Source: an optimization exercise on an open RTL-to-GDS flow (aim: small area, a short achievable clock period and few clock cycles). Production flows keep margins and buffers that such runs may drop.
RTL that was checked went through simulation tests only; none was proved equivalent to the original.
Not every run is shown, and edits may drop behaviour that the tests do not exercise.
Function not checked in run 2: the RTL went through the layout flow alone.
Power and IR drop assume default switching activity.

===== run.sh =====
#!/bin/bash
# synth_recipe.tcl (not shown) runs the flow's synth.tcl, then flattens the netlist and writes it again
# the make line also repeats each setting of config.mk as NAME=value (left out here)
make -C /OpenROAD-flow-scripts/flow DESIGN_CONFIG=/design/flow/config.mk WORK_HOME=/design/flow/orfs CLKGATE_MAP_FILE= SYNTH_SCRIPT=/design/flow/synth_recipe.tcl finish

===== config.mk =====
export PLATFORM = sky130hd
export DESIGN_NAME = PipelineCPU_Hazards
export DESIGN_NICKNAME = PipelineCPU_Hazards
export VERILOG_FILES = /design/flow/design.v
export SDC_FILE = /design/flow/constraint.sdc
export NUM_CORES = 8
export LEC_CHECK = 0
export CAP_MARGIN = 20
export CORE_MARGIN = 2
export CORE_UTILIZATION = 40
export SLEW_MARGIN = 20

===== constraint.sdc =====
create_clock -name core_clock -period 8.0 [get_ports {i_clk}]
set_input_delay 1.6000 -clock core_clock [delete_from_list [all_inputs] [get_ports {i_clk}]]
set_output_delay 1.6000 -clock core_clock [all_outputs]
set_load 0.01 [all_outputs]

===== design.v =====
module ADD(i_data1,i_data2,o_sum);
	input [31:0] i_data1,i_data2;
	output [31:0] o_sum;
	cla32 U0_cla32(.a(i_data1),.b(i_data2),.ci(1'b0),.s(o_sum),.co());
endmodule  
module cla32(a,b,ci,s,co);
	input [31:0] a,b;
	input ci;
	output [31:0] s;
	output co;
	wire c1,c2,c3,c4,c5,c6,c7;
	cla4 U0_cla4(.a(a[3:0]), .b(b[3:0]), .ci(ci), .s(s[3:0]), .co(c1));
	cla4 U1_cla4(.a(a[7:4]), .b(b[7:4]), .ci(c1), .s(s[7:4]), .co(c2));
	cla4 U2_cla4(.a(a[11:8]), .b(b[11:8]), .ci(c2), .s(s[11:8]), .co(c3));
	cla4 U3_cla4(.a(a[15:12]), .b(b[15:12]), .ci(c3), .s(s[15:12]), .co(c4));
	cla4 U4_cla4(.a(a[19:16]), .b(b[19:16]), .ci(c4), .s(s[19:16]), .co(c5));
	cla4 U5_cla4(.a(a[23:20]), .b(b[23:20]), .ci(c5), .s(s[23:20]), .co(c6));
	cla4 U6_cla4(.a(a[27:24]), .b(b[27:24]), .ci(c6), .s(s[27:24]), .co(c7));
	cla4 U7_cla4(.a(a[31:28]), .b(b[31:28]), .ci(c7), .s(s[31:28]), .co(co));
endmodule  
module cla4(a,b,ci,s,co);
	input [3:0] a, b;
	input ci;
	output [3:0] s;
	output co;
	wire [3:0] g,p;
	wire c1, c2, c3;
	wire w0_c2, w1_c2;
	wire w0_c3, w1_c3, w2_c3;
	wire w0_co, w1_co, w2_co, w3_co;
	assign g=a&b;
	assign p=a|b;
	assign c1=(g[0])|(p[0]&ci);
	assign w0_c2=p[1]&g[0];
	assign w1_c2=p[1]&p[0]&ci;
	assign c2=g[1]|w0_c2|w1_c2;
	assign w0_c3=p[2]&g[1];
	assign w1_c3=p[2]&p[1]&g[0];
	assign w2_c3=p[2]&p[1]&p[0]&ci;
	assign c3=g[2]|w0_c3|w1_c3|w2_c3;
	assign w0_co=p[3]&g[2];
	assign w1_co=p[3]&p[2]&g[1];
	assign w2_co=p[3]&p[2]&p[1]&g[0];
	assign w3_co=p[3]&p[2]&p[1]&p[0]&ci;
	assign co=g[3]|w0_co|w1_co|w2_co|w3_co;
	assign s[0]=a[0]^b[0]^ci;
	assign s[1]=a[1]^b[1]^c1;
	assign s[2]=a[2]^b[2]^c2;
	assign s[3]=a[3]^b[3]^c3;
endmodule  
module ALU(i_data1, i_data2, shamt, ALUop, o_result, o_zero);
	input [31:0] i_data1, i_data2;
	input [4:0] shamt;
	input [3:0] ALUop;	
	output reg [31:0] o_result;
	output o_zero;
	wire [31:0] w_and, w_or, w_add, w_sub, w_slt, w_nor, w_sll, w_srl, w_sra;
	parameter AND = 4'b0000;
	parameter OR = 4'b0001;
	parameter ADD = 4'b0010;
	parameter SUB = 4'b0110;
	parameter SLT = 4'b0111;
	parameter NOR = 4'b1100;
	parameter SLL = 4'b1000;
	parameter SRL = 4'b1001;
	parameter SRA = 4'b1010;
	assign w_and = i_data1&i_data2;  
	assign w_or = i_data1|i_data2;  
	assign w_nor = ~(i_data1|i_data2);  
	assign w_slt = (i_data1<i_data2) ? 32'h0000_0001 : 32'h0000_0000;  
	assign w_sll = i_data2<<shamt;  
	assign w_srl = i_data2>>shamt;  
	assign o_zero = (o_result==32'b0) ? 1'b1 : 1'b0;   
	cla32 U0_cla32(.a(i_data1),.b(i_data2),.ci(1'b0),.s(w_add));  
	cla32 U1_cla32(.a(i_data1),.b(~i_data2),.ci(1'b1),.s(w_sub));  
	ASR32 U2_ASR32(.d_in(i_data2), .shamt(shamt), .d_out(w_sra));  
	always@(*)
		begin
		case(ALUop)
			AND	: o_result <= w_and;
			OR : o_result <= w_or;
			ADD : o_result <= w_add;
			SUB : o_result <= w_sub;
			SLT : o_result <= w_slt;
			NOR : o_result <= w_nor;
			SLL : o_result <= w_sll;
			SRL : o_result <= w_srl;
			SRA : o_result <= w_sra;
			default	: o_result <= 32'h00;
		endcase
		end
endmodule
module ASR32(d_in, shamt, d_out);
	input[31:0] d_in;  
	input[4:0] shamt;  
	output reg[31:0] d_out;  
	always@(*)
	begin
		case(shamt)
			5'b00000 : d_out <= d_in[31:0];
			5'b00001 : d_out <= {d_in[31],d_in[31:1]};
			5'b00010 : d_out <= {d_in[31],d_in[31],d_in[31:2]};
			5'b00011 : d_out <= {d_in[31],d_in[31],d_in[31],d_in[31:3]};
			5'b00100 : d_out <= {d_in[31],d_in[31],d_in[31],d_in[31],d_in[31:4]};
			5'b00101 : d_out <= {d_in[31],d_in[31],d_in[31],d_in[31],d_in[31],d_in[31:5]};
			5'b00110 : d_out <= {d_in[31],d_in[31],d_in[31],d_in[31],d_in[31],d_in[31],d_in[31:6]};
			5'b00111 : d_out <= {d_in[31],d_in[31],d_in[31],d_in[31],d_in[31],d_in[31],d_in[31],d_in[31:7]};
			5'b01000 : d_out <= {d_in[31],d_in[31],d_in[31],d_in[31],d_in[31],d_in[31],d_in[31],d_in[31],d_in[31:8]};
			5'b01001 : d_out <= {d_in[31],d_in[31],d_in[31],d_in[31],d_in[31],d_in[31],d_in[31],d_in[31],d_in[31],d_in[31:9]};
			5'b01010 : d_out <= {d_in[31],d_in[31],d_in[31],d_in[31],d_in[31],d_in[31],d_in[31],d_in[31],d_in[31],d_in[31],d_in[31:10]};
			5'b01011 : d_out <= {d_in[31],d_in[31],d_in[31],d_in[31],d_in[31],d_in[31],d_in[31],d_in[31],d_in[31],d_in[31],d_in[31],d_in[31:11]};
			5'b01100 : d_out <= {d_in[31],d_in[31],d_in[31],d_in[31],d_in[31],d_in[31],d_in[31],d_in[31],d_in[31],d_in[31],d_in[31],d_in[31],d_in[31:12]};
			5'b01101 : d_out <= {d_in[31],d_in[31],d_in[31],d_in[31],d_in[31],d_in[31],d_in[31],d_in[31],d_in[31],d_in[31],d_in[31],d_in[31],d_in[31],d_in[31:13]};
			5'b01110 : d_out <= {d_in[31],d_in[31],d_in[31],d_in[31],d_in[31],d_in[31],d_in[31],d_in[31],d_in[31],d_in[31],d_in[31],d_in[31],d_in[31],d_in[31],d_in[31:14]};
			5'b01111 : d_out <= {d_in[31],d_in[31],d_in[31],d_in[31],d_in[31],d_in[31],d_in[31],d_in[31],d_in[31],d_in[31],d_in[31],d_in[31],d_in[31],d_in[31],d_in[31],d_in[31:15]};
			5'b10000 : d_out <= {d_in[31],d_in[31],d_in[31],d_in[31],d_in[31],d_in[31],d_in[31],d_in[31],d_in[31],d_in[31],d_in[31],d_in[31],d_in[31],d_in[31],d_in[31],d_in[31],d_in[31:16]};
			5'b10001 : d_out <= {d_in[31],d_in[31],d_in[31],d_in[31],d_in[31],d_in[31],d_in[31],d_in[31],d_in[31],d_in[31],d_in[31],d_in[31],d_in[31],d_in[31],d_in[31],d_in[31],d_in[31],d_in[31:17]};
			5'b10010 : d_out <= {d_in[31],d_in[31],d_in[31],d_in[31],d_in[31],d_in[31],d_in[31],d_in[31],d_in[31],d_in[31],d_in[31],d_in[31],d_in[31],d_in[31],d_in[31],d_in[31],d_in[31],d_in[31],d_in[31:18]};
			5'b10011 : d_out <= {d_in[31],d_in[31],d_in[31],d_in[31],d_in[31],d_in[31],d_in[31],d_in[31],d_in[31],d_in[31],d_in[31],d_in[31],d_in[31],d_in[31],d_in[31],d_in[31],d_in[31],d_in[31],d_in[31],d_in[31:19]};
			5'b10100 : d_out <= {d_in[31],d_in[31],d_in[31],d_in[31],d_in[31],d_in[31],d_in[31],d_in[31],d_in[31],d_in[31],d_in[31],d_in[31],d_in[31],d_in[31],d_in[31],d_in[31],d_in[31],d_in[31],d_in[31],d_in[31],d_in[31:20]};
			5'b10101 : d_out <= {d_in[31],d_in[31],d_in[31],d_in[31],d_in[31],d_in[31],d_in[31],d_in[31],d_in[31],d_in[31],d_in[31],d_in[31],d_in[31],d_in[31],d_in[31],d_in[31],d_in[31],d_in[31],d_in[31],d_in[31],d_in[31],d_in[31:21]};
			5'b10110 : d_out <= {d_in[31],d_in[31],d_in[31],d_in[31],d_in[31],d_in[31],d_in[31],d_in[31],d_in[31],d_in[31],d_in[31],d_in[31],d_in[31],d_in[31],d_in[31],d_in[31],d_in[31],d_in[31],d_in[31],d_in[31],d_in[31],d_in[31],d_in[31:22]};
			5'b10111 : d_out <= {d_in[31],d_in[31],d_in[31],d_in[31],d_in[31],d_in[31],d_in[31],d_in[31],d_in[31],d_in[31],d_in[31],d_in[31],d_in[31],d_in[31],d_in[31],d_in[31],d_in[31],d_in[31],d_in[31],d_in[31],d_in[31],d_in[31],d_in[31],d_in[31:23]};
			5'b11000 : d_out <= {d_in[31],d_in[31],d_in[31],d_in[31],d_in[31],d_in[31],d_in[31],d_in[31],d_in[31],d_in[31],d_in[31],d_in[31],d_in[31],d_in[31],d_in[31],d_in[31],d_in[31],d_in[31],d_in[31],d_in[31],d_in[31],d_in[31],d_in[31],d_in[31],d_in[31:24]};
			5'b11001 : d_out <= {d_in[31],d_in[31],d_in[31],d_in[31],d_in[31],d_in[31],d_in[31],d_in[31],d_in[31],d_in[31],d_in[31],d_in[31],d_in[31],d_in[31],d_in[31],d_in[31],d_in[31],d_in[31],d_in[31],d_in[31],d_in[31],d_in[31],d_in[31],d_in[31],d_in[31],d_in[31:25]};
			5'b11010 : d_out <= {d_in[31],d_in[31],d_in[31],d_in[31],d_in[31],d_in[31],d_in[31],d_in[31],d_in[31],d_in[31],d_in[31],d_in[31],d_in[31],d_in[31],d_in[31],d_in[31],d_in[31],d_in[31],d_in[31],d_in[31],d_in[31],d_in[31],d_in[31],d_in[31],d_in[31],d_in[31],d_in[31:26]};
			5'b11011 : d_out <= {d_in[31],d_in[31],d_in[31],d_in[31],d_in[31],d_in[31],d_in[31],d_in[31],d_in[31],d_in[31],d_in[31],d_in[31],d_in[31],d_in[31],d_in[31],d_in[31],d_in[31],d_in[31],d_in[31],d_in[31],d_in[31],d_in[31],d_in[31],d_in[31],d_in[31],d_in[31],d_in[31],d_in[31:27]};
			5'b11100 : d_out <= {d_in[31],d_in[31],d_in[31],d_in[31],d_in[31],d_in[31],d_in[31],d_in[31],d_in[31],d_in[31],d_in[31],d_in[31],d_in[31],d_in[31],d_in[31],d_in[31],d_in[31],d_in[31],d_in[31],d_in[31],d_in[31],d_in[31],d_in[31],d_in[31],d_in[31],d_in[31],d_in[31],d_in[31],d_in[31:28]};
			5'b11101 : d_out <= {d_in[31],d_in[31],d_in[31],d_in[31],d_in[31],d_in[31],d_in[31],d_in[31],d_in[31],d_in[31],d_in[31],d_in[31],d_in[31],d_in[31],d_in[31],d_in[31],d_in[31],d_in[31],d_in[31],d_in[31],d_in[31],d_in[31],d_in[31],d_in[31],d_in[31],d_in[31],d_in[31],d_in[31],d_in[31],d_in[31:29]};
			5'b11110 : d_out <= {d_in[31],d_in[31],d_in[31],d_in[31],d_in[31],d_in[31],d_in[31],d_in[31],d_in[31],d_in[31],d_in[31],d_in[31],d_in[31],d_in[31],d_in[31],d_in[31],d_in[31],d_in[31],d_in[31],d_in[31],d_in[31],d_in[31],d_in[31],d_in[31],d_in[31],d_in[31],d_in[31],d_in[31],d_in[31],d_in[31],d_in[31:30]};
			5'b11111 : d_out <= {d_in[31],d_in[31],d_in[31],d_in[31],d_in[31],d_in[31],d_in[31],d_in[31],d_in[31],d_in[31],d_in[31],d_in[31],d_in[31],d_in[31],d_in[31],d_in[31],d_in[31],d_in[31],d_in[31],d_in[31],d_in[31],d_in[31],d_in[31],d_in[31],d_in[31],d_in[31],d_in[31],d_in[31],d_in[31],d_in[31],d_in[31],d_in[31:31]};
			default : d_out <= 32'b0;
		endcase
	end
endmodule
module ALUControl(funct,ALUOp,ALU_control_signal);
	input [5:0] funct;
	input [1:0] ALUOp;
	output reg [3:0] ALU_control_signal;
	always@(funct or ALUOp)
	begin
	casex({funct,ALUOp})
		{6'bxxxxxx,2'b00} : ALU_control_signal<=4'b0010;  
		{6'bxxxxxx,2'b01} : ALU_control_signal<=4'b0110;  
		{6'b100000,2'b10} : ALU_control_signal<=4'b0010;  
		{6'b100010,2'b10} : ALU_control_signal<=4'b0110;  
		{6'b100100,2'b10} : ALU_control_signal<=4'b0000;  
		{6'b100101,2'b10} : ALU_control_signal<=4'b0001;  
		{6'b101010,2'b10} : ALU_control_signal<=4'b0111;  
		{6'b100111,2'b10} : ALU_control_signal<=4'b1100;  
		{6'b000000,2'b10} : ALU_control_signal<=4'b1000;  
		{6'b000010,2'b10} : ALU_control_signal<=4'b1001;  
		{6'b000011,2'b10} : ALU_control_signal<=4'b1010;  
		default : ALU_control_signal<=4'b1111;  
	endcase
	end
endmodule  
module MainControl(op,RegDst,Jump,Branch,MemRead,MemtoReg,ALUOp,MemWrite,ALUSrc,RegWrite);
	input [5:0] op;
	output reg RegDst,Jump,Branch,MemRead,MemtoReg,MemWrite,ALUSrc,RegWrite;
	output reg [1:0] ALUOp;
	parameter R_format = 6'b000000;
	parameter lw = 6'b100011;
	parameter sw = 6'b101011;
	parameter beq = 6'b000100;
	parameter addi = 6'b001000;
	parameter j = 6'b000010;
	always@(op)
	begin
	case(op)
		R_format :  
		begin
			RegDst<=1'b1;
			ALUSrc<=1'b0;
			MemtoReg<=1'b0;
			RegWrite<=1'b1;
			MemRead<=1'b0;
			MemWrite<=1'b0;
			Branch<=1'b0;
			Jump<=1'b0;
			ALUOp<=2'b10;
		end
		lw :  
		begin
			RegDst<=1'b0;
			ALUSrc<=1'b1;
			MemtoReg<=1'b1;
			RegWrite<=1'b1;
			MemRead<=1'b1;
			MemWrite<=1'b0;
			Branch<=1'b0;
			Jump<=1'b0;
			ALUOp<=2'b00;
		end
		sw :  
		begin
			RegDst<=1'b0;
			ALUSrc<=1'b1;
			MemtoReg<=1'b0;
			RegWrite<=1'b0;
			MemRead<=1'b0;
			MemWrite<=1'b1;
			Branch<=1'b0;
			Jump<=1'b0;
			ALUOp<=2'b00;
		end
		beq :  
		begin
			RegDst<=1'b0;
			ALUSrc<=1'b0;
			MemtoReg<=1'b0;
			RegWrite<=1'b0;
			MemRead<=1'b0;
			MemWrite<=1'b0;
			Branch<=1'b1;
			Jump<=1'b0;
			ALUOp<=2'b01;
		end
		addi :  
		begin
			RegDst<=1'b0;
			ALUSrc<=1'b1;
			MemtoReg<=1'b0;
			RegWrite<=1'b1;
			MemRead<=1'b0;
			MemWrite<=1'b0;
			Branch<=1'b0;
			Jump<=1'b0;
			ALUOp<=2'b00;
		end
		j :  
		begin
			RegDst<=1'b0;
			ALUSrc<=1'b0;
			MemtoReg<=1'b0;
			RegWrite<=1'b0;
			MemRead<=1'b0;
			MemWrite<=1'b0;
			Branch<=1'b0;
			Jump<=1'b1;
			ALUOp<=2'b00;
		end
		default :  
		begin
			RegDst<=1'b0;
			ALUSrc<=1'b0;
			MemtoReg<=1'b0;
			RegWrite<=1'b0;
			MemRead<=1'b0;
			MemWrite<=1'b0;
			Branch<=1'b0;
			Jump<=1'b0;
			ALUOp<=2'b00;
		end
	endcase
	end
endmodule  
module SEU(i_halfword,o_word);
	input [15:0] i_halfword;
	output [31:0] o_word;
	wire [15:0] sign;
	assign sign[0]=i_halfword[15]&1'b1;
	assign sign[1]=i_halfword[15]&1'b1;
	assign sign[2]=i_halfword[15]&1'b1;
	assign sign[3]=i_halfword[15]&1'b1;
	assign sign[4]=i_halfword[15]&1'b1;
	assign sign[5]=i_halfword[15]&1'b1;
	assign sign[6]=i_halfword[15]&1'b1;
	assign sign[7]=i_halfword[15]&1'b1;
	assign sign[8]=i_halfword[15]&1'b1;
	assign sign[9]=i_halfword[15]&1'b1;
	assign sign[10]=i_halfword[15]&1'b1;
	assign sign[11]=i_halfword[15]&1'b1;
	assign sign[12]=i_halfword[15]&1'b1;
	assign sign[13]=i_halfword[15]&1'b1;
	assign sign[14]=i_halfword[15]&1'b1;
	assign sign[15]=i_halfword[15]&1'b1;
	assign o_word={sign, i_halfword};
endmodule
module MUX32_1(i_data0,i_data1,i_data2,i_data3,i_data4,i_data5,i_data6,i_data7,i_data8,i_data9,i_data10,i_data11,i_data12,i_data13,i_data14,i_data15,i_data16,i_data17,i_data18,i_data19,i_data20,i_data21,i_data22,i_data23,i_data24,i_data25,i_data26,i_data27,i_data28,i_data29,i_data30,i_data31,sel,o_data);
	input [31:0] i_data0,i_data1,i_data2,i_data3,i_data4,i_data5,i_data6,i_data7,i_data8,i_data9,i_data10,i_data11,i_data12,i_data13,i_data14,i_data15,i_data16,i_data17,i_data18,i_data19,i_data20,i_data21,i_data22,i_data23,i_data24,i_data25,i_data26,i_data27,i_data28,i_data29,i_data30,i_data31;
	input [4:0] sel;
	output [31:0] o_data;
	wire [31:0] w_data1,w_data2,w_data3,w_data4,w_data5,w_data6,w_data7,w_data8,w_data9,w_data10,w_data11,w_data12,w_data13,w_data14,w_data15,w_data16,w_data17,w_data18,w_data19,w_data20,w_data21,w_data22,w_data23,w_data24,w_data25,w_data26,w_data27,w_data28,w_data29,w_data30;
	assign w_data1=(sel[0]==0) ? i_data0 : i_data1;
	assign w_data2=(sel[0]==0) ? i_data2 : i_data3;
	assign w_data3=(sel[0]==0) ? i_data4 : i_data5;
	assign w_data4=(sel[0]==0) ? i_data6 : i_data7;
	assign w_data5=(sel[0]==0) ? i_data8 : i_data9;
	assign w_data6=(sel[0]==0) ? i_data10 : i_data11;
	assign w_data7=(sel[0]==0) ? i_data12 : i_data13;
	assign w_data8=(sel[0]==0) ? i_data14 : i_data15;
	assign w_data9=(sel[0]==0) ? i_data16 : i_data17;
	assign w_data10=(sel[0]==0) ? i_data18 : i_data19;
	assign w_data11=(sel[0]==0) ? i_data20 : i_data21;
	assign w_data12=(sel[0]==0) ? i_data22 : i_data23;
	assign w_data13=(sel[0]==0) ? i_data24 : i_data25;
	assign w_data14=(sel[0]==0) ? i_data26 : i_data27;
	assign w_data15=(sel[0]==0) ? i_data28 : i_data29;
	assign w_data16=(sel[0]==0) ? i_data30 : i_data31;
	assign w_data17=(sel[1]==0) ? w_data1 : w_data2;
	assign w_data18=(sel[1]==0) ? w_data3 : w_data4;
	assign w_data19=(sel[1]==0) ? w_data5 : w_data6;
	assign w_data20=(sel[1]==0) ? w_data7 : w_data8;
	assign w_data21=(sel[1]==0) ? w_data9 : w_data10;
	assign w_data22=(sel[1]==0) ? w_data11 : w_data12;
	assign w_data23=(sel[1]==0) ? w_data13 : w_data14;
	assign w_data24=(sel[1]==0) ? w_data15 : w_data16;
	assign w_data25=(sel[2]==0) ? w_data17 : w_data18;
	assign w_data26=(sel[2]==0) ? w_data19 : w_data20;
	assign w_data27=(sel[2]==0) ? w_data21 : w_data22;
	assign w_data28=(sel[2]==0) ? w_data23 : w_data24;
	assign w_data29=(sel[3]==0) ? w_data25 : w_data26;
	assign w_data30=(sel[3]==0) ? w_data27 : w_data28;
	assign o_data=(sel[4]==0) ? w_data29 : w_data30;
endmodule  
module MUX4_1(i_data1,i_data2,i_data3,i_data4,sel,o_data);
	input [31:0] i_data1,i_data2,i_data3,i_data4;
	input [1:0] sel;
	output [31:0] o_data;
	wire [31:0] w_data1,w_data2;
	assign w_data1=(sel[0]==0) ? i_data1 : i_data2;
	assign w_data2=(sel[0]==0) ? i_data3 : i_data4;
	assign o_data=(sel[1]==0) ? w_data1 : w_data2;
endmodule  
module MUX3_1(i_data1,i_data2,i_data3,sel,o_data);
	input [31:0] i_data1,i_data2,i_data3;
	input [1:0] sel;
	output [31:0] o_data;
	wire [31:0] w_data1,w_data2;
	assign w_data1=(sel[0]==0) ? i_data1 : i_data2;
	assign o_data=(sel[1]==0) ? w_data1 : i_data3;
endmodule  
module MUX2_1(i_data1,i_data2,sel,o_data);
	input [31:0] i_data1,i_data2;
	input sel;
	output [31:0] o_data;
	assign o_data=(sel==0) ? i_data1 : i_data2;
endmodule  
module MUX2_1_5bits(i_data1,i_data2,sel,o_data);
	input [4:0] i_data1,i_data2;
	input sel;
	output [4:0] o_data;
	assign o_data=(sel==0) ? i_data1 : i_data2;
endmodule  
module RF(i_Write_reg,RegWrite,i_Write_data,i_rst_n,i_clk,i_Read_reg1,i_Read_reg2,o_Read_data1,o_Read_data2);
	input RegWrite,i_rst_n,i_clk;
	input [4:0] i_Write_reg,i_Read_reg1,i_Read_reg2;
	input [31:0] i_Write_data;
	output [31:0] o_Read_data1,o_Read_data2;
	wire [31:0] w_dec0,w_dec1,
					w_reg0,w_reg1,w_reg2,w_reg3,w_reg4,w_reg5,w_reg6,w_reg7,w_reg8,w_reg9,w_reg10,w_reg11,
					w_reg12,w_reg13,w_reg14,w_reg15,w_reg16,w_reg17,w_reg18,w_reg19,w_reg20,w_reg21,
					w_reg22,w_reg23,w_reg24,w_reg25,w_reg26,w_reg27,w_reg28,w_reg29,w_reg30,w_reg31;
	wire [31:0] w_rd1,w_rd2;
	assign o_Read_data1 = (RegWrite && (i_Write_reg!=5'd0) && (i_Write_reg==i_Read_reg1)) ? i_Write_data : w_rd1;
	assign o_Read_data2 = (RegWrite && (i_Write_reg!=5'd0) && (i_Write_reg==i_Read_reg2)) ? i_Write_data : w_rd2;
	assign w_dec1[31:0]={w_dec0[31:1],1'b0}&{RegWrite,RegWrite,RegWrite,RegWrite,RegWrite,RegWrite,RegWrite,RegWrite,
												RegWrite,RegWrite,RegWrite,RegWrite,RegWrite,RegWrite,RegWrite,RegWrite,
												RegWrite,RegWrite,RegWrite,RegWrite,RegWrite,RegWrite,RegWrite,RegWrite,
												RegWrite,RegWrite,RegWrite,RegWrite,RegWrite,RegWrite,RegWrite,RegWrite};
	MUX32_1 U0_MUX32_1(.i_data0(w_reg0),.i_data1(w_reg1),.i_data2(w_reg2),.i_data3(w_reg3),.i_data4(w_reg4),.i_data5(w_reg5),
						.i_data6(w_reg6),.i_data7(w_reg7),.i_data8(w_reg8),.i_data9(w_reg9),.i_data10(w_reg10),.i_data11(w_reg11),
						.i_data12(w_reg12),.i_data13(w_reg13),.i_data14(w_reg14),.i_data15(w_reg15),.i_data16(w_reg16),.i_data17(w_reg17),
						.i_data18(w_reg18),.i_data19(w_reg19),.i_data20(w_reg20),.i_data21(w_reg21),.i_data22(w_reg22),.i_data23(w_reg23),
						.i_data24(w_reg24),.i_data25(w_reg25),.i_data26(w_reg26),.i_data27(w_reg27),.i_data28(w_reg28),.i_data29(w_reg29),
						.i_data30(w_reg30),.i_data31(w_reg31),.sel(i_Read_reg1),.o_data(w_rd1));
	MUX32_1 U1_MUX32_1(.i_data0(w_reg0),.i_data1(w_reg1),.i_data2(w_reg2),.i_data3(w_reg3),.i_data4(w_reg4),.i_data5(w_reg5),
						.i_data6(w_reg6),.i_data7(w_reg7),.i_data8(w_reg8),.i_data9(w_reg9),.i_data10(w_reg10),.i_data11(w_reg11),
						.i_data12(w_reg12),.i_data13(w_reg13),.i_data14(w_reg14),.i_data15(w_reg15),.i_data16(w_reg16),.i_data17(w_reg17),
						.i_data18(w_reg18),.i_data19(w_reg19),.i_data20(w_reg20),.i_data21(w_reg21),.i_data22(w_reg22),.i_data23(w_reg23),
						.i_data24(w_reg24),.i_data25(w_reg25),.i_data26(w_reg26),.i_data27(w_reg27),.i_data28(w_reg28),.i_data29(w_reg29),
						.i_data30(w_reg30),.i_data31(w_reg31),.sel(i_Read_reg2),.o_data(w_rd2));
	_register32 U2_register32(.clk(i_clk),.reset_n(i_rst_n),.en(w_dec1[0]),.d(i_Write_data),.q(w_reg0));
	_register32 U3_register32(.clk(i_clk),.reset_n(i_rst_n),.en(w_dec1[1]),.d(i_Write_data),.q(w_reg1));
	_register32 U4_register32(.clk(i_clk),.reset_n(i_rst_n),.en(w_dec1[2]),.d(i_Write_data),.q(w_reg2));
	_register32 U5_register32(.clk(i_clk),.reset_n(i_rst_n),.en(w_dec1[3]),.d(i_Write_data),.q(w_reg3));
	_register32 U6_register32(.clk(i_clk),.reset_n(i_rst_n),.en(w_dec1[4]),.d(i_Write_data),.q(w_reg4));
	_register32 U7_register32(.clk(i_clk),.reset_n(i_rst_n),.en(w_dec1[5]),.d(i_Write_data),.q(w_reg5));
	_register32 U8_register32(.clk(i_clk),.reset_n(i_rst_n),.en(w_dec1[6]),.d(i_Write_data),.q(w_reg6));
	_register32 U9_register32(.clk(i_clk),.reset_n(i_rst_n),.en(w_dec1[7]),.d(i_Write_data),.q(w_reg7));
	_register32 U10_register32(.clk(i_clk),.reset_n(i_rst_n),.en(w_dec1[8]),.d(i_Write_data),.q(w_reg8));
	_register32 U11_register32(.clk(i_clk),.reset_n(i_rst_n),.en(w_dec1[9]),.d(i_Write_data),.q(w_reg9));
	_register32 U12_register32(.clk(i_clk),.reset_n(i_rst_n),.en(w_dec1[10]),.d(i_Write_data),.q(w_reg10));
	_register32 U13_register32(.clk(i_clk),.reset_n(i_rst_n),.en(w_dec1[11]),.d(i_Write_data),.q(w_reg11));
	_register32 U14_register32(.clk(i_clk),.reset_n(i_rst_n),.en(w_dec1[12]),.d(i_Write_data),.q(w_reg12));
	_register32 U15_register32(.clk(i_clk),.reset_n(i_rst_n),.en(w_dec1[13]),.d(i_Write_data),.q(w_reg13));
	_register32 U16_register32(.clk(i_clk),.reset_n(i_rst_n),.en(w_dec1[14]),.d(i_Write_data),.q(w_reg14));
	_register32 U17_register32(.clk(i_clk),.reset_n(i_rst_n),.en(w_dec1[15]),.d(i_Write_data),.q(w_reg15));
	_register32 U18_register32(.clk(i_clk),.reset_n(i_rst_n),.en(w_dec1[16]),.d(i_Write_data),.q(w_reg16));
	_register32 U19_register32(.clk(i_clk),.reset_n(i_rst_n),.en(w_dec1[17]),.d(i_Write_data),.q(w_reg17));
	_register32 U20_register32(.clk(i_clk),.reset_n(i_rst_n),.en(w_dec1[18]),.d(i_Write_data),.q(w_reg18));
	_register32 U21_register32(.clk(i_clk),.reset_n(i_rst_n),.en(w_dec1[19]),.d(i_Write_data),.q(w_reg19));
	_register32 U22_register32(.clk(i_clk),.reset_n(i_rst_n),.en(w_dec1[20]),.d(i_Write_data),.q(w_reg20));
	_register32 U23_register32(.clk(i_clk),.reset_n(i_rst_n),.en(w_dec1[21]),.d(i_Write_data),.q(w_reg21));
	_register32 U24_register32(.clk(i_clk),.reset_n(i_rst_n),.en(w_dec1[22]),.d(i_Write_data),.q(w_reg22));
	_register32 U25_register32(.clk(i_clk),.reset_n(i_rst_n),.en(w_dec1[23]),.d(i_Write_data),.q(w_reg23));
	_register32 U26_register32(.clk(i_clk),.reset_n(i_rst_n),.en(w_dec1[24]),.d(i_Write_data),.q(w_reg24));
	_register32 U27_register32(.clk(i_clk),.reset_n(i_rst_n),.en(w_dec1[25]),.d(i_Write_data),.q(w_reg25));
	_register32 U28_register32(.clk(i_clk),.reset_n(i_rst_n),.en(w_dec1[26]),.d(i_Write_data),.q(w_reg26));
	_register32 U29_register32(.clk(i_clk),.reset_n(i_rst_n),.en(w_dec1[27]),.d(i_Write_data),.q(w_reg27));
	_register32 U30_register32(.clk(i_clk),.reset_n(i_rst_n),.en(w_dec1[28]),.d(i_Write_data),.q(w_reg28));
	_register32 U31_register32(.clk(i_clk),.reset_n(i_rst_n),.en(w_dec1[29]),.d(i_Write_data),.q(w_reg29));
	_register32 U32_register32(.clk(i_clk),.reset_n(i_rst_n),.en(w_dec1[30]),.d(i_Write_data),.q(w_reg30));
	_register32 U33_register32(.clk(i_clk),.reset_n(i_rst_n),.en(w_dec1[31]),.d(i_Write_data),.q(w_reg31));
	dec532 U34_dec532(.a(i_Write_reg),.y(w_dec0));
endmodule
module dec532(a,y);
	input [4:0] a;
	output reg [32:0] y;
	always@(a)
	begin
	case(a)
		5'b00000 : y <= 32'b00000000_00000000_00000000_00000001;
		5'b00001 : y <= 32'b00000000_00000000_00000000_00000010;
		5'b00010 : y <= 32'b00000000_00000000_00000000_00000100;
		5'b00011 : y <= 32'b00000000_00000000_00000000_00001000;
		5'b00100 : y <= 32'b00000000_00000000_00000000_00010000; 
		5'b00101 : y <= 32'b00000000_00000000_00000000_00100000; 
		5'b00110 : y <= 32'b00000000_00000000_00000000_01000000; 
		5'b00111 : y <= 32'b00000000_00000000_00000000_10000000; 
		5'b01000 : y <= 32'b00000000_00000000_00000001_00000000; 
		5'b01001 : y <= 32'b00000000_00000000_00000010_00000000; 
		5'b01010 : y <= 32'b00000000_00000000_00000100_00000000; 
		5'b01011 : y <= 32'b00000000_00000000_00001000_00000000; 
		5'b01100 : y <= 32'b00000000_00000000_00010000_00000000; 
		5'b01101 : y <= 32'b00000000_00000000_00100000_00000000;
		5'b01110 : y <= 32'b00000000_00000000_01000000_00000000;
		5'b01111 : y <= 32'b00000000_00000000_10000000_00000000;
		5'b10000 : y <= 32'b00000000_00000001_00000000_00000000;
		5'b10001 : y <= 32'b00000000_00000010_00000000_00000000;
		5'b10010 : y <= 32'b00000000_00000100_00000000_00000000;
		5'b10011 : y <= 32'b00000000_00001000_00000000_00000000;
		5'b10100 : y <= 32'b00000000_00010000_00000000_00000000;
		5'b10101 : y <= 32'b00000000_00100000_00000000_00000000;
		5'b10110 : y <= 32'b00000000_01000000_00000000_00000000;
		5'b10111 : y <= 32'b00000000_10000000_00000000_00000000;
		5'b11000 : y <= 32'b00000001_00000000_00000000_00000000;
		5'b11001 : y <= 32'b00000010_00000000_00000000_00000000;
		5'b11010 : y <= 32'b00000100_00000000_00000000_00000000;
		5'b11011 : y <= 32'b00001000_00000000_00000000_00000000;
		5'b11100 : y <= 32'b00010000_00000000_00000000_00000000;
		5'b11101 : y <= 32'b00100000_00000000_00000000_00000000;
		5'b11110 : y <= 32'b01000000_00000000_00000000_00000000;
		5'b11111 : y <= 32'b10000000_00000000_00000000_00000000;
	endcase
	end
endmodule 
module _register32(clk,reset_n,en,d,q);
	input clk,reset_n,en;  
	input [31:0] d;  
	output reg [31:0] q;  
	always@(posedge clk or negedge reset_n)
	begin
		if(reset_n==0) q <= 32'b0;
		else if(en==1) q <= d;
	end
endmodule  
module R_IF_ID(i_clk,i_rst_n,IFID_Write,IFFlush,i_next_pc,i_data,o_next_pc,o_data);
	input i_clk,i_rst_n,IFID_Write,IFFlush;
	input [31:0] i_next_pc,i_data;
	output reg [31:0] o_next_pc,o_data;
	always@(posedge i_clk or negedge i_rst_n) begin
		if(i_rst_n==0) o_next_pc <= 32'b0;
		else if(IFFlush==1) o_next_pc <= 32'b0;
		else if(IFID_Write==1) o_next_pc <= i_next_pc;
		else o_next_pc <= o_next_pc;
	end
	always@(posedge i_clk or negedge i_rst_n) begin
		if(i_rst_n==0) o_data <= 32'b0;
		else if(IFFlush==1) o_data <= 32'b0;
		else if(IFID_Write==1) o_data <= i_data;
		else o_data <= o_data;
	end
endmodule  
module R_ID_EX(i_clk,i_rst_n,i_next_pc,i_read_data1,i_read_data2,i_imm,i_src_reg,i_tar_reg,i_des_reg,i_WB_control,i_MEM_control,i_EX_control,o_next_pc,o_read_data1,o_read_data2,o_imm,o_src_reg,o_tar_reg,o_des_reg,o_WB_control,o_MEM_control,o_EX_control);
	input i_clk,i_rst_n;
	input [1:0] i_WB_control;
	input [2:0] i_MEM_control;
	input [3:0] i_EX_control;
	input [4:0] i_src_reg,i_tar_reg,i_des_reg;
	input [31:0] i_next_pc,i_read_data1,i_read_data2,i_imm;
	output reg [1:0] o_WB_control;
	output reg [2:0] o_MEM_control;
	output reg [3:0] o_EX_control;
	output reg [4:0] o_src_reg,o_tar_reg,o_des_reg;
	output reg [31:0] o_next_pc,o_read_data1,o_read_data2,o_imm;
	always@(posedge i_clk or negedge i_rst_n) begin
		if(i_rst_n==0) o_WB_control <= 2'b0;
		else o_WB_control <= i_WB_control;
	end
	always@(posedge i_clk or negedge i_rst_n) begin
		if(i_rst_n==0) o_MEM_control <= 3'b0;
		else o_MEM_control <= i_MEM_control;
	end
	always@(posedge i_clk or negedge i_rst_n) begin
		if(i_rst_n==0) o_EX_control <= 4'b0;
		else o_EX_control <= i_EX_control;
	end
	always@(posedge i_clk or negedge i_rst_n) begin
		if(i_rst_n==0) o_src_reg <= 5'b0;
		else o_src_reg <= i_src_reg;
	end
	always@(posedge i_clk or negedge i_rst_n) begin
		if(i_rst_n==0) o_tar_reg <= 5'b0;
		else o_tar_reg <= i_tar_reg;
	end
	always@(posedge i_clk or negedge i_rst_n) begin
		if(i_rst_n==0) o_des_reg <= 5'b0;
		else o_des_reg <= i_des_reg;
	end
	always@(posedge i_clk or negedge i_rst_n) begin
		if(i_rst_n==0) o_next_pc <= 32'b0;
		else o_next_pc <= i_next_pc;
	end
	always@(posedge i_clk or negedge i_rst_n) begin
		if(i_rst_n==0) o_read_data1 <= 32'b0;
		else o_read_data1 <= i_read_data1;
	end
	always@(posedge i_clk or negedge i_rst_n) begin
		if(i_rst_n==0) o_read_data2 <= 32'b0;
		else o_read_data2 <= i_read_data2;
	end
	always@(posedge i_clk or negedge i_rst_n) begin
		if(i_rst_n==0) o_imm <= 32'b0;
		else o_imm <= i_imm;
	end
endmodule  
module R_EX_MEM(i_clk,i_rst_n,i_branch_pc,i_result,i_zero,i_read_data2,i_write_reg,i_WB_control,i_MEM_control,o_branch_pc,o_result,o_zero,o_read_data2,o_write_reg,o_WB_control,o_MEM_control);
	input i_clk,i_rst_n,i_zero;
	input [1:0] i_WB_control;
	input [2:0] i_MEM_control;
	input [4:0] i_write_reg;
	input [31:0] i_branch_pc,i_result,i_read_data2;
	output reg o_zero;
	output reg [1:0] o_WB_control;
	output reg [2:0] o_MEM_control;
	output reg [4:0] o_write_reg;
	output reg [31:0] o_branch_pc,o_result,o_read_data2;
	always@(posedge i_clk or negedge i_rst_n) begin
		if(i_rst_n==0) o_zero <= 1'b0;
		else o_zero <= i_zero;
	end
	always@(posedge i_clk or negedge i_rst_n) begin
		if(i_rst_n==0) o_WB_control <= 2'b0;
		else o_WB_control <= i_WB_control;
	end
	always@(posedge i_clk or negedge i_rst_n) begin
		if(i_rst_n==0) o_MEM_control <= 3'b0;
		else o_MEM_control <= i_MEM_control;
	end
	always@(posedge i_clk or negedge i_rst_n) begin
		if(i_rst_n==0) o_write_reg <= 5'b0;
		else o_write_reg <= i_write_reg;
	end
	always@(posedge i_clk or negedge i_rst_n) begin
		if(i_rst_n==0) o_branch_pc <= 32'b0;
		else o_branch_pc <= i_branch_pc;
	end
	always@(posedge i_clk or negedge i_rst_n) begin
		if(i_rst_n==0) o_result <= 32'b0;
		else o_result <= i_result;
	end
	always@(posedge i_clk or negedge i_rst_n) begin
		if(i_rst_n==0) o_read_data2 <= 32'b0;
		else o_read_data2 <= i_read_data2;
	end
endmodule  
module R_MEM_WB(i_clk,i_rst_n,i_write_reg,i_write_data,i_result,i_WB_control,o_write_reg,o_write_data,o_result,o_WB_control);
	input i_clk,i_rst_n;
	input [1:0] i_WB_control;
	input [4:0] i_write_reg;
	input [31:0] i_write_data,i_result;
	output reg [1:0] o_WB_control;
	output reg [4:0] o_write_reg;
	output reg [31:0] o_write_data,o_result;
	always@(posedge i_clk or negedge i_rst_n) begin
		if(i_rst_n==0) o_WB_control <= 2'b0;
		else o_WB_control <= i_WB_control;
	end
	always@(posedge i_clk or negedge i_rst_n) begin
		if(i_rst_n==0) o_write_reg <= 5'b0;
		else o_write_reg <= i_write_reg;
	end
	always@(posedge i_clk or negedge i_rst_n) begin
		if(i_rst_n==0) o_write_data <= 32'b0;
		else o_write_data <= i_write_data;
	end
	always@(posedge i_clk or negedge i_rst_n) begin
		if(i_rst_n==0) o_result <= 32'b0;
		else o_result <= i_result;
	end
endmodule  
module PC(i_next_pc,o_pc,i_rst_n,i_clk,PC_Write);
	input [31:0] i_next_pc;
 	input i_rst_n,i_clk,PC_Write;
	output reg [31:0] o_pc;
	always @ (posedge i_clk or negedge i_rst_n)  
	begin
		if(i_rst_n==0) o_pc <= 32'h0000_0000;  
		else if(PC_Write==1) o_pc <= i_next_pc;  
		else o_pc <= o_pc;
	end
endmodule
module FU(IDEX_Rs,IDEX_Rt,EXMEM_Rd,EXMEM_RegWrite,MEMWB_Rd,MEMWB_RegWrite,ForwardA,ForwardB);
	input EXMEM_RegWrite,MEMWB_RegWrite;
	input [4:0] IDEX_Rs,IDEX_Rt,EXMEM_Rd,MEMWB_Rd;
	output reg [1:0] ForwardA,ForwardB;
	always @ (*)
	begin
		if(EXMEM_RegWrite && (EXMEM_Rd != 0) && (EXMEM_Rd == IDEX_Rs))	 
			ForwardA <= 2'b10;
		else if(MEMWB_RegWrite && (MEMWB_Rd != 0) && (MEMWB_Rd == IDEX_Rs))	 
			ForwardA <= 2'b01;
		else
			ForwardA <= 2'b00;
		if(EXMEM_RegWrite && (EXMEM_Rd != 0) && (EXMEM_Rd == IDEX_Rt))	 
			ForwardB <= 2'b10;
		else if(MEMWB_RegWrite && (MEMWB_Rd != 0) && (MEMWB_Rd == IDEX_Rt))	 
			ForwardB <= 2'b01;
		else
			ForwardB <= 2'b00;
	end
endmodule  
module HDU(IDEX_Rt,IFID_Rs,IFID_Rt,IDEX_MemRead,EX_Bubble,PC_Write,IFID_Write);
	input IDEX_MemRead;
	input [4:0] IDEX_Rt,IFID_Rs,IFID_Rt;
	output reg EX_Bubble,PC_Write,IFID_Write;
	always @ (*)
	begin
		if(IDEX_MemRead && ((IDEX_Rt == IFID_Rs) || (IDEX_Rt == IFID_Rt)))
		begin
			EX_Bubble <= 1'b1;
			PC_Write <= 1'b0;
			IFID_Write <= 1'b0;
		end
		else
		begin
			EX_Bubble <= 1'b0;
			PC_Write <= 1'b1;
			IFID_Write <= 1'b1;
		end
	end
endmodule  
module IF(i_clk,i_rst_n,i_PCSrc,i_jump_addr,i_branch_addr,PC_Write,IFID_Write,Jump,o_imem_addr,i_imem_data,o_next_pc,o_data);
	input i_clk,i_rst_n,i_PCSrc,PC_Write,IFID_Write,Jump;
	input [31:0] i_jump_addr,i_branch_addr;
	input [31:0] i_imem_data;  
	output [31:0] o_imem_addr;  
	output [31:0] o_next_pc,o_data;
	wire IFFlush;
	wire [31:0] w_pc,w_ADD_pc,w_next_pc,w_data;
	assign IFFlush = i_PCSrc | Jump;
	assign w_next_pc = (i_PCSrc==1) ? i_branch_addr : ((Jump==0) ? w_ADD_pc : i_jump_addr);  
	PC				U0_PC(.i_next_pc(w_next_pc),.o_pc(w_pc),.i_rst_n(i_rst_n),.i_clk(i_clk),.PC_Write(PC_Write|IFFlush));  
	assign o_imem_addr = w_pc;  
	assign w_data = i_imem_data;
	R_IF_ID		U2_IF_ID(.i_clk(i_clk),.i_rst_n(i_rst_n),.IFID_Write(IFID_Write),.IFFlush(IFFlush),.i_next_pc(w_ADD_pc),.i_data(w_data),.o_next_pc(o_next_pc),.o_data(o_data));  
	ADD			U3_ADD_PC(.i_data1(w_pc),.i_data2(32'h0000_0004),.o_sum(w_ADD_pc));  
endmodule  
module ID(i_clk,i_rst_n,RegWrite,i_next_PC,i_write_reg,i_write_data,i_data,IDFlush,EX_Bubble,o_jump,o_next_pc,o_read_data1,o_read_data2,o_imm,o_src_reg,o_tar_reg,o_des_reg,o_WB_control,o_MEM_control,o_EX_control);
	input i_clk,i_rst_n,RegWrite,IDFlush,EX_Bubble;
	input [4:0] i_write_reg;
	input [31:0]i_next_PC,i_data,i_write_data;
	output o_jump;
	output [1:0] o_WB_control;
	output [2:0] o_MEM_control;
	output [3:0] o_EX_control;
	output [4:0] o_src_reg,o_tar_reg,o_des_reg;
	output [31:0]o_next_pc,o_read_data1,o_read_data2,o_imm;
	wire w_RegDst,w_Branch,w_MemRead,w_MemtoReg,w_MemWrite,w_ALUSrc,w_RegWrite,w_sel;
	wire [1:0] w_ALUOp;
	wire [8:0] w_control;
	wire [31:0] w_read_data1,w_read_data2,w_imm,w_next_pc;
	assign w_sel = EX_Bubble | IDFlush;
	assign w_control = (w_sel==0) ? {w_MemtoReg,w_RegWrite,w_MemWrite,w_MemRead,w_Branch,w_ALUSrc,w_ALUOp,w_RegDst} : 9'b0;
	RF				U0_RF(.i_Write_reg(i_write_reg),.RegWrite(RegWrite),.i_Write_data(i_write_data),.i_rst_n(i_rst_n),.i_clk(i_clk),
						.i_Read_reg1(i_data[25:21]),.i_Read_reg2(i_data[20:16]),.o_Read_data1(w_read_data1),.o_Read_data2(w_read_data2));  
	R_ID_EX		U1_ID_EX(.i_clk(i_clk),.i_rst_n(i_rst_n),.i_next_pc(w_next_pc),.i_read_data1(w_read_data1),.i_read_data2(w_read_data2),
						.i_imm(w_imm),.i_src_reg(i_data[25:21]),.i_tar_reg(i_data[20:16]),.i_des_reg(i_data[15:11]),.i_WB_control(w_control[8:7]),
						.i_MEM_control(w_control[6:4]),.i_EX_control(w_control[3:0]),.o_next_pc(o_next_pc),
						.o_read_data1(o_read_data1),.o_read_data2(o_read_data2),.o_imm(o_imm),.o_src_reg(o_src_reg),.o_tar_reg(o_tar_reg),
						.o_des_reg(o_des_reg),.o_WB_control(o_WB_control),.o_MEM_control(o_MEM_control),.o_EX_control(o_EX_control));  
	MainControl	U2_MainControl(.op(i_data[31:26]),.RegDst(w_RegDst),.Jump(o_jump),.Branch(w_Branch),.MemRead(w_MemRead),
										.MemtoReg(w_MemtoReg),.ALUOp(w_ALUOp),.MemWrite(w_MemWrite),.ALUSrc(w_ALUSrc),.RegWrite(w_RegWrite));  
	SEU			U3_SEU(.i_halfword(i_data[15:0]),.o_word(w_imm));  
	assign w_next_pc = i_next_PC;  
endmodule  
module EX(i_clk,i_rst_n,i_next_pc,i_read_data1,i_read_data2,i_imm,i_tar_reg,i_des_reg,i_WB_control,i_MEM_control,i_EX_control,ForwardA,ForwardB,i_mem_data,EXFlush,o_branch_pc,o_result,o_zero,o_read_data2,o_write_reg,o_WB_control,o_MEM_control);
	input i_clk,i_rst_n,EXFlush;
	input [1:0] i_WB_control,ForwardA,ForwardB;
	input [2:0] i_MEM_control;
	input [3:0] i_EX_control;
	input [4:0] i_tar_reg,i_des_reg;
	input [31:0] i_next_pc,i_read_data1,i_read_data2,i_imm,i_mem_data;
	output o_zero;
	output [1:0] o_WB_control;
	output [2:0] o_MEM_control;
	output [4:0] o_write_reg;
	output [31:0] o_branch_pc,o_result,o_read_data2;
	wire w_zero;
	wire [1:0] w_WB_control;
	wire [2:0] w_MEM_control;
	wire [3:0] w_ALUop;
	wire [31:0] w_result,w_branch_pc,w_read_data1,w_read_data2,w_read_data3,w_write_reg;
	assign w_WB_control = (EXFlush==0) ? i_WB_control : 2'b0;
	assign w_MEM_control = (EXFlush==0) ? i_MEM_control : 3'b0;
	assign w_read_data1 = (ForwardA[1]==0) ? ((ForwardA[0]==0) ? i_read_data1 : i_mem_data) : o_result;
	assign w_read_data2 = (ForwardB[1]==0) ? ((ForwardB[0]==0) ? i_read_data2 : i_mem_data) : o_result;
	assign w_read_data3 = (i_EX_control[3]==0) ? w_read_data2 : i_imm;
	assign w_write_reg = (i_EX_control[0]==0) ? i_tar_reg : i_des_reg;
	ALU				U0_ALU(.i_data1(w_read_data1),.i_data2(w_read_data3),.shamt(i_imm[10:6]),.ALUop(w_ALUop),.o_result(w_result),.o_zero(w_zero));  
	R_EX_MEM			U1_EX_MEM(.i_clk(i_clk),.i_rst_n(i_rst_n),.i_branch_pc(w_branch_pc),.i_result(w_result),.i_zero(w_zero),.i_read_data2(w_read_data2),
									.i_write_reg(w_write_reg),.i_WB_control(w_WB_control),.i_MEM_control(w_MEM_control),.o_branch_pc(o_branch_pc),.o_result(o_result),
									.o_zero(o_zero),.o_read_data2(o_read_data2),.o_write_reg(o_write_reg),.o_WB_control(o_WB_control),.o_MEM_control(o_MEM_control));  
	ADD				U3_ADD_Branch(.i_data1(i_next_pc),.i_data2({i_imm[29:0],2'b00}),.o_sum(w_branch_pc));  
	ALUControl		U6_ALUControl(.funct(i_imm[5:0]),.ALUOp(i_EX_control[2:1]),.ALU_control_signal(w_ALUop));  
endmodule  
module MEM(i_clk,i_rst_n,i_result,i_zero,i_read_data2,i_write_reg,i_WB_control,i_MEM_control,i_branch_pc,o_write_reg,o_write_data,o_result,o_WB_control,o_branch,o_branch_pc,o_dmem_addr,o_dmem_wdata,o_dmem_we,o_dmem_re,i_dmem_rdata);
	input i_clk,i_rst_n,i_zero;
	input [1:0] i_WB_control;
	input [2:0] i_MEM_control;
	input [4:0] i_write_reg;
	input [31:0] i_result,i_read_data2,i_branch_pc;
	output o_branch;
	output [1:0] o_WB_control;
	output [4:0] o_write_reg;
	output [31:0] o_write_data,o_result,o_branch_pc;
	input [31:0] i_dmem_rdata;  
	output [31:0] o_dmem_addr,o_dmem_wdata;  
	output o_dmem_we,o_dmem_re;  
	wire [31:0] w_data;
	assign o_branch_pc=i_branch_pc;
	assign o_branch=i_MEM_control[0]&i_zero;
	assign o_dmem_addr = i_result;
	assign o_dmem_wdata = i_read_data2;
	assign o_dmem_we = i_MEM_control[2] & ~i_MEM_control[1];
	assign o_dmem_re = i_MEM_control[1] & ~i_MEM_control[2];
	assign w_data = o_dmem_re ? i_dmem_rdata : 32'h0000_0000;
	R_MEM_WB		U1_MEM_WB(.i_clk(i_clk),.i_rst_n(i_rst_n),.i_write_reg(i_write_reg),.i_write_data(w_data),.i_result(i_result),.i_WB_control(i_WB_control),
								.o_write_reg(o_write_reg),.o_write_data(o_write_data),.o_result(o_result),.o_WB_control(o_WB_control));  
endmodule  
module WB(i_clk,i_rst_n,i_write_reg,i_write_data,i_result,i_WB_control,o_write_reg,o_write_data,o_RegWrite);
	input i_clk,i_rst_n;
	input [1:0] i_WB_control;
	input [4:0] i_write_reg;
	input [31:0] i_write_data,i_result;
	output o_RegWrite;
	output [4:0] o_write_reg;
	output [31:0] o_write_data;
	assign o_RegWrite=i_WB_control[0];
	assign o_write_reg=i_write_reg;
	MUX2_1		U4_MUX_data(.i_data1(i_result),.i_data2(i_write_data),.sel(i_WB_control[1]),.o_data(o_write_data));  
endmodule  
module PipelineCPU_Hazards(i_clk,i_rst_n,o_imem_addr,i_imem_data,o_dmem_addr,o_dmem_wdata,o_dmem_we,o_dmem_re,i_dmem_rdata);
	input i_clk,i_rst_n;
	input [31:0] i_imem_data,i_dmem_rdata;  
	output [31:0] o_imem_addr,o_dmem_addr,o_dmem_wdata;  
	output o_dmem_we,o_dmem_re;  
	wire w_PCSrc,w_RegWrite,w_EX_MEM_zero,EX_Bubble,PC_Write,IFID_Write,Jump;
	wire [1:0] w_ID_EX_WB,w_EX_MEM_WB,w_MEM_WB_ctrl,ForwardA,ForwardB;
	wire [2:0] w_ID_EX_MEM,w_EX_MEM_ctrl;
	wire [3:0] w_ID_EX_ctrl;
	wire [4:0] w_WB_ID_reg,w_ID_FU_reg,w_ID_EX_tar,w_ID_EX_des,w_EX_MEM_reg,w_MEM_WB_reg;
	wire [31:0] w_IF_ID_PC,w_IF_ID_data,
					w_ID_EX_PC,w_ID_EX_read1,w_ID_EX_read2,w_ID_EX_imm,
					w_EX_MEM_PC,w_EX_MEM_result,w_EX_MEM_read,
					w_MEM_IF_PC,w_MEM_WB_data,w_MEM_WB_result,
					w_WB_ID_data;
	IF		U0_IF(.i_clk(i_clk),.i_rst_n(i_rst_n),.i_PCSrc(w_PCSrc),.i_jump_addr({w_IF_ID_PC[31:28],w_IF_ID_data[25:0],2'b0}),.i_branch_addr(w_MEM_IF_PC),.PC_Write(PC_Write),.IFID_Write(IFID_Write),.Jump(Jump),.o_imem_addr(o_imem_addr),.i_imem_data(i_imem_data),.o_next_pc(w_IF_ID_PC),.o_data(w_IF_ID_data));
	ID		U1_ID(.i_clk(i_clk),.i_rst_n(i_rst_n),.RegWrite(w_RegWrite),.i_next_PC(w_IF_ID_PC),.i_write_reg(w_WB_ID_reg),.i_write_data(w_WB_ID_data),
					.i_data(w_IF_ID_data),.IDFlush(w_PCSrc),.EX_Bubble(EX_Bubble),.o_jump(Jump),.o_next_pc(w_ID_EX_PC),.o_read_data1(w_ID_EX_read1),.o_read_data2(w_ID_EX_read2),
					.o_imm(w_ID_EX_imm),.o_src_reg(w_ID_FU_reg),.o_tar_reg(w_ID_EX_tar),.o_des_reg(w_ID_EX_des),.o_WB_control(w_ID_EX_WB),.o_MEM_control(w_ID_EX_MEM),.o_EX_control(w_ID_EX_ctrl));
	EX		U2_EX(.i_clk(i_clk),.i_rst_n(i_rst_n),.i_next_pc(w_ID_EX_PC),.i_read_data1(w_ID_EX_read1),.i_read_data2(w_ID_EX_read2),.i_imm(w_ID_EX_imm),
					.i_tar_reg(w_ID_EX_tar),.i_des_reg(w_ID_EX_des),.i_WB_control(w_ID_EX_WB),.i_MEM_control(w_ID_EX_MEM),.i_EX_control(w_ID_EX_ctrl),
					.ForwardA(ForwardA),.ForwardB(ForwardB),.i_mem_data(w_WB_ID_data),.EXFlush(w_PCSrc),.o_branch_pc(w_EX_MEM_PC),.o_result(w_EX_MEM_result),
					.o_zero(w_EX_MEM_zero),.o_read_data2(w_EX_MEM_read),.o_write_reg(w_EX_MEM_reg),.o_WB_control(w_EX_MEM_WB),.o_MEM_control(w_EX_MEM_ctrl));
	MEM	U3_MEM(.i_clk(i_clk),.i_rst_n(i_rst_n),.i_result(w_EX_MEM_result),.i_zero(w_EX_MEM_zero),.i_read_data2(w_EX_MEM_read),.i_write_reg(w_EX_MEM_reg),
					.i_WB_control(w_EX_MEM_WB),.i_MEM_control(w_EX_MEM_ctrl),.i_branch_pc(w_EX_MEM_PC),.o_write_reg(w_MEM_WB_reg),.o_write_data(w_MEM_WB_data),
					.o_result(w_MEM_WB_result),.o_WB_control(w_MEM_WB_ctrl),.o_branch(w_PCSrc),.o_branch_pc(w_MEM_IF_PC),
					.o_dmem_addr(o_dmem_addr),.o_dmem_wdata(o_dmem_wdata),.o_dmem_we(o_dmem_we),.o_dmem_re(o_dmem_re),.i_dmem_rdata(i_dmem_rdata));
	WB		U4_WB(.i_clk(i_clk),.i_rst_n(i_rst_n),.i_write_reg(w_MEM_WB_reg),.i_write_data(w_MEM_WB_data),.i_result(w_MEM_WB_result),
					.i_WB_control(w_MEM_WB_ctrl),.o_write_reg(w_WB_ID_reg),.o_write_data(w_WB_ID_data),.o_RegWrite(w_RegWrite));
	FU		U5_FU(.IDEX_Rs(w_ID_FU_reg),.IDEX_Rt(w_ID_EX_tar),.EXMEM_Rd(w_EX_MEM_reg),.EXMEM_RegWrite(w_EX_MEM_WB[0]),.MEMWB_Rd(w_MEM_WB_reg),.MEMWB_RegWrite(w_MEM_WB_ctrl[0]),.ForwardA(ForwardA),.ForwardB(ForwardB));
	HDU	U6_HDU(.IDEX_Rt(w_ID_EX_tar),.IFID_Rs(w_IF_ID_data[25:21]),.IFID_Rt(w_IF_ID_data[20:16]),.IDEX_MemRead(w_ID_EX_MEM[1]),.EX_Bubble(EX_Bubble),.PC_Write(PC_Write),.IFID_Write(IFID_Write));
endmodule

run_1/chip.png
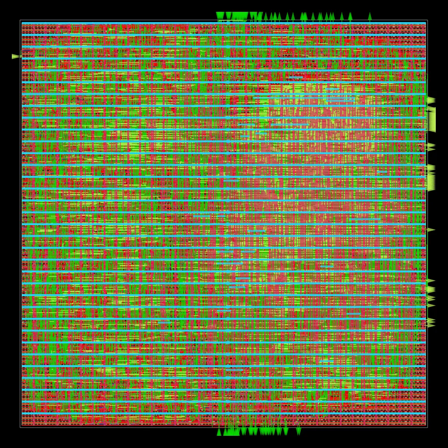
FP Rows: 170
drt total wl: 489700 um
DIE WIDTH: 468.7 um
Die Y: 468.7 um

run_1/io_fan.png
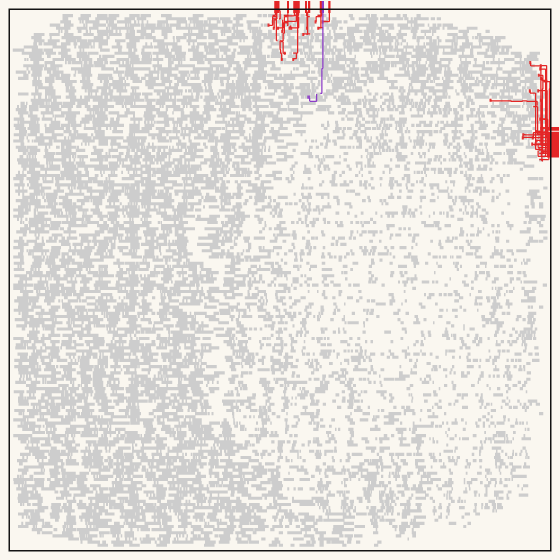
`i_imem_data` -> red  # direction input, edge 18 right, 14 top, end cells 32, wire 1280 um
`o_dmem_we` -> purple  # direction output, edge top, end cells 1, wire 89.3 um
I/O Pins: 164
# port buffers: 163

==> impl_results.md, run 1 <==
* Worst path arrival time at 8.27 ns
* Yosys top cell by area: dfrtp_1
* Synth Area in Compound Gates at 0.1972
* Grt met2 use at 0.6393
* Layout area overhead at 14.73%
* WL/cell at 41.55 um
* Yosys Warn Count at 15
* Max cap viols at 0
* TAP cells at 2838
* Fraction of area in multi-input gates at 0.4878
* M3 GR Usage at 0.1620
* Final hold slack at 0.3493 ns
* Power Density at 223.6 mW/mm2
* Synth area leaders: dfrtp_1, mux4_2, a21oi_1
* Initial antenna violation count at 72
* WL met2 at between 200000 and 250000 um
* Avg Inst Size Synth at 9.808 um2
* 1st-pass router iterations at 15
* Top cells by count, synth: dfrtp_1, nor2_1, a21oi_1
* RSZ-0062 raised after global routing: false
* Cell with the most instances after synthesis: dfrtp_1
* Clk slew on worst S/H paths at ~0.060 ns
* Worst setup startpoint: U3_MEM.U1_MEM_WB.o_write_reg[2]
* Post-CTS Setup Bufs at 0
* Via count at 81.88k
* Internal at 14.14 mW
* LEAKAGE at between 40 and 50 nW
* WP buf/inv at 5
* TritonCTS clock tree: built
* Worst rel slew slack at 0.1402
* DRT met1 WL at approximately 180000 um
* HP Start: U1_ID.U1_ID_EX.o_next_pc[0]
* GRT Overall Usage at 0.4407
* Multi-input logic area at 0.04834 mm2
* Seq pwr share at 0.384
* Comb pwr share at 0.264
* Fraction of area in registers at 0.3526
* Max power group: registers
* CTS Buf Count at 161
* Routed Antenna Nets at 0
* FF+latch count at between 1k and 1.5k
* Met1 usage at 0.5373
* Layout Cells excl Fill at 11.79k
* EDFF count, synth at 0
* #FFs+latches synth at 1394
* H-tree depth at 4
* VDD IR max at 0.2290 mV
* Top class by area: multi-input gates
* Top_reg_cell synth: dfrtp_1
* Hold endpoint: U2_EX.U1_EX_MEM.o_branch_pc[0]
* Synthesized area at around 0.086 mm2
* DP Area at 0.09321 mm2
* CP Capture Type: flop
* Comb pwr at 5.86 mW
* Adder-cell area share of the yosys netlist at 0.03344
* Routability-driven placement congestion ratio at ~1.2
* Hold buffer count at CTS at 0
* WP data required at 8.72 ns
* Iteration-0 DRC Markers at roughly 13k
* Max frequency at 132.4 MHz
* Pre-CTS worst setup slack at 0.2604 ns
* WS Path Type: flop to flop
* Root buffer cell: clkbuf_16
* Startpoint types: flop
* Synth cell types at 104
* Final WS setup at between 0.4 and 0.5 ns
* Clock period minus worst slack at 7.554 ns
* Net Sw Power at 8.016 mW
* Placed Cells at 11.45k
* Most used cell, CP: buf_4
* Total congestion overflow at 0
* Most Crowded Layer GR: met2
* Share of Yosys cell area claimed by the top area cell type at 0.4039
* R2R Path Start: U3_MEM.U1_MEM_WB.o_write_reg[2]
* Post-synthesis cell count at 8806
* Critical path fanouts, max at 23
* Largest net degree at the start of global routing at 171
* Final Instance Area at 0.09909 mm2
* Fin. Hold Viols at 0
* Commonest non-fill, non-tap cell in the layout: dfrtp_1
* Filler cells at between 15k and 20k
* Non-CTS inverters at 174
* Post-synthesis mux area share at 0.1807
* R2r setup slk at 0.45 ns
* Setup violators final at 0
* Die ar. at 0.2197 mm2
* Nets at 9058
* Crit-path max cell delay at 0.54 ns
* Buffers excl. clock at ~700
* HP Class: flop to flop
* Vias in the first global route at 78.91k
* Wire length on met3 at 55180 um
* R2R cell count at 28
* P_seq at between 8 and 9 mW
* Setup tns final at 0 ns
* Switching share of total power at 0.3618
* Final core utilization at 0.4617
* Clock power share at 0.351
* Critical path depth in cells at 28
* Crit share post-route at 0.9443
* Clk power at 7.78 mW
* # resized after CTS at 0
* Multi-In Gates at between 6k and 7k
* Clock Buffer Count at 230
* Reg-to-Reg End: U2_EX.U1_EX_MEM.o_zero
* Ratio of cells with drive above 1 in the final layout at 0.1987
* Core ar. at 0.2146 mm2
* Clk latency of the worst-skew pair at 0.86 ns
* Longest Clk Path Bufs at 3
* Worst-Margin Slew at 1.276 ns
* Storage element area at 0.03493 mm2
* Fraction of area in non-clock buffers at 0.05978
* DP HPWL at 332000 um
* Clock skew at between 0.08 and 0.09 ns
* Largest family of logic cells by synthesized area: compound AO/OA/AOI/OAI gates
* Commonest non-fill, non-tap cells in the layout: dfrtp_1, nor2_1, a21oi_1
* Residual DRC count at 0
* Clk sink count at 1394
* Post-synthesis sequential area ratio at 0.4039
* Global-route wire length before repair at 666900 um
* Via/cell ratio at 6.947
* Slowest CP cell: a21oi_1
* Capture point of the worst path: U2_EX.U1_EX_MEM.o_zero
* Synth Area in Simple Gates at 0.1267
* Starting Density at 0.4024
* Outcome: finished clean
* FFs w/ async S/R, synth at 1.000
* Top layer in use: met5
* Final count of pins violating max slew at 0
* Hold Crit Depth at 0
* Diode count at 39
* Top delay family on crit path: simple AND/OR/NAND/NOR gates
* Final clock-cell share at 0.05641
* Total power draw at 22.15 mW
* Post-Synth XOR/XNOR Area at 0.009634
Testbench counts for the RTL of run 1, summed over its fixed seeds: cycles 24,930.
run_1/clk_routes.png
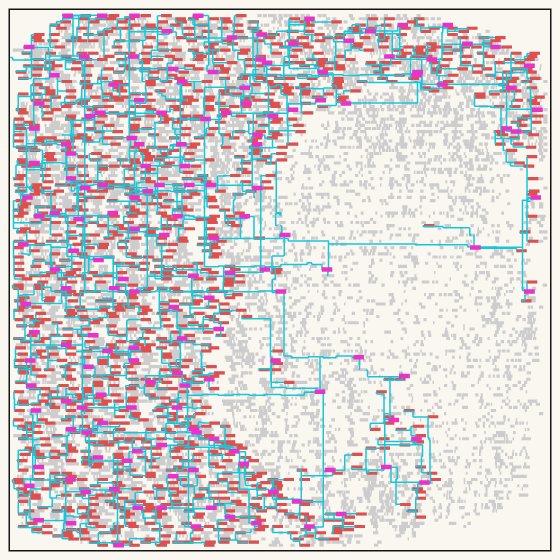
clock drivers -> magenta  # count 161
flip-flops -> red  # count 1394
clock wires -> cyan  # length 20000 um
routed clock nets = 162

run_1/logic_types.png
The bar under the picture is 100 um long.
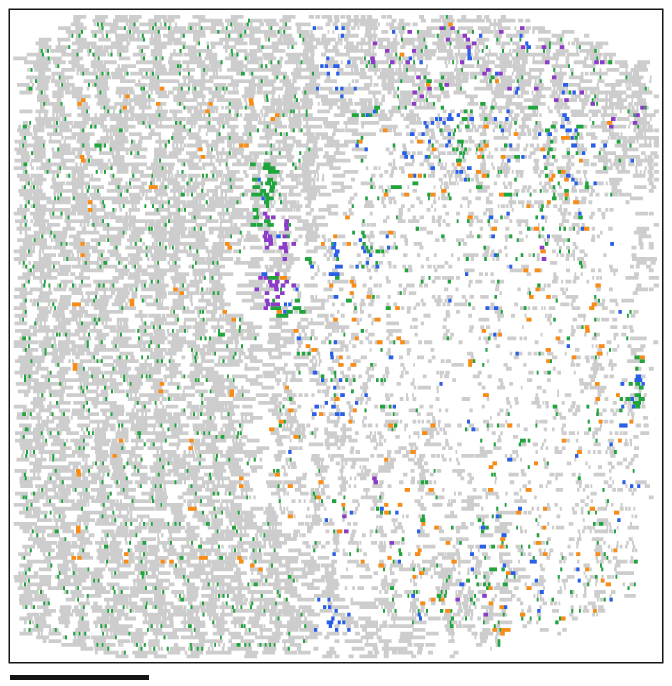

==> run 2: a larger rewrite; changed files in full <==
==> design.v <==
module PipelineCPU_Hazards(i_clk,i_rst_n,o_imem_addr,i_imem_data,o_dmem_addr,o_dmem_wdata,o_dmem_we,o_dmem_re,i_dmem_rdata);
	input i_clk,i_rst_n;
	input [31:0] i_imem_data,i_dmem_rdata;
	output [31:0] o_imem_addr,o_dmem_addr,o_dmem_wdata;
	output o_dmem_we,o_dmem_re;
	reg [31:2] pc;             
	reg        e_we;           
	reg        e_ld, e_st, e_br;
	reg [4:0]  e_rd;
	reg [31:0] e_a, e_b;       
	reg [15:0] e_imm;          
	reg        e_isub;         
	reg        e_sub;          
	reg        e_addi;         
	reg        e_add;          
	reg        e_slt, e_and, e_or, e_nor, e_sll, e_srl, e_sra;
	reg [31:1] rf_v;           
	wire [31:0] rf [0:31];
	wire [31:0] simm_e = {{16{e_imm[15]}}, e_imm};
	wire [31:0] addr = e_a + simm_e;
	wire [32:0] as = {1'b0, e_a} + {1'b0, e_b ^ {32{e_sub}}} + {32'b0, e_sub};
	wire        ltu = ~as[32];
	wire [4:0]  sh = e_imm[10:6];
	wire [31:0] b_rev;
	genvar gi;
	generate for (gi = 0; gi < 32; gi = gi + 1) begin : g_rev
		assign b_rev[gi] = e_b[31-gi];
	end endgenerate
	wire [31:0] sh_in = e_sll ? b_rev : e_b;
	wire        sh_fill = e_sra & e_b[31];
	wire [63:0] sh_ext = {{32{sh_fill}}, sh_in} >> sh;
	wire [31:0] sh_r = sh_ext[31:0];
	wire [31:0] sh_l;
	generate for (gi = 0; gi < 32; gi = gi + 1) begin : g_revo
		assign sh_l[gi] = sh_r[31-gi];
	end endgenerate
	wire [31:0] result = ({32{e_addi}} & addr)
	                   | ({32{e_add}} & as[31:0])
	                   | {31'b0, e_slt & ltu}
	                   | ({32{e_and}} & (e_a & e_b))
	                   | ({32{e_or}} & (e_a | e_b))
	                   | ({32{e_nor}} & ~(e_a | e_b))
	                   | ({32{e_sll}} & sh_l)
	                   | ({32{e_srl | e_sra}} & sh_r);
	wire [31:0] wd = e_ld ? i_dmem_rdata : result;
	wire        taken = e_br & (e_a == e_b);
	assign o_dmem_addr = addr;
	assign o_dmem_wdata = e_b;
	assign o_dmem_we = e_st;
	assign o_dmem_re = e_ld;
	assign rf[0] = 32'b0;
	generate for (gi = 1; gi < 32; gi = gi + 1) begin : g_rf
		reg [31:0] q;
		always @(posedge i_clk) begin
			if (e_we && e_rd == gi) q <= wd;
		end
		assign rf[gi] = q;
	end endgenerate
	always @(posedge i_clk or negedge i_rst_n) begin
		if (!i_rst_n) rf_v <= 31'b0;
		else if (e_we) rf_v[e_rd] <= 1'b1;
	end
	wire [31:0] ins = i_imem_data;
	wire [5:0]  op = ins[31:26];
	wire [4:0]  rs = ins[25:21];
	wire [4:0]  rt = ins[20:16];
	wire [4:0]  rd = ins[15:11];
	wire [5:0]  fn = ins[5:0];
	wire is_r    = (op == 6'h00);
	wire is_addi = (op == 6'h08);
	wire is_lw   = (op == 6'h23);
	wire is_sw   = (op == 6'h2B);
	wire is_beq  = (op == 6'h04);
	wire is_j    = (op == 6'h02);
	wire [4:0] dst = is_r ? rd : rt;
	wire       wen = (is_r | is_addi | is_lw) & (dst != 5'd0);
	wire [31:0] v = {rf_v, 1'b0};
	reg  [31:0] rf_a, rf_b;
	integer k;
	always @(*) begin
		rf_a = 32'b0;
		rf_b = 32'b0;
		for (k = 1; k < 32; k = k + 1) begin
			rf_a = rf_a | ({32{v[k] && rs == k}} & rf[k]);
			rf_b = rf_b | ({32{v[k] && rt == k}} & rf[k]);
		end
	end
	wire fwd_a = e_we & (e_rd == rs);
	wire fwd_b = e_we & (e_rd == rt);
	wire [31:0] a_n = fwd_a ? wd : rf_a;
	wire [31:0] b_n = fwd_b ? wd : rf_b;
	wire [31:2] pc4 = pc + 30'd1;
	always @(posedge i_clk) begin
		e_rd   <= dst;
		e_a    <= a_n;
		e_b    <= b_n;
		e_imm  <= ins[15:0];
		e_addi <= is_addi | is_lw | is_sw;
		e_sub  <= (fn == 6'h22) | (fn == 6'h2A);
		e_add  <= is_r & ((fn == 6'h20) | (fn == 6'h22));
		e_slt  <= is_r & (fn == 6'h2A);
		e_and  <= is_r & (fn == 6'h24);
		e_or   <= is_r & (fn == 6'h25);
		e_nor  <= is_r & (fn == 6'h27);
		e_sll  <= is_r & (fn == 6'h00);
		e_srl  <= is_r & (fn == 6'h02);
		e_sra  <= is_r & (fn == 6'h03);
	end
	always @(posedge i_clk or negedge i_rst_n) begin
		if (!i_rst_n) begin
			pc   <= 30'b0;
			e_we <= 1'b0;
			e_ld <= 1'b0;
			e_st <= 1'b0;
			e_br <= 1'b0;
		end else begin
			e_we <= wen & ~taken;
			e_ld <= is_lw & ~taken;
			e_st <= is_sw & ~taken;
			e_br <= is_beq & ~taken;
			if (taken)     pc <= pc + {{14{e_imm[15]}}, e_imm};    
			else if (is_j) pc <= {pc4[31:28], ins[25:0]};
			else           pc <= pc4;
		end
	end
	assign o_imem_addr = {pc, 2'b00};
endmodule
run_2/logic_types.png
The bar under the picture is 100 um long.
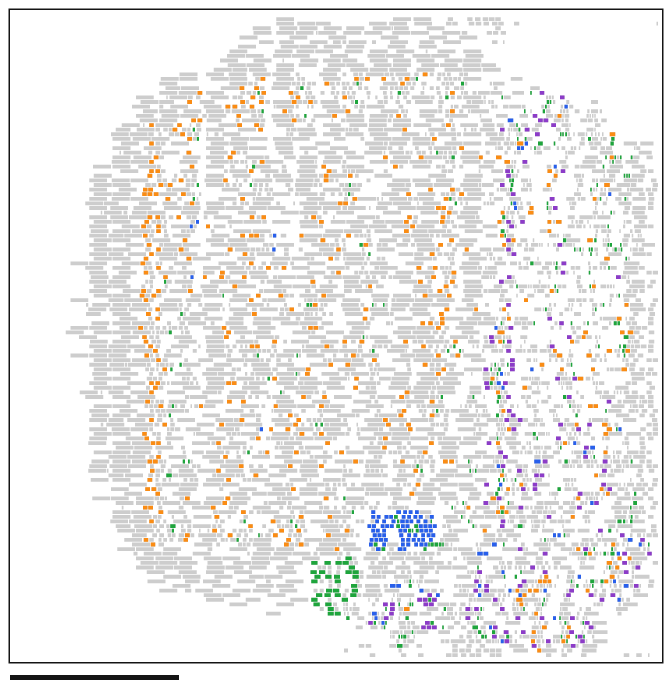
and/or cells -> blue  # cells 126
nor cells -> green  # cells 304
non-inverting ao/oa cells -> orange  # cells 426, where widely spread
xor and xnor cells -> purple  # cells 150
fraction of area in multi-input gates: 0.3481
commonest non-fill, non-tap cell in the layout: edfxtp_1
Layout Cells excl Fill: 6758

run_2/chip.png
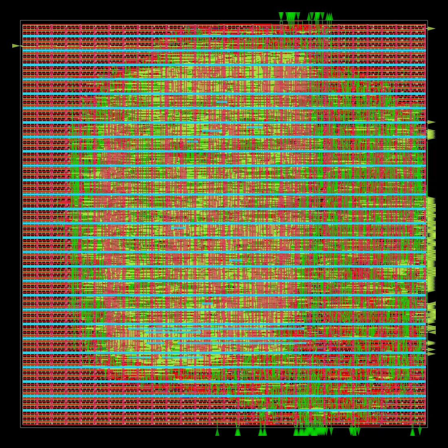
DIE WIDTH: 384.8 um
drt total wl: 289400 um
FP Rows: 139
Final Instance Area: 0.06652 mm2
final core utilization: 0.4625

==> run 2 against run 1 <==
Net effect:
- setup slack better by 0.95 ns
- hold slack better by 0.13 ns
- total power down 36%
- critical path depth down 18
- sequential share of layout area up 15 points
- register-to-register slack better by 2.3 ns
- routed wire length down 41%
- global-route usage down 6.0 points
- flip-flop and latch count down 242
==> impl_results.md, run 2 <==
* Outcome: finished clean
* Die ar. at 0.1481 mm2 (-33%)
* Diode count at 20 (-49%)
* Global-route wire length before repair at 391300 um (-41%)
* Post-Synth XOR/XNOR Area at 0.02265 (+0.01302)
* Yosys top cell by area: edfxtp_1
* Clock Buffer Count at 147 (-36%)
* WP data required at 6.40 ns (-2.32 ns)
* Post-synthesis sequential area ratio at 0.5744 (+0.1706)
* Setup tns final at 0 ns (unchanged)
* Synth Area in Compound Gates at 0.2138 (+0.01657)
* Via count at 51.35k (-37%)
* Vias in the first global route at 47.95k (-39%)
* Placed Cells at 6524 (-43%)
* Fin. Hold Viols at 0 (unchanged)
* Hold buffer count at CTS at 0 (unchanged)
* Core ar. at 0.1438 mm2 (-33%)
* I/O Pins at 164 (unchanged)
* Top cells by count, synth: edfxtp_1, clkbuf_1, a221oi_1
* Hold endpoint: pc[31]
* Commonest non-fill, non-tap cells in the layout: edfxtp_1, a221oi_1, a22o_1
* Adder-cell area share of the yosys netlist at 0.03728 (+0.003843)
* Fraction of area in registers at 0.5010 (+0.1484)
* Synthesized area at 0.05800 mm2 (-33%)
* Critical path fanouts, max at 36 (+57%)
* Ratio of cells with drive above 1 in the final layout at 0.1278 (-0.07084)
* Filler cells at 12.68k (-37%)
* Final clock-cell share at 0.05705 (+0.0006408)
* Final hold slack at 0.4762 ns (+0.1269 ns)
* P_seq at 6.82 mW (-20%)
* Top_reg_cell synth: edfxtp_1
* CTS Buf Count at 114 (-29%)
* Longest Clk Path Bufs at 3 (unchanged)
* Comb pwr share at 0.132 (-0.132)
* Clock power share at 0.390 (+0.039)
* Storage element area at 0.03333 mm2 (-4.6%)
* Worst rel slew slack at 0.1198 (-0.02041)
* WL/cell at 42.82 um (+3.1%)
* Max power group: registers
* CP Capture Type: primary output
* LEAKAGE at 23.19 nW (-44%)
* Met1 usage at 0.4479 (-0.08939)
* Synth area leaders: edfxtp_1, a221oi_1, a22o_1
* Clk latency of the worst-skew pair at 0.78 ns (-0.08 ns)
* Post-synthesis cell count at 4638 (-47%)
* M3 GR Usage at 0.1532 (-0.008840)
* 1st-pass router iterations at 15 (unchanged)
* VDD IR max at 0.1654 mV (-28%)
* Multi-In Gates at 2972 (-53%)
* Buffers excl. clock at 374 (-46%)
* Post-CTS Setup Bufs at 0 (unchanged)
* Residual DRC count at 0 (unchanged)
* # port buffers at 161 (-1.2%)
* Most used cell, CP: a21oi_1
* Worst path arrival time at 5.01 ns (-3.26 ns)
* Multi-input logic area at 0.02316 mm2 (-52%)
* WL met2 at 118300 um (-43%)
* Critical path depth in cells at 10 (-64%)
* Iteration-0 DRC Markers at 11.67k (-8.8%)
* Max frequency at 151.4 MHz (+14%)
* Top delay family on crit path: compound AO/OA/AOI/OAI gates
* Crit-path max cell delay at 0.93 ns (+0.39 ns)
* #FFs+latches synth at 1152 (-17%)
==> run 3: a larger rewrite; changed files in full <==
==> design.v <==
module PipelineCPU_Hazards(i_clk,i_rst_n,o_imem_addr,i_imem_data,o_dmem_addr,o_dmem_wdata,o_dmem_we,o_dmem_re,i_dmem_rdata);
	input i_clk,i_rst_n;
	input [31:0] i_imem_data,i_dmem_rdata;
	output [31:0] o_imem_addr,o_dmem_addr,o_dmem_wdata;
	output o_dmem_we,o_dmem_re;
	genvar gi;
	integer k;
	reg [31:2] pc;             
	reg        e_we, e_ld, e_st, e_br;
	reg [4:0]  e_rd;
	reg [31:0] e_a, e_b;       
	reg        e_fa_m, e_fa_l, e_fa_r, e_fb_m, e_fb_l, e_fb_r;
	reg [15:0] e_imm;          
	reg [31:2] e_tgt;          
	reg        e_sub;          
	reg        e_addi;         
	reg        e_add;          
	reg        e_slt, e_and, e_or, e_nor, e_sll, e_srl, e_sra;
	reg        m_we, m_ld, m_st;
	reg [4:0]  m_rd;
	reg [31:0] m_res;          
	reg [31:0] m_sd;           
	reg [31:1] rf_v;           
	wire [31:0] rf [0:31];
	wire [31:0] wd = m_ld ? i_dmem_rdata : m_res;
	assign o_dmem_addr  = m_res;
	assign o_dmem_wdata = m_sd;
	assign o_dmem_we    = m_st;
	assign o_dmem_re    = m_ld;
	assign rf[0] = 32'b0;
	generate for (gi = 1; gi < 32; gi = gi + 1) begin : g_rf
		reg [31:0] q;
		always @(posedge i_clk) begin
			if (m_we && m_rd == gi) q <= wd;
		end
		assign rf[gi] = q;
	end endgenerate
	always @(posedge i_clk or negedge i_rst_n) begin
		if (!i_rst_n) rf_v <= 31'b0;
		else if (m_we) rf_v[m_rd] <= 1'b1;
	end
	wire [31:0] a = ({32{e_fa_m}} & m_res) | ({32{e_fa_l}} & i_dmem_rdata) | ({32{e_fa_r}} & e_a);
	wire [31:0] b = ({32{e_fb_m}} & m_res) | ({32{e_fb_l}} & i_dmem_rdata) | ({32{e_fb_r}} & e_b);
	wire [31:0] simm_e = {{16{e_imm[15]}}, e_imm};
	wire [31:0] addr, as;
	wire        as_co;
	add32 u_addr(.a(a), .b(simm_e), .ci(1'b0), .s(addr), .co());
	add32 u_as(.a(a), .b(b ^ {32{e_sub}}), .ci(e_sub), .s(as), .co(as_co));
	wire        ltu = ~as_co;
	wire [4:0]  sh = e_imm[10:6];
	wire [31:0] b_rev;
	generate for (gi = 0; gi < 32; gi = gi + 1) begin : g_rev
		assign b_rev[gi] = b[31-gi];
	end endgenerate
	wire [31:0] sh_in = e_sll ? b_rev : b;
	wire        sh_fill = e_sra & b[31];
	wire [63:0] sh_ext = {{32{sh_fill}}, sh_in} >> sh;
	wire [31:0] sh_r = sh_ext[31:0];
	wire [31:0] sh_l;
	generate for (gi = 0; gi < 32; gi = gi + 1) begin : g_revo
		assign sh_l[gi] = sh_r[31-gi];
	end endgenerate
	wire [31:0] result = ({32{e_addi}} & addr)
	                   | ({32{e_add}} & as)
	                   | {31'b0, e_slt & ltu}
	                   | ({32{e_and}} & (a & b))
	                   | ({32{e_or}} & (a | b))
	                   | ({32{e_nor}} & ~(a | b))
	                   | ({32{e_sll}} & sh_l)
	                   | ({32{e_srl | e_sra}} & sh_r);
	wire taken = e_br & (a == b);
	always @(posedge i_clk) begin
		m_rd  <= e_rd;
		m_res <= result;
		m_sd  <= b;
	end
	always @(posedge i_clk or negedge i_rst_n) begin
		if (!i_rst_n) begin
			m_we <= 1'b0;
			m_ld <= 1'b0;
			m_st <= 1'b0;
		end else begin
			m_we <= e_we;
			m_ld <= e_ld;
			m_st <= e_st;
		end
	end
	wire [31:0] ins = i_imem_data;
	wire [5:0]  op = ins[31:26];
	wire [4:0]  rs = ins[25:21];
	wire [4:0]  rt = ins[20:16];
	wire [4:0]  rd = ins[15:11];
	wire [5:0]  fn = ins[5:0];
	wire is_r    = (op == 6'h00);
	wire is_addi = (op == 6'h08);
	wire is_lw   = (op == 6'h23);
	wire is_sw   = (op == 6'h2B);
	wire is_beq  = (op == 6'h04);
	wire is_j    = (op == 6'h02);
	wire [4:0] dst = is_r ? rd : rt;
	wire       wen = (is_r | is_addi | is_lw) & (dst != 5'd0);
	wire       ub  = is_beq & (rs == rt);       
	wire d_go  = ~taken;                        
	wire [31:0] v = {rf_v, 1'b0};
	reg  [31:0] rf_a, rf_b;
	always @(*) begin
		rf_a = 32'b0;
		rf_b = 32'b0;
		for (k = 1; k < 32; k = k + 1) begin
			rf_a = rf_a | ({32{v[k] && rs == k}} & rf[k]);
			rf_b = rf_b | ({32{v[k] && rt == k}} & rf[k]);
		end
	end
	wire [31:0] a_n = (m_we && m_rd == rs) ? wd : rf_a;
	wire [31:0] b_n = (m_we && m_rd == rt) ? wd : rf_b;
	wire [31:2] pc4 = pc + 30'd1;
	wire [30:0] tsum = {pc, 1'b1} + {{14{ins[15]}}, ins[15:0], 1'b1};
	wire [31:2] d_tgt = tsum[30:1];
	always @(posedge i_clk) begin
		e_rd   <= dst;
		e_a    <= a_n;
		e_b    <= b_n;
		e_fa_m <= e_we & ~e_ld & (e_rd == rs);
		e_fa_l <= e_we & e_ld & (e_rd == rs);
		e_fa_r <= ~(e_we & (e_rd == rs));
		e_fb_m <= e_we & ~e_ld & (e_rd == rt);
		e_fb_l <= e_we & e_ld & (e_rd == rt);
		e_fb_r <= ~(e_we & (e_rd == rt));
		e_imm  <= ins[15:0];
		e_tgt  <= d_tgt;
		e_addi <= is_addi | is_lw | is_sw;
		e_sub  <= is_r & ((fn == 6'h22) | (fn == 6'h2A));
		e_add  <= is_r & ((fn == 6'h20) | (fn == 6'h22));
		e_slt  <= is_r & (fn == 6'h2A);
		e_and  <= is_r & (fn == 6'h24);
		e_or   <= is_r & (fn == 6'h25);
		e_nor  <= is_r & (fn == 6'h27);
		e_sll  <= is_r & (fn == 6'h00);
		e_srl  <= is_r & (fn == 6'h02);
		e_sra  <= is_r & (fn == 6'h03);
	end
	always @(posedge i_clk or negedge i_rst_n) begin
		if (!i_rst_n) begin
			pc   <= 30'b0;
			e_we <= 1'b0;
			e_ld <= 1'b0;
			e_st <= 1'b0;
			e_br <= 1'b0;
		end else begin
			e_we <= d_go & wen;
			e_ld <= d_go & is_lw;
			e_st <= d_go & is_sw;
			e_br <= d_go & is_beq & ~ub;
			if (taken)              pc <= e_tgt;
			else if (is_j)          pc <= {pc4[31:28], ins[25:0]};
			else if (ub)            pc <= d_tgt;
			else                    pc <= pc4;
		end
	end
	assign o_imem_addr = {pc, 2'b00};
endmodule
module add32(a, b, ci, s, co);
	input [31:0] a, b;
	input ci;
	output [31:0] s;
	output co;
	assign {co, s} = {1'b0, a} + {1'b0, b} + {32'b0, ci};
endmodule
==> config.mk <==
export PLATFORM = sky130hd
export DESIGN_NAME = PipelineCPU_Hazards
export DESIGN_NICKNAME = PipelineCPU_Hazards
export VERILOG_FILES = /design/flow/design.v
export SDC_FILE = /design/flow/constraint.sdc
export NUM_CORES = 8
export LEC_CHECK = 0
export ABC_AREA = 1
export CAP_MARGIN = 20
export CORE_MARGIN = 2
export CORE_UTILIZATION = 40
export SETUP_SLACK_MARGIN = 4.5
export SLEW_MARGIN = 20
export SYNTH_HIERARCHICAL = 1
export SYNTH_MINIMUM_KEEP_SIZE = 0
run_3/layer_met3.png
The bar under the picture is 100 um long. Cells faint in the background.
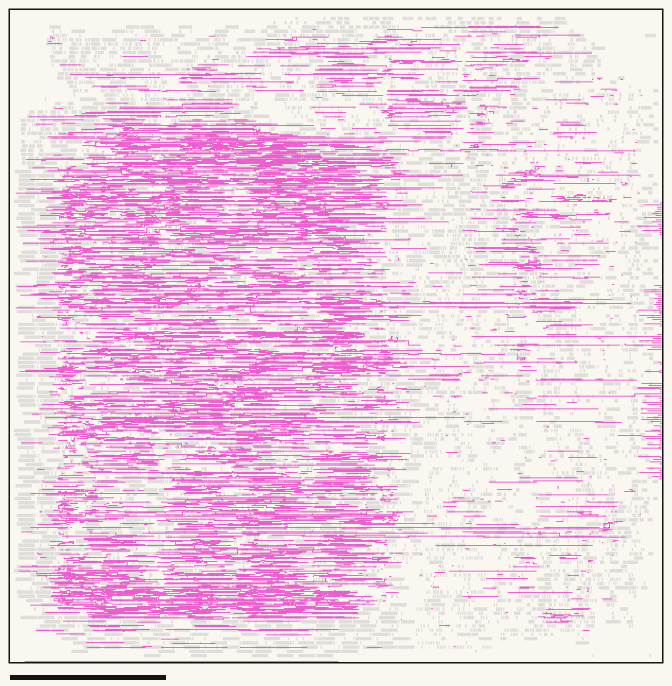
nets with wire on the layer = 1207
wire length on this layer = 57.5 mm
share of all routed wire = 14%
M3 GR Usage: 0.1513
via count: 68.77k
drt total wl: 399500 um

run_3/logic_types.png
The bar under the picture is 100 um long.
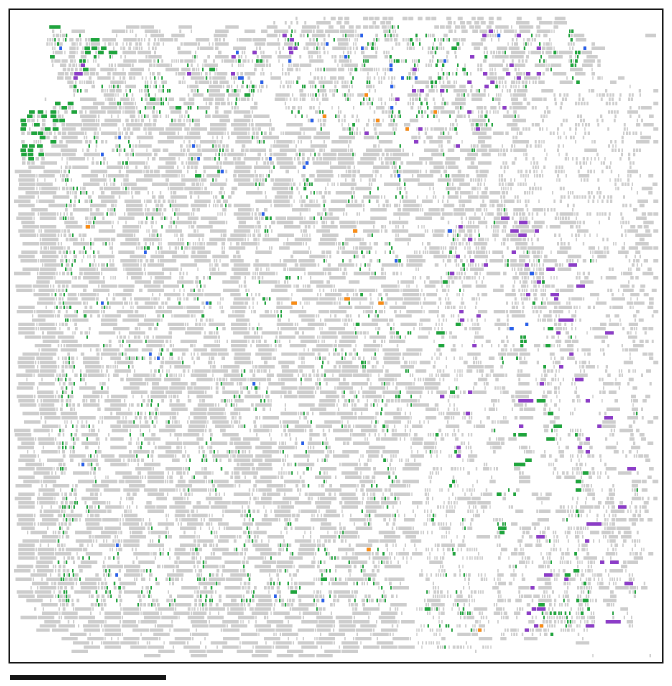
xor and xnor cells -> purple  # cells 100
nor cells -> green  # cells 875, where widely spread
and/or cells -> blue  # cells 46
non-inverting ao/oa cells -> orange  # cells 13
fraction of area in multi-input gates: 0.3519
Layout Cells excl Fill: 10.85k
commonest non-fill, non-tap cell in the layout: nand2_1

==> run 3 against run 2 <==
Net effect:
- setup slack better by 3.1 ns
- synthesized area grew 18%
- die area rose by 18%
- highest routed layer unchanged
- routed wire length increased by 38%
- global-route usage is 6.3 points higher
- critical path type is now primary input to flop
==> impl_results.md, run 3 <==
* Storage element area at 0.03558 mm2 (+6.8%)
* CP Capture Type: flop
* Outcome: finished clean
* Filler cells at 16.27k (+28%)
* Crit-path max cell delay at 0.36 ns (-0.57 ns)
* Iteration-0 DRC Markers at 12.38k (+6.1%)
* I/O Pins at 164 (unchanged)
* Core ar. at 0.1697 mm2 (+18%)
* Clock skew at about 0.071 ns
* FP Rows at 151 (+8.6%)
* WL met2 at 165100 um (+40%)
* Max power group: registers
* Vias in the first global route at 62.78k (+31%)
* Clock Buffer Count at 189 (+29%)
* DRT met1 WL at 137700 um
* Residual DRC count at 0 (unchanged)
* Setup tns final at 0 ns (unchanged)
* Wire length on met3 at 57460 um
* Post-CTS Setup Bufs at 121 (+121)
* VDD IR max at 0.2279 mV (+38%)
* LEAKAGE at 38.23 nW (+65%)
* Final Instance Area at 0.08310 mm2 (+25%)
* WL/cell at 36.82 um (-14%)
* Final hold slack at 0.3334 ns (-0.1428 ns)
* P_seq at 7.52 mW (+10%)
* Clock period minus worst slack at 3.525 ns
* Die ar. at 0.1744 mm2 (+18%)
* Fraction of area in registers at 0.4281 (-0.07287)
* Longest Clk Path Bufs at 3 (unchanged)
* Comb pwr share at 0.150 (+0.018)
* Final core utilization at 0.4898 (+0.02732)
* Multi-input logic area at 0.02924 mm2 (+26%)
* CTS Buf Count at 145 (+27%)
* Clock power share at 0.413 (+0.023)
* Max frequency at 283.7 MHz (+87%)
* WP data required at 8.69 ns (+2.29 ns)
* Ratio of cells with drive above 1 in the final layout at 0.1523 (+0.02444)
* Commonest non-fill, non-tap cells in the layout: nand2_1, inv_1, edfxtp_1
* Final clock-cell share at 0.05995 (+0.002905)
* Post-synthesis cell count at 8070 (+74%)
* Worst rel slew slack at 0.1146 (-0.005168)
* Multi-In Gates at 5138 (+73%)
* Fin. Hold Viols at 0 (unchanged)
* Critical path fanouts, max at 12 (-67%)
* Pre-CTS worst setup slack at about 2.2 ns
* Hold endpoint: m_rd[1]
* Buffers excl. clock at 540 (+44%)
* Power Density at 207.0 mW/mm2
* Critical path depth in cells at 14 (+4)
* Hold buffer count at CTS at 0 (unchanged)
* 1st-pass router iterations at 9 (-6)
* # port buffers at 161 (unchanged)
* HP Class: flop to flop
* H-tree depth at 4
* Synthesized area at 0.06842 mm2 (+18%)
* DIE WIDTH at 417.6 um (+8.5%)
* Placed Cells at 10.37k (+59%)
* Worst path arrival time at 4.21 ns (-0.80 ns)
* Root buffer cell: clkbuf_16
* Top delay family on crit path: buffers and inverters
* Global-route wire length before repair at 527500 um (+35%)
* Diode count at 36 (+80%)
* Clk latency of the worst-skew pair at 0.85 ns (+0.07 ns)
* Met1 usage at 0.5396 (+0.09172)
Testbench counts for the RTL of run 3, summed over its fixed seeds: cycles 21,541.
==> run 3 -> run 4 <==
--- a/design.v
+++ b/design.v
@@ -8,8 +8,8 @@
 	reg [31:2] pc;             
 	reg        e_we, e_ld, e_st, e_br;
 	reg [4:0]  e_rd;
-	reg [31:0] e_a, e_b;       
-	reg        e_fa_m, e_fa_l, e_fa_r, e_fb_m, e_fb_l, e_fb_r;
+	reg [31:0] e_a;            
+	reg [31:0] e_b;            
 	reg [15:0] e_imm;          
 	reg [31:2] e_tgt;          
 	reg        e_sub;          
@@ -39,13 +39,13 @@
 		if (!i_rst_n) rf_v <= 31'b0;
 		else if (m_we) rf_v[m_rd] <= 1'b1;
 	end
-	wire [31:0] a = ({32{e_fa_m}} & m_res) | ({32{e_fa_l}} & i_dmem_rdata) | ({32{e_fa_r}} & e_a);
-	wire [31:0] b = ({32{e_fb_m}} & m_res) | ({32{e_fb_l}} & i_dmem_rdata) | ({32{e_fb_r}} & e_b);
+	wire [31:0] a = e_a;
+	wire [31:0] b = e_b;
 	wire [31:0] simm_e = {{16{e_imm[15]}}, e_imm};
 	wire [31:0] addr, as;
 	wire        as_co;
 	add32 u_addr(.a(a), .b(simm_e), .ci(1'b0), .s(addr), .co());
-	add32 u_as(.a(a), .b(b ^ {32{e_sub}}), .ci(e_sub), .s(as), .co(as_co));
+	add32 u_as(.a(a), .b(b), .ci(e_sub), .s(as), .co(as_co));
 	wire        ltu = ~as_co;
 	wire [4:0]  sh = e_imm[10:6];
 	wire [31:0] b_rev;
@@ -100,7 +100,11 @@
 	wire [4:0] dst = is_r ? rd : rt;
 	wire       wen = (is_r | is_addi | is_lw) & (dst != 5'd0);
 	wire       ub  = is_beq & (rs == rt);       
-	wire d_go  = ~taken;                        
+	wire       use_rs = is_r | is_addi | is_lw | is_sw | (is_beq & ~ub);
+	wire       use_rt = is_r | is_sw | (is_beq & ~ub);
+	wire       sub_n = is_r & ((fn == 6'h22) | (fn == 6'h2A));
+	wire stall = e_ld & e_we & ((use_rs & (e_rd == rs)) | (use_rt & (e_rd == rt)));
+	wire d_go  = ~stall & ~taken;               
 	wire [31:0] v = {rf_v, 1'b0};
 	reg  [31:0] rf_a, rf_b;
 	always @(*) begin
@@ -111,25 +115,19 @@
 			rf_b = rf_b | ({32{v[k] && rt == k}} & rf[k]);
 		end
 	end
-	wire [31:0] a_n = (m_we && m_rd == rs) ? wd : rf_a;
-	wire [31:0] b_n = (m_we && m_rd == rt) ? wd : rf_b;
+	wire [31:0] a_n = (e_we && e_rd == rs) ? result : (m_we && m_rd == rs) ? wd : rf_a;
+	wire [31:0] b_n = (e_we && e_rd == rt) ? result : (m_we && m_rd == rt) ? wd : rf_b;
 	wire [31:2] pc4 = pc + 30'd1;
 	wire [30:0] tsum = {pc, 1'b1} + {{14{ins[15]}}, ins[15:0], 1'b1};
 	wire [31:2] d_tgt = tsum[30:1];
 	always @(posedge i_clk) begin
 		e_rd   <= dst;
 		e_a    <= a_n;
-		e_b    <= b_n;
-		e_fa_m <= e_we & ~e_ld & (e_rd == rs);
-		e_fa_l <= e_we & e_ld & (e_rd == rs);
-		e_fa_r <= ~(e_we & (e_rd == rs));
-		e_fb_m <= e_we & ~e_ld & (e_rd == rt);
-		e_fb_l <= e_we & e_ld & (e_rd == rt);
-		e_fb_r <= ~(e_we & (e_rd == rt));
+		e_b    <= b_n ^ {32{sub_n}};
 		e_imm  <= ins[15:0];
 		e_tgt  <= d_tgt;
 		e_addi <= is_addi | is_lw | is_sw;
-		e_sub  <= is_r & ((fn == 6'h22) | (fn == 6'h2A));
+		e_sub  <= sub_n;
 		e_add  <= is_r & ((fn == 6'h20) | (fn == 6'h22));
 		e_slt  <= is_r & (fn == 6'h2A);
 		e_and  <= is_r & (fn == 6'h24);
@@ -152,6 +150,7 @@
 			e_st <= d_go & is_sw;
 			e_br <= d_go & is_beq & ~ub;
 			if (taken)              pc <= e_tgt;
+			else if (stall)         pc <= pc;
 			else if (is_j)          pc <= {pc4[31:28], ins[25:0]};
 			else if (ub)            pc <= d_tgt;
 			else                    pc <= pc4;
@@ -164,5 +163,6 @@
 	input ci;
 	output [31:0] s;
 	output co;
-	assign {co, s} = {1'b0, a} + {1'b0, b} + {32'b0, ci};
+	wire [33:0] t = {1'b0, a, 1'b1} + {1'b0, b, ci};
+	assign {co, s} = t[33:1];
 endmodule
--- a/config.mk
+++ b/config.mk
@@ -5,11 +5,10 @@
 export SDC_FILE = /design/flow/constraint.sdc
 export NUM_CORES = 8
 export LEC_CHECK = 0
-export ABC_AREA = 1
 export CAP_MARGIN = 20
 export CORE_MARGIN = 2
 export CORE_UTILIZATION = 40
+export CTS_CLUSTER_DIAMETER = 80
+export CTS_CLUSTER_SIZE = 24
 export SETUP_SLACK_MARGIN = 4.5
 export SLEW_MARGIN = 20
-export SYNTH_HIERARCHICAL = 1
-export SYNTH_MINIMUM_KEEP_SIZE = 0
run_4/clk_routes.png
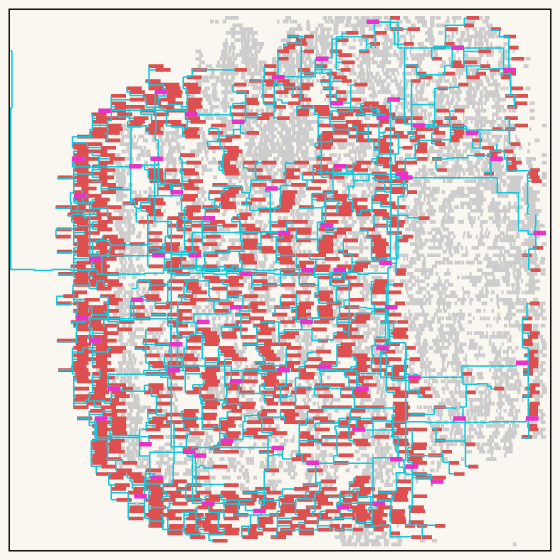
clock wires -> cyan  # length 14400 um
clock drivers -> magenta  # count 71
flip-flops -> red  # count 1254
routed clock nets = 72
Clk power: 4.20 mW
clock skew: 0.04723 ns
clock power share: 0.300
clk latency of the worst-skew pair: 0.74 ns

run_4/logic_types.png
The bar under the picture is 100 um long.
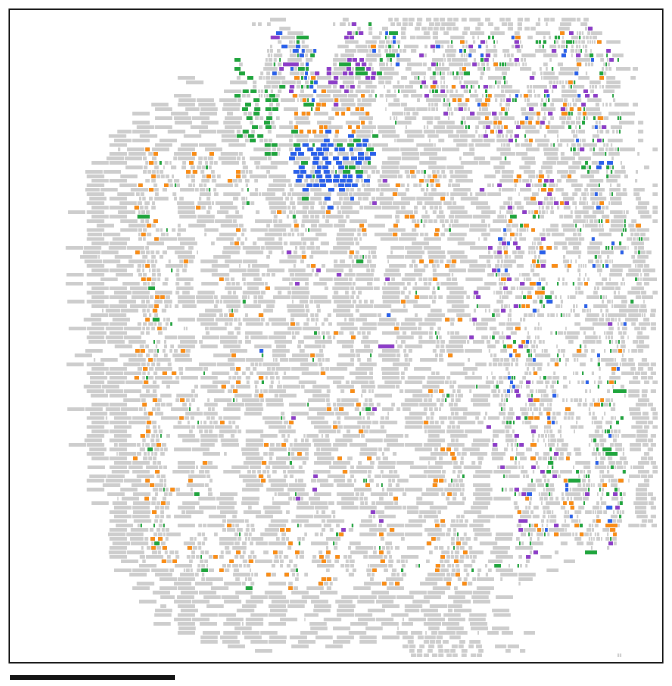
non-inverting ao/oa cells -> orange  # cells 331, where widely spread
nor cells -> green  # cells 370
xor and xnor cells -> purple  # cells 152
and/or cells -> blue  # cells 153
Layout Cells excl Fill: 7392
commonest non-fill, non-tap cell in the layout: edfxtp_1

==> run 4 against run 3 <==
Net effect:
- still clean
- flip-flop and latch count shrank 6
- non-clock buffer count shrank 30
- count of clock-buffer cells in the layout shrank 92
- final cell count shrank 32%
- sequential share of layout area grew 6.1 points
- via count shrank 18%
- synthesized cell count shrank 37%
- critical endpoint is now e_b[31]
==> impl_results.md, run 4 <==
* Internal at 10.04 mW
* Largest net degree at the start of global routing at between 60 and 70
* Reg-to-Reg End: pc[27]
* HP Start: e_st
* Core ar. at 0.1523 mm2 (-10%)
* VDD IR max at 0.1493 mV (-35%)
* LEAKAGE at 25.41 nW (-34%)
* 1st-pass router iterations at 17 (+8)
* Diode count at 27 (-25%)
* Synth Area in Compound Gates at 0.2081
* Via count at 56.50k (-18%)
* Layout area overhead at 18.00%
* # resized after CTS at 451
* Multi-In Gates at 3306 (-36%)
* Max frequency at 272.2 MHz (-4.1%)
* Clock Buffer Count at 97 (-49%)
* Final WS setup at about 4.3 ns
* Hold Crit Depth at 0
* Comb pwr share at 0.165 (+0.015)
* H-tree depth at 3 (-1)
* Worst path arrival time at 4.33 ns (+0.12 ns)
* RSZ-0062 raised after global routing: true
* FP Rows at 143 (-5.3%)
* WP data required at 8.65 ns (-0.04 ns)
* Top cells by count, synth: edfxtp_1, a22oi_1, clkbuf_1
* Post-CTS Setup Bufs at 91 (-25%)
* M3 GR Usage at 0.1780 (+0.02668)
* Via/cell ratio at between 7 and 8
* DRT met1 WL at 105000 um (-24%)
* Post-synthesis mux area share at 0.04047
* Vias in the first global route at 51.68k (-18%)
* Capture point of the worst path: e_b[31]
* Clock period minus worst slack at 3.674 ns (+0.1491 ns)
* Starting Density at 0.4040
* CTS Buf Count at 71 (-51%)
* Nets at 5485
* Largest register FFs at 992
* Yosys Warn Count at 1
* R2R Path Start: e_b[30]
* #FFs+latches synth at around 1.3k
* Top class by area: sequential cells
* Top delay family on crit path: simple AND/OR/NAND/NOR gates
* Die ar. at 0.1570 mm2 (-10%)
* Critical path fanouts, max at 23 (+11)
* EDFF count, synth at about 990
* Net Sw Power at between 3 and 4 mW
* Total power draw at between 10 and 15 mW
* Drt total wl at 322600 um (-19%)
* DIE WIDTH at 396.2 um (-5.1%)
* Routed Antenna Nets at 0
* Outcome: finished clean
* Clk slew on worst S/H paths at roughly 0.10 ns
* Fraction of area in registers at 0.4894 (+0.06125)
* Fraction of area in non-clock buffers at 0.07244
* I/O Pins at 164 (unchanged)
* Max cap viols at 0
* Yosys top cell by area: edfxtp_1
* Post-synthesis sequential area ratio at 0.5750
* R2R cell count at 11
* Synth cell types at 84
* Share of Yosys cell area claimed by the top area cell type at 0.4842
* WL/cell at 43.65 um (+19%)
* Wire length on met3 at 54160 um (-5.8%)
* Max power group: registers
* Final Instance Area at 0.07259 mm2 (-13%)
* Initial antenna violation count at 21
* Routability-driven placement congestion ratio at around 1.0
* Switching share of total power at 0.2824
* DP HPWL at 184700 um
* Critical-path cell list: buf_16 > buf_4 > nor2_4 > and3_4 > buf_12 > a22oi_1 > nand3_1 > nor4_2 > nand2_1 > o211ai_1 > o21ai_1 > xnor2_1
* Post-Synth XOR/XNOR Area at 0.02164
* Hold endpoint: m_st
* Fraction of area in multi-input gates at 0.3633 (+0.01143)
* Placed Cells at 7040 (-32%)
* P_seq at 7.48 mW (-0.5%)
* Buffers excl. clock at 510 (-5.6%)
* Final hold slack at 0.3483 ns (+0.01486 ns)
* Setup violators final at 0
* Top layer in use: met5
* GRT Overall Usage at 0.3934
* Synthesized area at 0.06152 mm2 (-10%)
* Iteration-0 DRC Markers at 11.95k (-3.5%)
* Post-synthesis cell count at 5099 (-37%)
* Longest Clk Path Bufs at 3 (unchanged)
* Crit-path max cell delay at 0.50 ns (+0.14 ns)
* Residual DRC count at 0 (unchanged)
* Startpoint types: primary input
* Crit share post-route at 0.4593
* TritonCTS clock tree: built
* Filler cells at 13.34k (-18%)
* Die Y at ~400 um
* Multi-input logic area at 0.02638 mm2 (-9.8%)
* Root buffer cell: clkbuf_16
* Top_reg_cell synth: edfxtp_1
* Worst setup startpoint: i_imem_data[16]
* R2r setup slk at 4.43 ns
* Final clock-cell share at 0.03118 (-0.02877)
* Largest family of logic cells by synthesized area: compound AO/OA/AOI/OAI gates
* Hold buffer count at CTS at 0 (unchanged)
* Non-CTS inverters at 136
* CP Capture Type: flop
* DP Area at 0.06592 mm2
* WL met2 at 129500 um (-22%)
* Clk sink count at 1254
* Adder-cell area share of the yosys netlist at 0.02884
* Ratio of cells with drive above 1 in the final layout at 0.1957 (+0.04343)
* Setup tns final at 0 ns (unchanged)
* Seq pwr share at 0.535
* Final core utilization at 0.4768 (-0.01306)
* WS Path Type: primary input to flop
* Fin. Hold Viols at 0 (unchanged)
* Avg Inst Size Synth at roughly 12 um2
* FF+latch count at 1254
* Total congestion overflow at 0
* WP buf/inv at 3
* Critical path depth in cells at 12 (-2)
* Global-route wire length before repair at 429100 um (-19%)
* Synth Area in Simple Gates at 0.09110
* Power Density at 192.7 mW/mm2 (-6.9%)
* Comb pwr at 2.31 mW
* TAP cells at approximately 2k
* Met1 usage at 0.4646 (-0.07504)
* Slowest CP cell: and3_4
* Final count of pins violating max slew at 0
* Commonest non-fill, non-tap cells in the layout: edfxtp_1, a22oi_1, buf_4
* FFs w/ async S/R, synth at 0.05423
* HP Class: flop to flop
* Most Crowded Layer GR: met2
* Pre-CTS worst setup slack at 2.034 ns (-0.1523 ns)
* Grt met2 use at 0.5571
* Worst-Margin Slew at approximately 1.2 ns
* # port buffers at 161 (unchanged)
* Storage element area at 0.03553 mm2 (-0.15%)
* Most flops, register: g_rf.q
* Worst rel slew slack at 0.2252 (+0.1105)
* Synth area leaders: edfxtp_1, a22oi_1, dfxtp_1
* Cell with the most instances after synthesis: edfxtp_1
Testbench counts for the RTL of run 4, summed over its fixed seeds: cycles 21,767.
run_4/chip.png
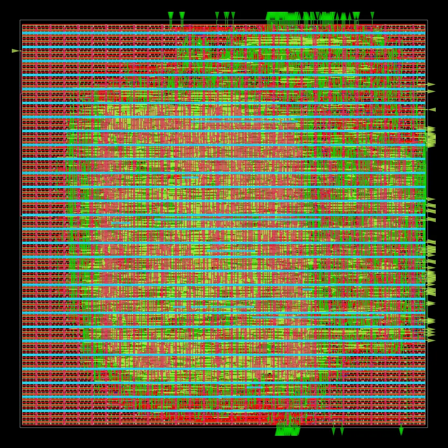

==> run 4 -> run 5 <==
--- a/design.v
+++ b/design.v
@@ -16,11 +16,13 @@
 	reg        e_addi;         
 	reg        e_add;          
 	reg        e_slt, e_and, e_or, e_nor, e_sll, e_srl, e_sra;
+	reg [3:0]  e_sa, e_sb;     
+	reg [1:0]  e_sc;           
 	reg        m_we, m_ld, m_st;
 	reg [4:0]  m_rd;
 	reg [31:0] m_res;          
 	reg [31:0] m_sd;           
-	reg [31:1] rf_v;           
+	reg [31:0] rf_v;           
 	wire [31:0] rf [0:31];
 	wire [31:0] wd = m_ld ? i_dmem_rdata : m_res;
 	assign o_dmem_addr  = m_res;
@@ -35,10 +37,13 @@
 		end
 		assign rf[gi] = q;
 	end endgenerate
-	always @(posedge i_clk or negedge i_rst_n) begin
-		if (!i_rst_n) rf_v <= 31'b0;
-		else if (m_we) rf_v[m_rd] <= 1'b1;
-	end
+	always @(*) rf_v[0] = 1'b0;
+	generate for (gi = 1; gi < 32; gi = gi + 1) begin : g_rfv
+		always @(posedge i_clk or negedge i_rst_n) begin
+			if (!i_rst_n) rf_v[gi] <= 1'b0;
+			else if (m_we && m_rd == gi) rf_v[gi] <= 1'b1;
+		end
+	end endgenerate
 	wire [31:0] a = e_a;
 	wire [31:0] b = e_b;
 	wire [31:0] simm_e = {{16{e_imm[15]}}, e_imm};
@@ -47,15 +52,21 @@
 	add32 u_addr(.a(a), .b(simm_e), .ci(1'b0), .s(addr), .co());
 	add32 u_as(.a(a), .b(b), .ci(e_sub), .s(as), .co(as_co));
 	wire        ltu = ~as_co;
-	wire [4:0]  sh = e_imm[10:6];
 	wire [31:0] b_rev;
 	generate for (gi = 0; gi < 32; gi = gi + 1) begin : g_rev
 		assign b_rev[gi] = b[31-gi];
 	end endgenerate
 	wire [31:0] sh_in = e_sll ? b_rev : b;
 	wire        sh_fill = e_sra & b[31];
-	wire [63:0] sh_ext = {{32{sh_fill}}, sh_in} >> sh;
-	wire [31:0] sh_r = sh_ext[31:0];
+	wire [34:0] sx = {{3{sh_fill}}, sh_in};
+	wire [31:0] sy, sz, sh_r;
+	wire [43:0] syx = {{12{sh_fill}}, sy};
+	wire [47:0] szx = {{16{sh_fill}}, sz};
+	generate for (gi = 0; gi < 32; gi = gi + 1) begin : g_sh
+		assign sy[gi] = |(e_sa & {sx[gi+3], sx[gi+2], sx[gi+1], sx[gi]});
+		assign sz[gi] = |(e_sb & {syx[gi+12], syx[gi+8], syx[gi+4], syx[gi]});
+		assign sh_r[gi] = |(e_sc & {szx[gi+16], szx[gi]});
+	end endgenerate
 	wire [31:0] sh_l;
 	generate for (gi = 0; gi < 32; gi = gi + 1) begin : g_revo
 		assign sh_l[gi] = sh_r[31-gi];
@@ -105,7 +116,7 @@
 	wire       sub_n = is_r & ((fn == 6'h22) | (fn == 6'h2A));
 	wire stall = e_ld & e_we & ((use_rs & (e_rd == rs)) | (use_rt & (e_rd == rt)));
 	wire d_go  = ~stall & ~taken;               
-	wire [31:0] v = {rf_v, 1'b0};
+	wire [31:0] v = rf_v;
 	reg  [31:0] rf_a, rf_b;
 	always @(*) begin
 		rf_a = 32'b0;
@@ -120,6 +131,13 @@
 	wire [31:2] pc4 = pc + 30'd1;
 	wire [30:0] tsum = {pc, 1'b1} + {{14{ins[15]}}, ins[15:0], 1'b1};
 	wire [31:2] d_tgt = tsum[30:1];
+	wire p_t = taken;
+	wire p_s = ~taken & stall;
+	wire p_j = ~taken & ~stall & is_j;
+	wire p_u = ~taken & ~stall & ~is_j & ub;
+	wire p_4 = ~taken & ~stall & ~is_j & ~ub;
+	wire [31:2] pc_n = ({30{p_t}} & e_tgt) | ({30{p_s}} & pc) | ({30{p_j}} & {pc4[31:28], ins[25:0]})
+	                 | ({30{p_u}} & d_tgt) | ({30{p_4}} & pc4);
 	always @(posedge i_clk) begin
 		e_rd   <= dst;
 		e_a    <= a_n;
@@ -136,6 +154,9 @@
 		e_sll  <= is_r & (fn == 6'h00);
 		e_srl  <= is_r & (fn == 6'h02);
 		e_sra  <= is_r & (fn == 6'h03);
+		e_sa   <= 4'b0001 << ins[7:6];
+		e_sb   <= 4'b0001 << ins[9:8];
+		e_sc   <= 2'b01 << ins[10];
 	end
 	always @(posedge i_clk or negedge i_rst_n) begin
 		if (!i_rst_n) begin
@@ -149,11 +170,7 @@
 			e_ld <= d_go & is_lw;
 			e_st <= d_go & is_sw;
 			e_br <= d_go & is_beq & ~ub;
-			if (taken)              pc <= e_tgt;
-			else if (stall)         pc <= pc;
-			else if (is_j)          pc <= {pc4[31:28], ins[25:0]};
-			else if (ub)            pc <= d_tgt;
-			else                    pc <= pc4;
+			pc <= pc_n;
 		end
 	end
 	assign o_imem_addr = {pc, 2'b00};
run_5/chip.png
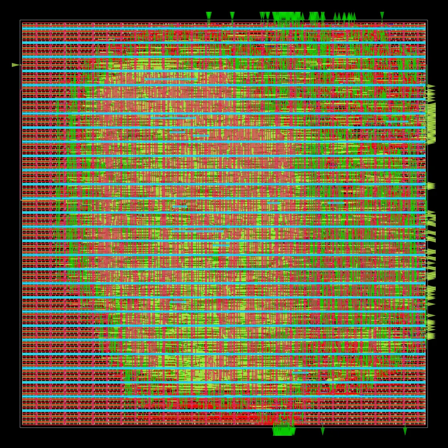
final core utilization: 0.4722
DIE WIDTH: 391.7 um
Layout Cells excl Fill: 7191
Die Y: 391.7 um

==> run 5 against run 4 <==
Net effect:
- sequential share of layout area is 1.5 points higher
- combinational power down about 10%
- routed wire length down 0.20%
- register-to-register slack improved by 0.07 ns
- sequential power increased by 1%
- count of clock-buffer cells in the layout grew 9
- first-iteration DRC count up 5.1%
- synthesized cell count decreased by 3.2%
- critical path type unchanged
==> impl_results.md, run 5 <==
* Top layer in use: met5
* R2R Path Start: e_sll
* Comb pwr at 2.07 mW (-10%)
* Crit share post-route at 0.4587 (-0.0005900)
* Storage element area at 0.03565 mm2 (+0.34%)
* P_seq at 7.56 mW (+1%)
* H-tree depth at 3 (unchanged)
* Filler cells at 13.37k (+0.25%)
* Startpoint types: primary input
* Largest net degree at the start of global routing at 69 (unchanged)
* Met1 usage at 0.4660 (+0.001382)
* Yosys top cell by area: edfxtp_1
* Max cap viols at 0 (unchanged)
* Critical path fanouts, max at 21 (-8.7%)
* Clock skew at 0.05343 ns (+0.006197 ns)
* R2r setup slk at 4.50 ns (+0.07 ns)
* R2R cell count at 11 (unchanged)
* DRT met1 WL at 103900 um (-1.0%)
* DP Area at 0.06456 mm2 (-2.1%)
* FP Rows at 142 (-0.70%)
* Largest register FFs at 992 (unchanged)
* Adder-cell area share of the yosys netlist at 0.02701 (-0.001830)
* Max frequency at 272.5 MHz (+0.13%)
* Die ar. at 0.1534 mm2 (-2.2%)
* Final hold slack at 0.3584 ns (+0.01015 ns)
* Commonest non-fill, non-tap cells in the layout: edfxtp_1, a22oi_1, buf_4
* Residual DRC count at 0 (unchanged)
* LEAKAGE at 24.26 nW (-4.5%)
* Yosys Warn Count at 1 (unchanged)
* I/O Pins at 164 (unchanged)
* WL met2 at 128100 um (-1.1%)
* Synth Area in Simple Gates at 0.08840 (-0.002699)
* Post-CTS Setup Bufs at 103 (+13%)
* #FFs+latches synth at 1263 (+0.72%)
* TAP cells at 2016 (-0.69%)
* Clk sink count at 1263 (+0.72%)
* Post-synthesis sequential area ratio at 0.5913 (+0.01630)
* Fraction of area in multi-input gates at 0.3525 (-0.01080)
* Worst-Margin Slew at 1.201 ns (+0.04376 ns)
* HP Start: e_st
* Total power draw at 14.01 mW (+0.17%)
* Routed Antenna Nets at 0 (unchanged)
* Iteration-0 DRC Markers at 12.56k (+5.1%)
* Post-synthesis cell count at 4938 (-3.2%)
* Max power group: registers
* Core ar. at 0.1496 mm2 (-1.7%)
* Grt met2 use at 0.5720 (+0.01490)
* Final WS setup at 4.330 ns (+0.004720 ns)
* Non-CTS inverters at 113 (-17%)
* Setup violators final at 0 (unchanged)
* Root buffer cell: clkbuf_16
* Buffers excl. clock at 478 (-6.3%)
* Clock period minus worst slack at 3.670 ns (-0.004720 ns)
* Global-route wire length before repair at 426200 um (-0.68%)
* Layout area overhead at 17.48%
* Comb pwr share at 0.148 (-0.017)
* Clk power at 4.37 mW (+4%)
* Nets at 5298 (-3.4%)
* Synth area leaders: edfxtp_1, a22oi_1, dfxtp_1
* Diode count at 12 (-56%)
* Most Crowded Layer GR: met2
* Commonest non-fill, non-tap cell in the layout: edfxtp_1
* Crit-path max cell delay at 0.55 ns (+0.05 ns)
* Ratio of cells with drive above 1 in the final layout at 0.1875 (-0.008201)
* Seq pwr share at 0.540 (+0.005)
* Pre-CTS worst setup slack at 2.264 ns (+0.2302 ns)
* RSZ-0062 raised after global routing: true
* Final Instance Area at 0.07064 mm2 (-2.7%)
* Vias in the first global route at 50.12k (-3.0%)
* Multi-In Gates at 3176 (-3.9%)
* Capture point of the worst path: e_a[20]
* Hold buffer count at CTS at 0 (unchanged)
* Outcome: finished clean
* Critical path depth in cells at 11 (-1)
* 1st-pass router iterations at 20 (+3)
* Placed Cells at 6872 (-2.4%)
* WS Path Type: primary input to flop
* Longest Clk Path Bufs at 3 (unchanged)
* Internal at 10.11 mW (+0.74%)
* WP data required at 8.68 ns (+0.03 ns)
* Cell with the most instances after synthesis: edfxtp_1
* Avg Inst Size Synth at 12.18 um2 (+0.93%)
* FFs w/ async S/R, synth at 0.05384 (-0.0003864)
* Hold endpoint: m_st
* Final count of pins violating max slew at 0 (unchanged)
* GRT Overall Usage at 0.4064 (+0.01297)
* Setup tns final at 0 ns (unchanged)
* Slowest CP cell: and3_4
* TritonCTS clock tree: built
* Wire length on met3 at 53180 um (-1.8%)
* Fraction of area in non-clock buffers at 0.06559 (-0.006852)
* DP HPWL at 186400 um (+0.97%)
* Switching share of total power at 0.2783 (-0.004054)
* Fraction of area in registers at 0.5046 (+0.01526)
* Largest family of logic cells by synthesized area: compound AO/OA/AOI/OAI gates
* # port buffers at 161 (unchanged)
* CTS Buf Count at 72 (+1.4%)
* Critical-path cell list: clkbuf_4 > nor3b_4 > and3_4 > buf_8 > a22o_1 > a221oi_1 > nand3_1 > nor2_1 > nand4_1 > o22ai_2 > a21oi_1
* FF+latch count at 1263 (+0.72%)
* Share of Yosys cell area claimed by the top area cell type at 0.4954 (+0.01120)
* Fin. Hold Viols at 0 (unchanged)
* Top cells by count, synth: edfxtp_1, a22oi_1, clkbuf_1
* WP buf/inv at 2 (-1)
* Multi-input logic area at 0.02490 mm2 (-5.6%)
* Synth cell types at 90 (+7.1%)
* Clk slew on worst S/H paths at 0.10 ns (about the same)
* Final clock-cell share at 0.03466 (+0.003484)
* VDD IR max at 0.1531 mV (+2.6%)
* Synth Area in Compound Gates at 0.2192 (+0.01112)
* Via/cell ratio at 7.566 (-1.0%)
* Post-synthesis mux area share at 0.02060 (-0.01987)
* Power Density at 198.3 mW/mm2 (+2.9%)
* Initial antenna violation count at 27 (+29%)
* CP Capture Type: flop
* Starting Density at 0.4019 (-0.002106)
* Top delay family on crit path: simple AND/OR/NAND/NOR gates
* Worst path arrival time at 4.35 ns (+0.02 ns)
* Most flops, register: g_rf.q
* Top class by area: sequential cells
* Post-Synth XOR/XNOR Area at 0.02083 (-0.0008102)
* EDFF count, synth at 992 (unchanged)
* Hold Crit Depth at 0 (unchanged)
* # resized after CTS at 408 (-9.5%)
* HP Class: flop to flop
* Total congestion overflow at 0 (unchanged)
* Reg-to-Reg End: e_a[7]
* Clock power share at 0.312 (+0.012)
* Top_reg_cell synth: edfxtp_1
* Routability-driven placement congestion ratio at 1.039 (about the same)
* Net Sw Power at 3.900 mW (-1.3%)
* Worst setup startpoint: i_imem_data[21]
* Clock Buffer Count at 106 (+9.3%)
* Synthesized area at 0.06013 mm2 (-2.3%)
* WL/cell at 44.78 um (+2.6%)
* Clk latency of the worst-skew pair at 0.76 ns (+0.02 ns)
* Worst rel slew slack at 0.1994 (-0.02578)
Testbench counts for the RTL of run 5, summed over its fixed seeds: cycles 21,767.
run_5/layer_met3.png
The bar under the picture is 100 um long. Cells faint in the background.
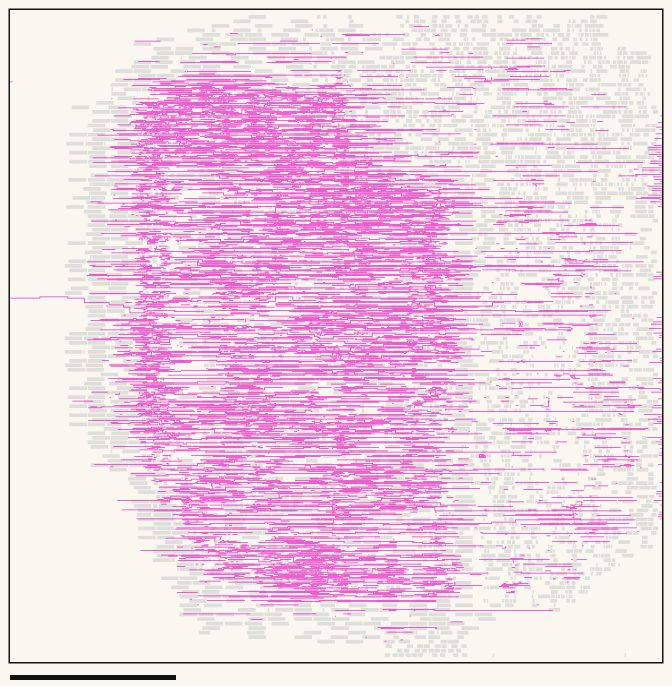
share of all routed wire = 17%
wire length on this layer = 53.2 mm
drt total wl: 322000 um
via count: 54.41k
M3 GR Usage: 0.1953

==> run 5 -> run 6 <==
==> flow/run.sh (new file) <==
#!/bin/bash
# The standard layout (standard.sh, standard synthesis and all ORFS
# steps unchanged), except that the input and output port buffers are
# sky130_fd_sc_hd__buf_2 cells instead of the delay cell buffer_ports picks
# by default. Every port still gets its own buffer.
set -euo pipefail
bash standard.sh 'BUFFER_PORTS_ARGS=-buffer_cell sky130_fd_sc_hd__buf_2' finish > standard_flow.log 2>&1
==> standard.sh (new file) <==
#!/bin/bash
# synth_recipe.tcl (not shown) runs the flow's synth.tcl, then flattens the netlist and writes it again
# the make line also repeats each setting of config.mk as NAME=value (left out here)
make -C /OpenROAD-flow-scripts/flow DESIGN_CONFIG=/design/flow/config.mk WORK_HOME=/design/flow/orfs CLKGATE_MAP_FILE= SYNTH_SCRIPT=/design/flow/synth_recipe.tcl "${@:-finish}"
removed: run.sh
run_6/logic_types.png
The bar under the picture is 100 um long.
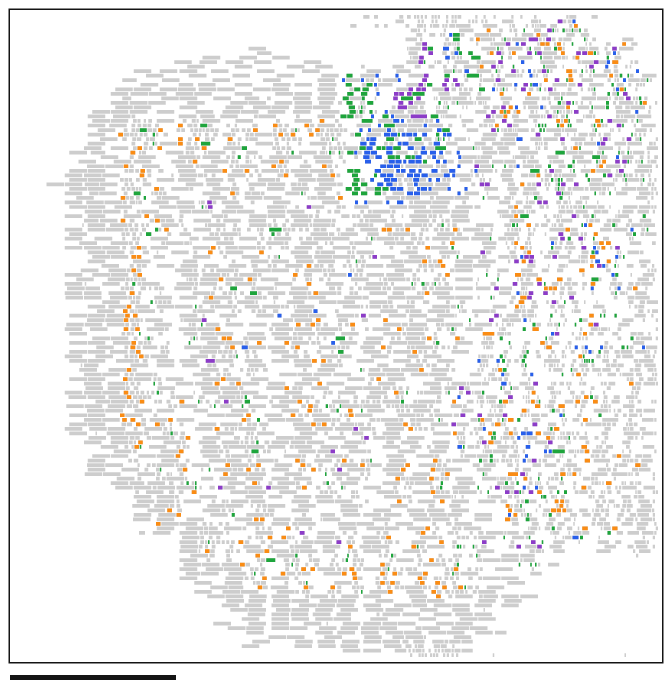
and/or cells -> blue  # cells 173
nor cells -> green  # cells 370
xor and xnor cells -> purple  # cells 143
non-inverting ao/oa cells -> orange  # cells 329, where widely spread

run_6/clk_routes.png
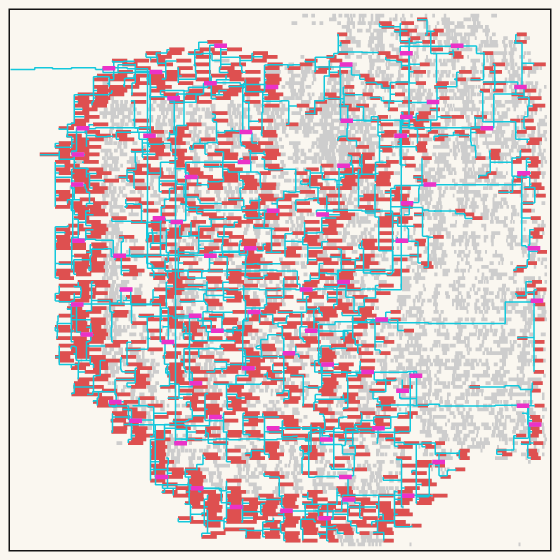
flip-flops -> red  # count 1263
clock wires -> cyan  # length 14500 um
clock drivers -> magenta  # count 73
routed clock nets = 74

==> run 6 against run 5 <==
Net effect:
- still clean
- global-route usage shrank 1.5 points
- synthesized cell count is the same
- via count shrank 0.97%
- largest power group unchanged
==> impl_results.md, run 6 <==
* Outcome: finished clean
* Most flops, register: g_rf.q
* #FFs+latches synth at 1263 (unchanged)
* Clk latency of the worst-skew pair at 0.77 ns (about the same)
* Vias in the first global route at 49.73k (-0.77%)
* Yosys Warn Count at 1 (unchanged)
* WL/cell at 43.53 um (-2.8%)
* Placed Cells at 6872 (unchanged)
* Top delay family on crit path: simple AND/OR/NAND/NOR gates
* Multi-input logic area at 0.02459 mm2 (-1.2%)
* WP buf/inv at 3 (+1)
* Clock period minus worst slack at 3.729 ns (+0.05929 ns)
* Clk power at 4.45 mW (+2%)
* DRT met1 WL at 102000 um (-1.9%)
* R2R Path Start: m_we
* WP data required at 8.69 ns (about the same)
* Nets at 5263 (-0.66%)
* Worst-Margin Slew at 1.252 ns (+0.05129 ns)
* # resized after CTS at 235 (-42%)
* Post-synthesis mux area share at 0.02060 (unchanged)
* TAP cells at 2016 (unchanged)
* Setup tns final at 0 ns (unchanged)
* Most Crowded Layer GR: met2
* Worst path arrival time at 4.41 ns (+0.06 ns)
* Synthesized area at 0.06013 mm2 (unchanged)
* Final hold slack at 0.3659 ns (+0.007494 ns)
* HP Class: flop to flop
* # port buffers at 161 (unchanged)
* H-tree depth at 3 (unchanged)
* Synth Area in Simple Gates at 0.08840 (unchanged)
* RSZ-0062 raised after global routing: true
* Storage element area at 0.03562 mm2 (about the same)
* Post-Synth XOR/XNOR Area at 0.02083 (unchanged)
* Critical-path cell list: buf_4 > nor3b_2 > and3_4 > buf_4 > buf_4 > a22oi_1 > nand4_1 > nor3_2 > nand2_1 > o211ai_1 > o21ai_1
* GRT Overall Usage at 0.3917 (-0.01464)
* Top class by area: sequential cells
* Ratio of cells with drive above 1 in the final layout at 0.2018 (+0.01427)
* Yosys top cell by area: edfxtp_1
* VDD IR max at 0.1539 mV (+0.48%)
* Max power group: registers
* Final WS setup at 4.271 ns (-0.05929 ns)
* WL met2 at 124400 um (-2.9%)
* Reg-to-Reg End: g_rf[31].q[3]
* Wire length on met3 at 51990 um (-2.2%)
* Total power draw at 13.90 mW (-0.77%)
* Initial antenna violation count at 22 (-19%)
* Clock skew at 0.06289 ns (+0.009459 ns)
* Die ar. at 0.1534 mm2 (unchanged)
* Comb pwr at 1.93 mW (-7%)
* Global-route wire length before repair at 414600 um (-2.7%)
* Longest Clk Path Bufs at 3 (unchanged)
* Fraction of area in non-clock buffers at 0.05080 (-0.01479)
* Switching share of total power at 0.2778 (-0.0005112)
* LEAKAGE at 24.11 nW (-0.61%)
* Starting Density at 0.4019 (unchanged)
* Synth cell types at 90 (unchanged)
* Critical path fanouts, max at 13 (-38%)
* Via count at 53.88k (-0.97%)
* TritonCTS clock tree: built
* Post-CTS Setup Bufs at 72 (-30%)
* Avg Inst Size Synth at 12.18 um2 (unchanged)
* Top layer in use: met5
* Routed Antenna Nets at 0 (unchanged)
* Post-synthesis sequential area ratio at 0.5913 (unchanged)
* Seq pwr share at 0.541 (about the same)
* Root buffer cell: clkbuf_16
* Drt total wl at 311700 um (-3.2%)
* DP Area at 0.06375 mm2 (-1.3%)
* R2R cell count at 3 (-8)
* Largest register FFs at 992 (unchanged)
* Synth Area in Compound Gates at 0.2192 (unchanged)
* Largest net degree at the start of global routing at 69 (unchanged)
* Worst rel slew slack at 0.1615 (-0.03787)
* M3 GR Usage at 0.1740 (-0.02129)
* Max frequency at 268.2 MHz (-1.6%)
* Synth area leaders: edfxtp_1, a22oi_1, dfxtp_1
* CP Capture Type: flop

==> notes/layouts.md <==
Pictures saved along the way, in no particular order.

Nets reached from selected ports.
Plate I
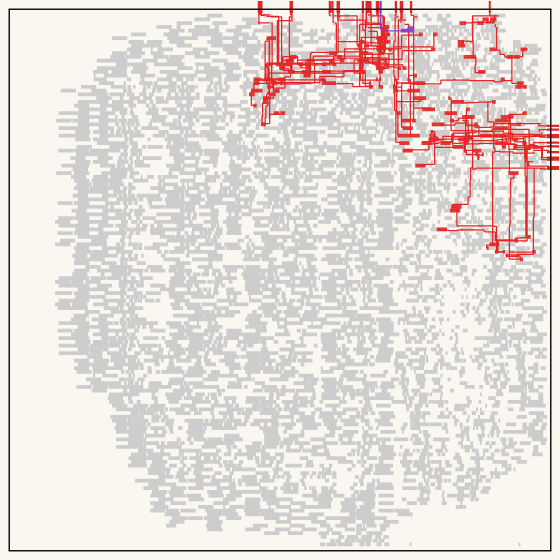
Plate II
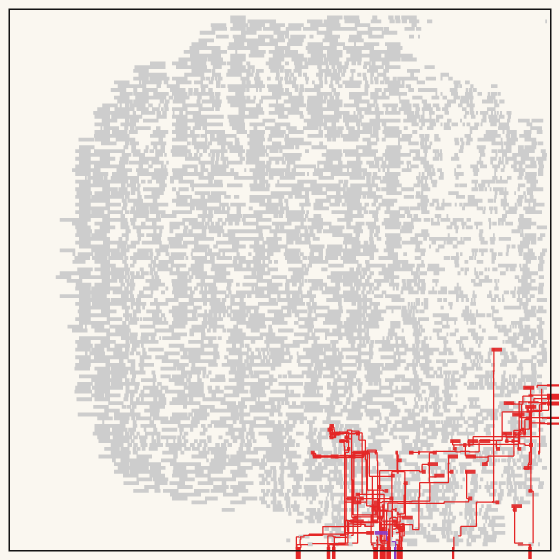
Plate III
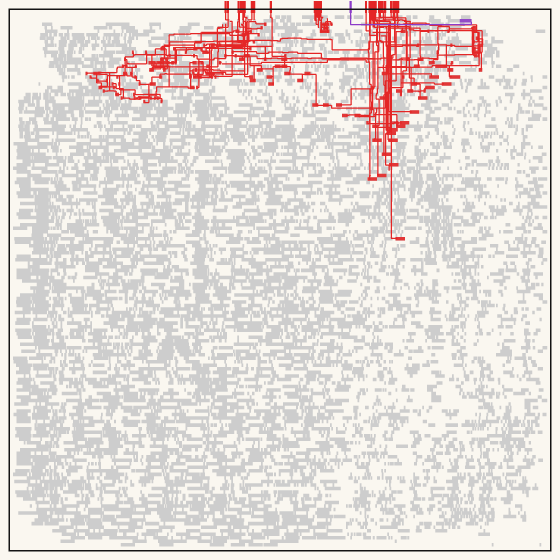
For run 5, see Plate I.
For run 2, see Plate II.
For run 3, see Plate III.
- most cells: Plate III


==> notes/layouts.md <==
Pictures saved along the way, in no particular order.

The metal 3 layer.
The bar under the picture is 100 um long. Cells faint in the background.
shot_01.png
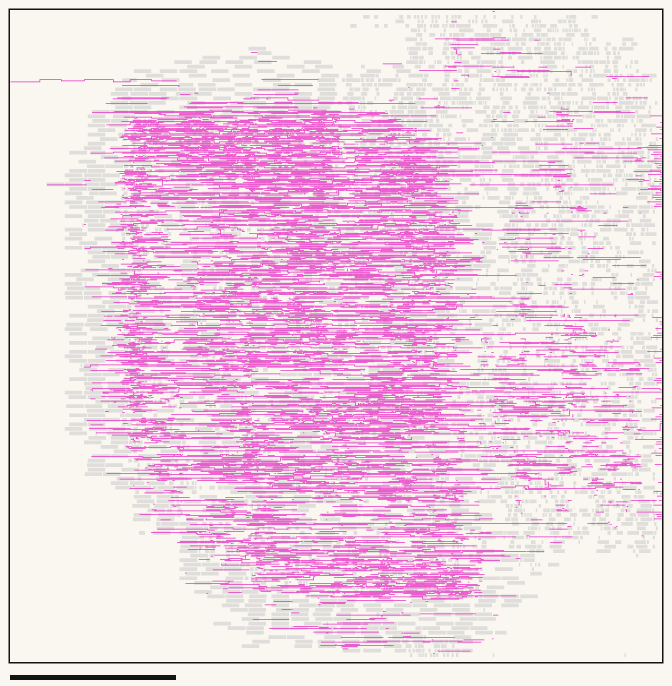
shot_02.png
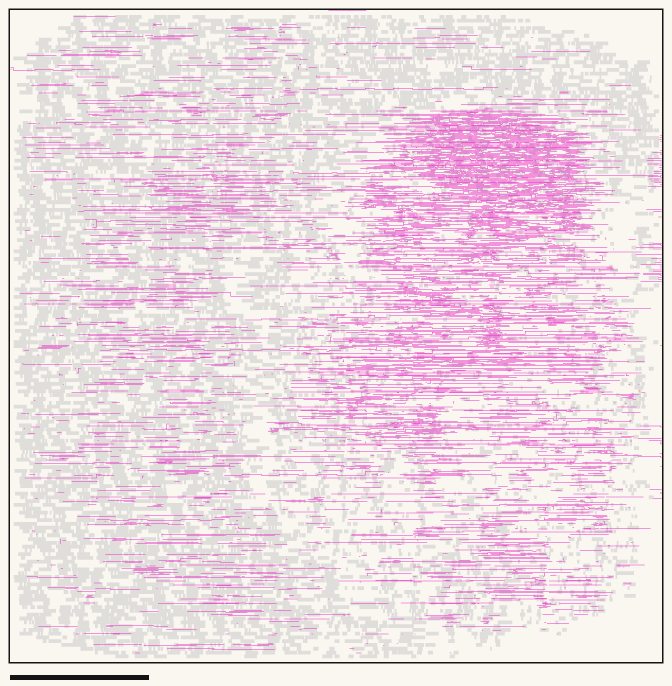
shot_03.png
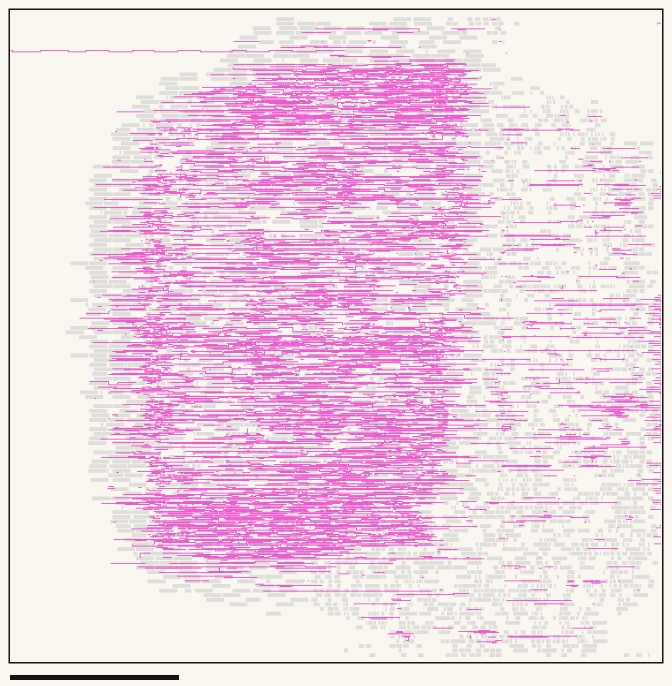
Of these, largest die: shot_02.png
| picture | from |
|---|---|
| shot_02.png | run 1 |
| shot_03.png | run 2 |
| shot_01.png | run 6 |

separate check: timing with driven ports:
No port has a modelled driver above. Below, the same layouts with a new extraction and two added sets of constraints. Step 1 sets driving cells, clkbuf_16 on the clock port and buf_2 on the other inputs (assumed; they add their load-dependent delay and slew). Step 2 also shifts input and output timing later by t, the mid clock arrival at the registers, as if the neighbouring blocks saw the same clock. Three values: ideal ports, drivers, drivers and shift; two values: the first two.
| run | t, ns | setup slack, ns | worst hold slack (ns) | slew at the worst register clock pin (ns) |
|---|---|---|---|---|
| run 1 | 0.928 | 0.446 / 0.446 / 0.446 | 0.349 / 0.349 / 0.349 | 0.07 / 0.07 |
| run 2 | 0.838 | 1.393 / 1.306 / 2.129 | 0.476 / 0.476 / 0.476 | 0.07 / 0.07 |
| run 3 | 0.895 | 4.475 / 4.432 / 3.605 | 0.333 / 0.333 / 0.333 | 0.07 / 0.07 |
| run 4 | 0.802 | 4.326 / 4.308 / 3.506 | 0.348 / 0.348 / 0.348 | 0.11 / 0.11 |
| run 5 | 0.815 | 4.330 / 4.394 / 3.579 | 0.358 / 0.358 / 0.358 | 0.11 / 0.11 |
| run 6 | 0.827 | 4.271 / 4.288 / 3.461 | 0.366 / 0.366 / 0.366 | 0.11 / 0.11 |
After both steps every run listed still meets setup and hold. For run 3, which loses most, drivers alone change the setup slack by -0.043 ns; drivers and shift together by -0.870 ns.
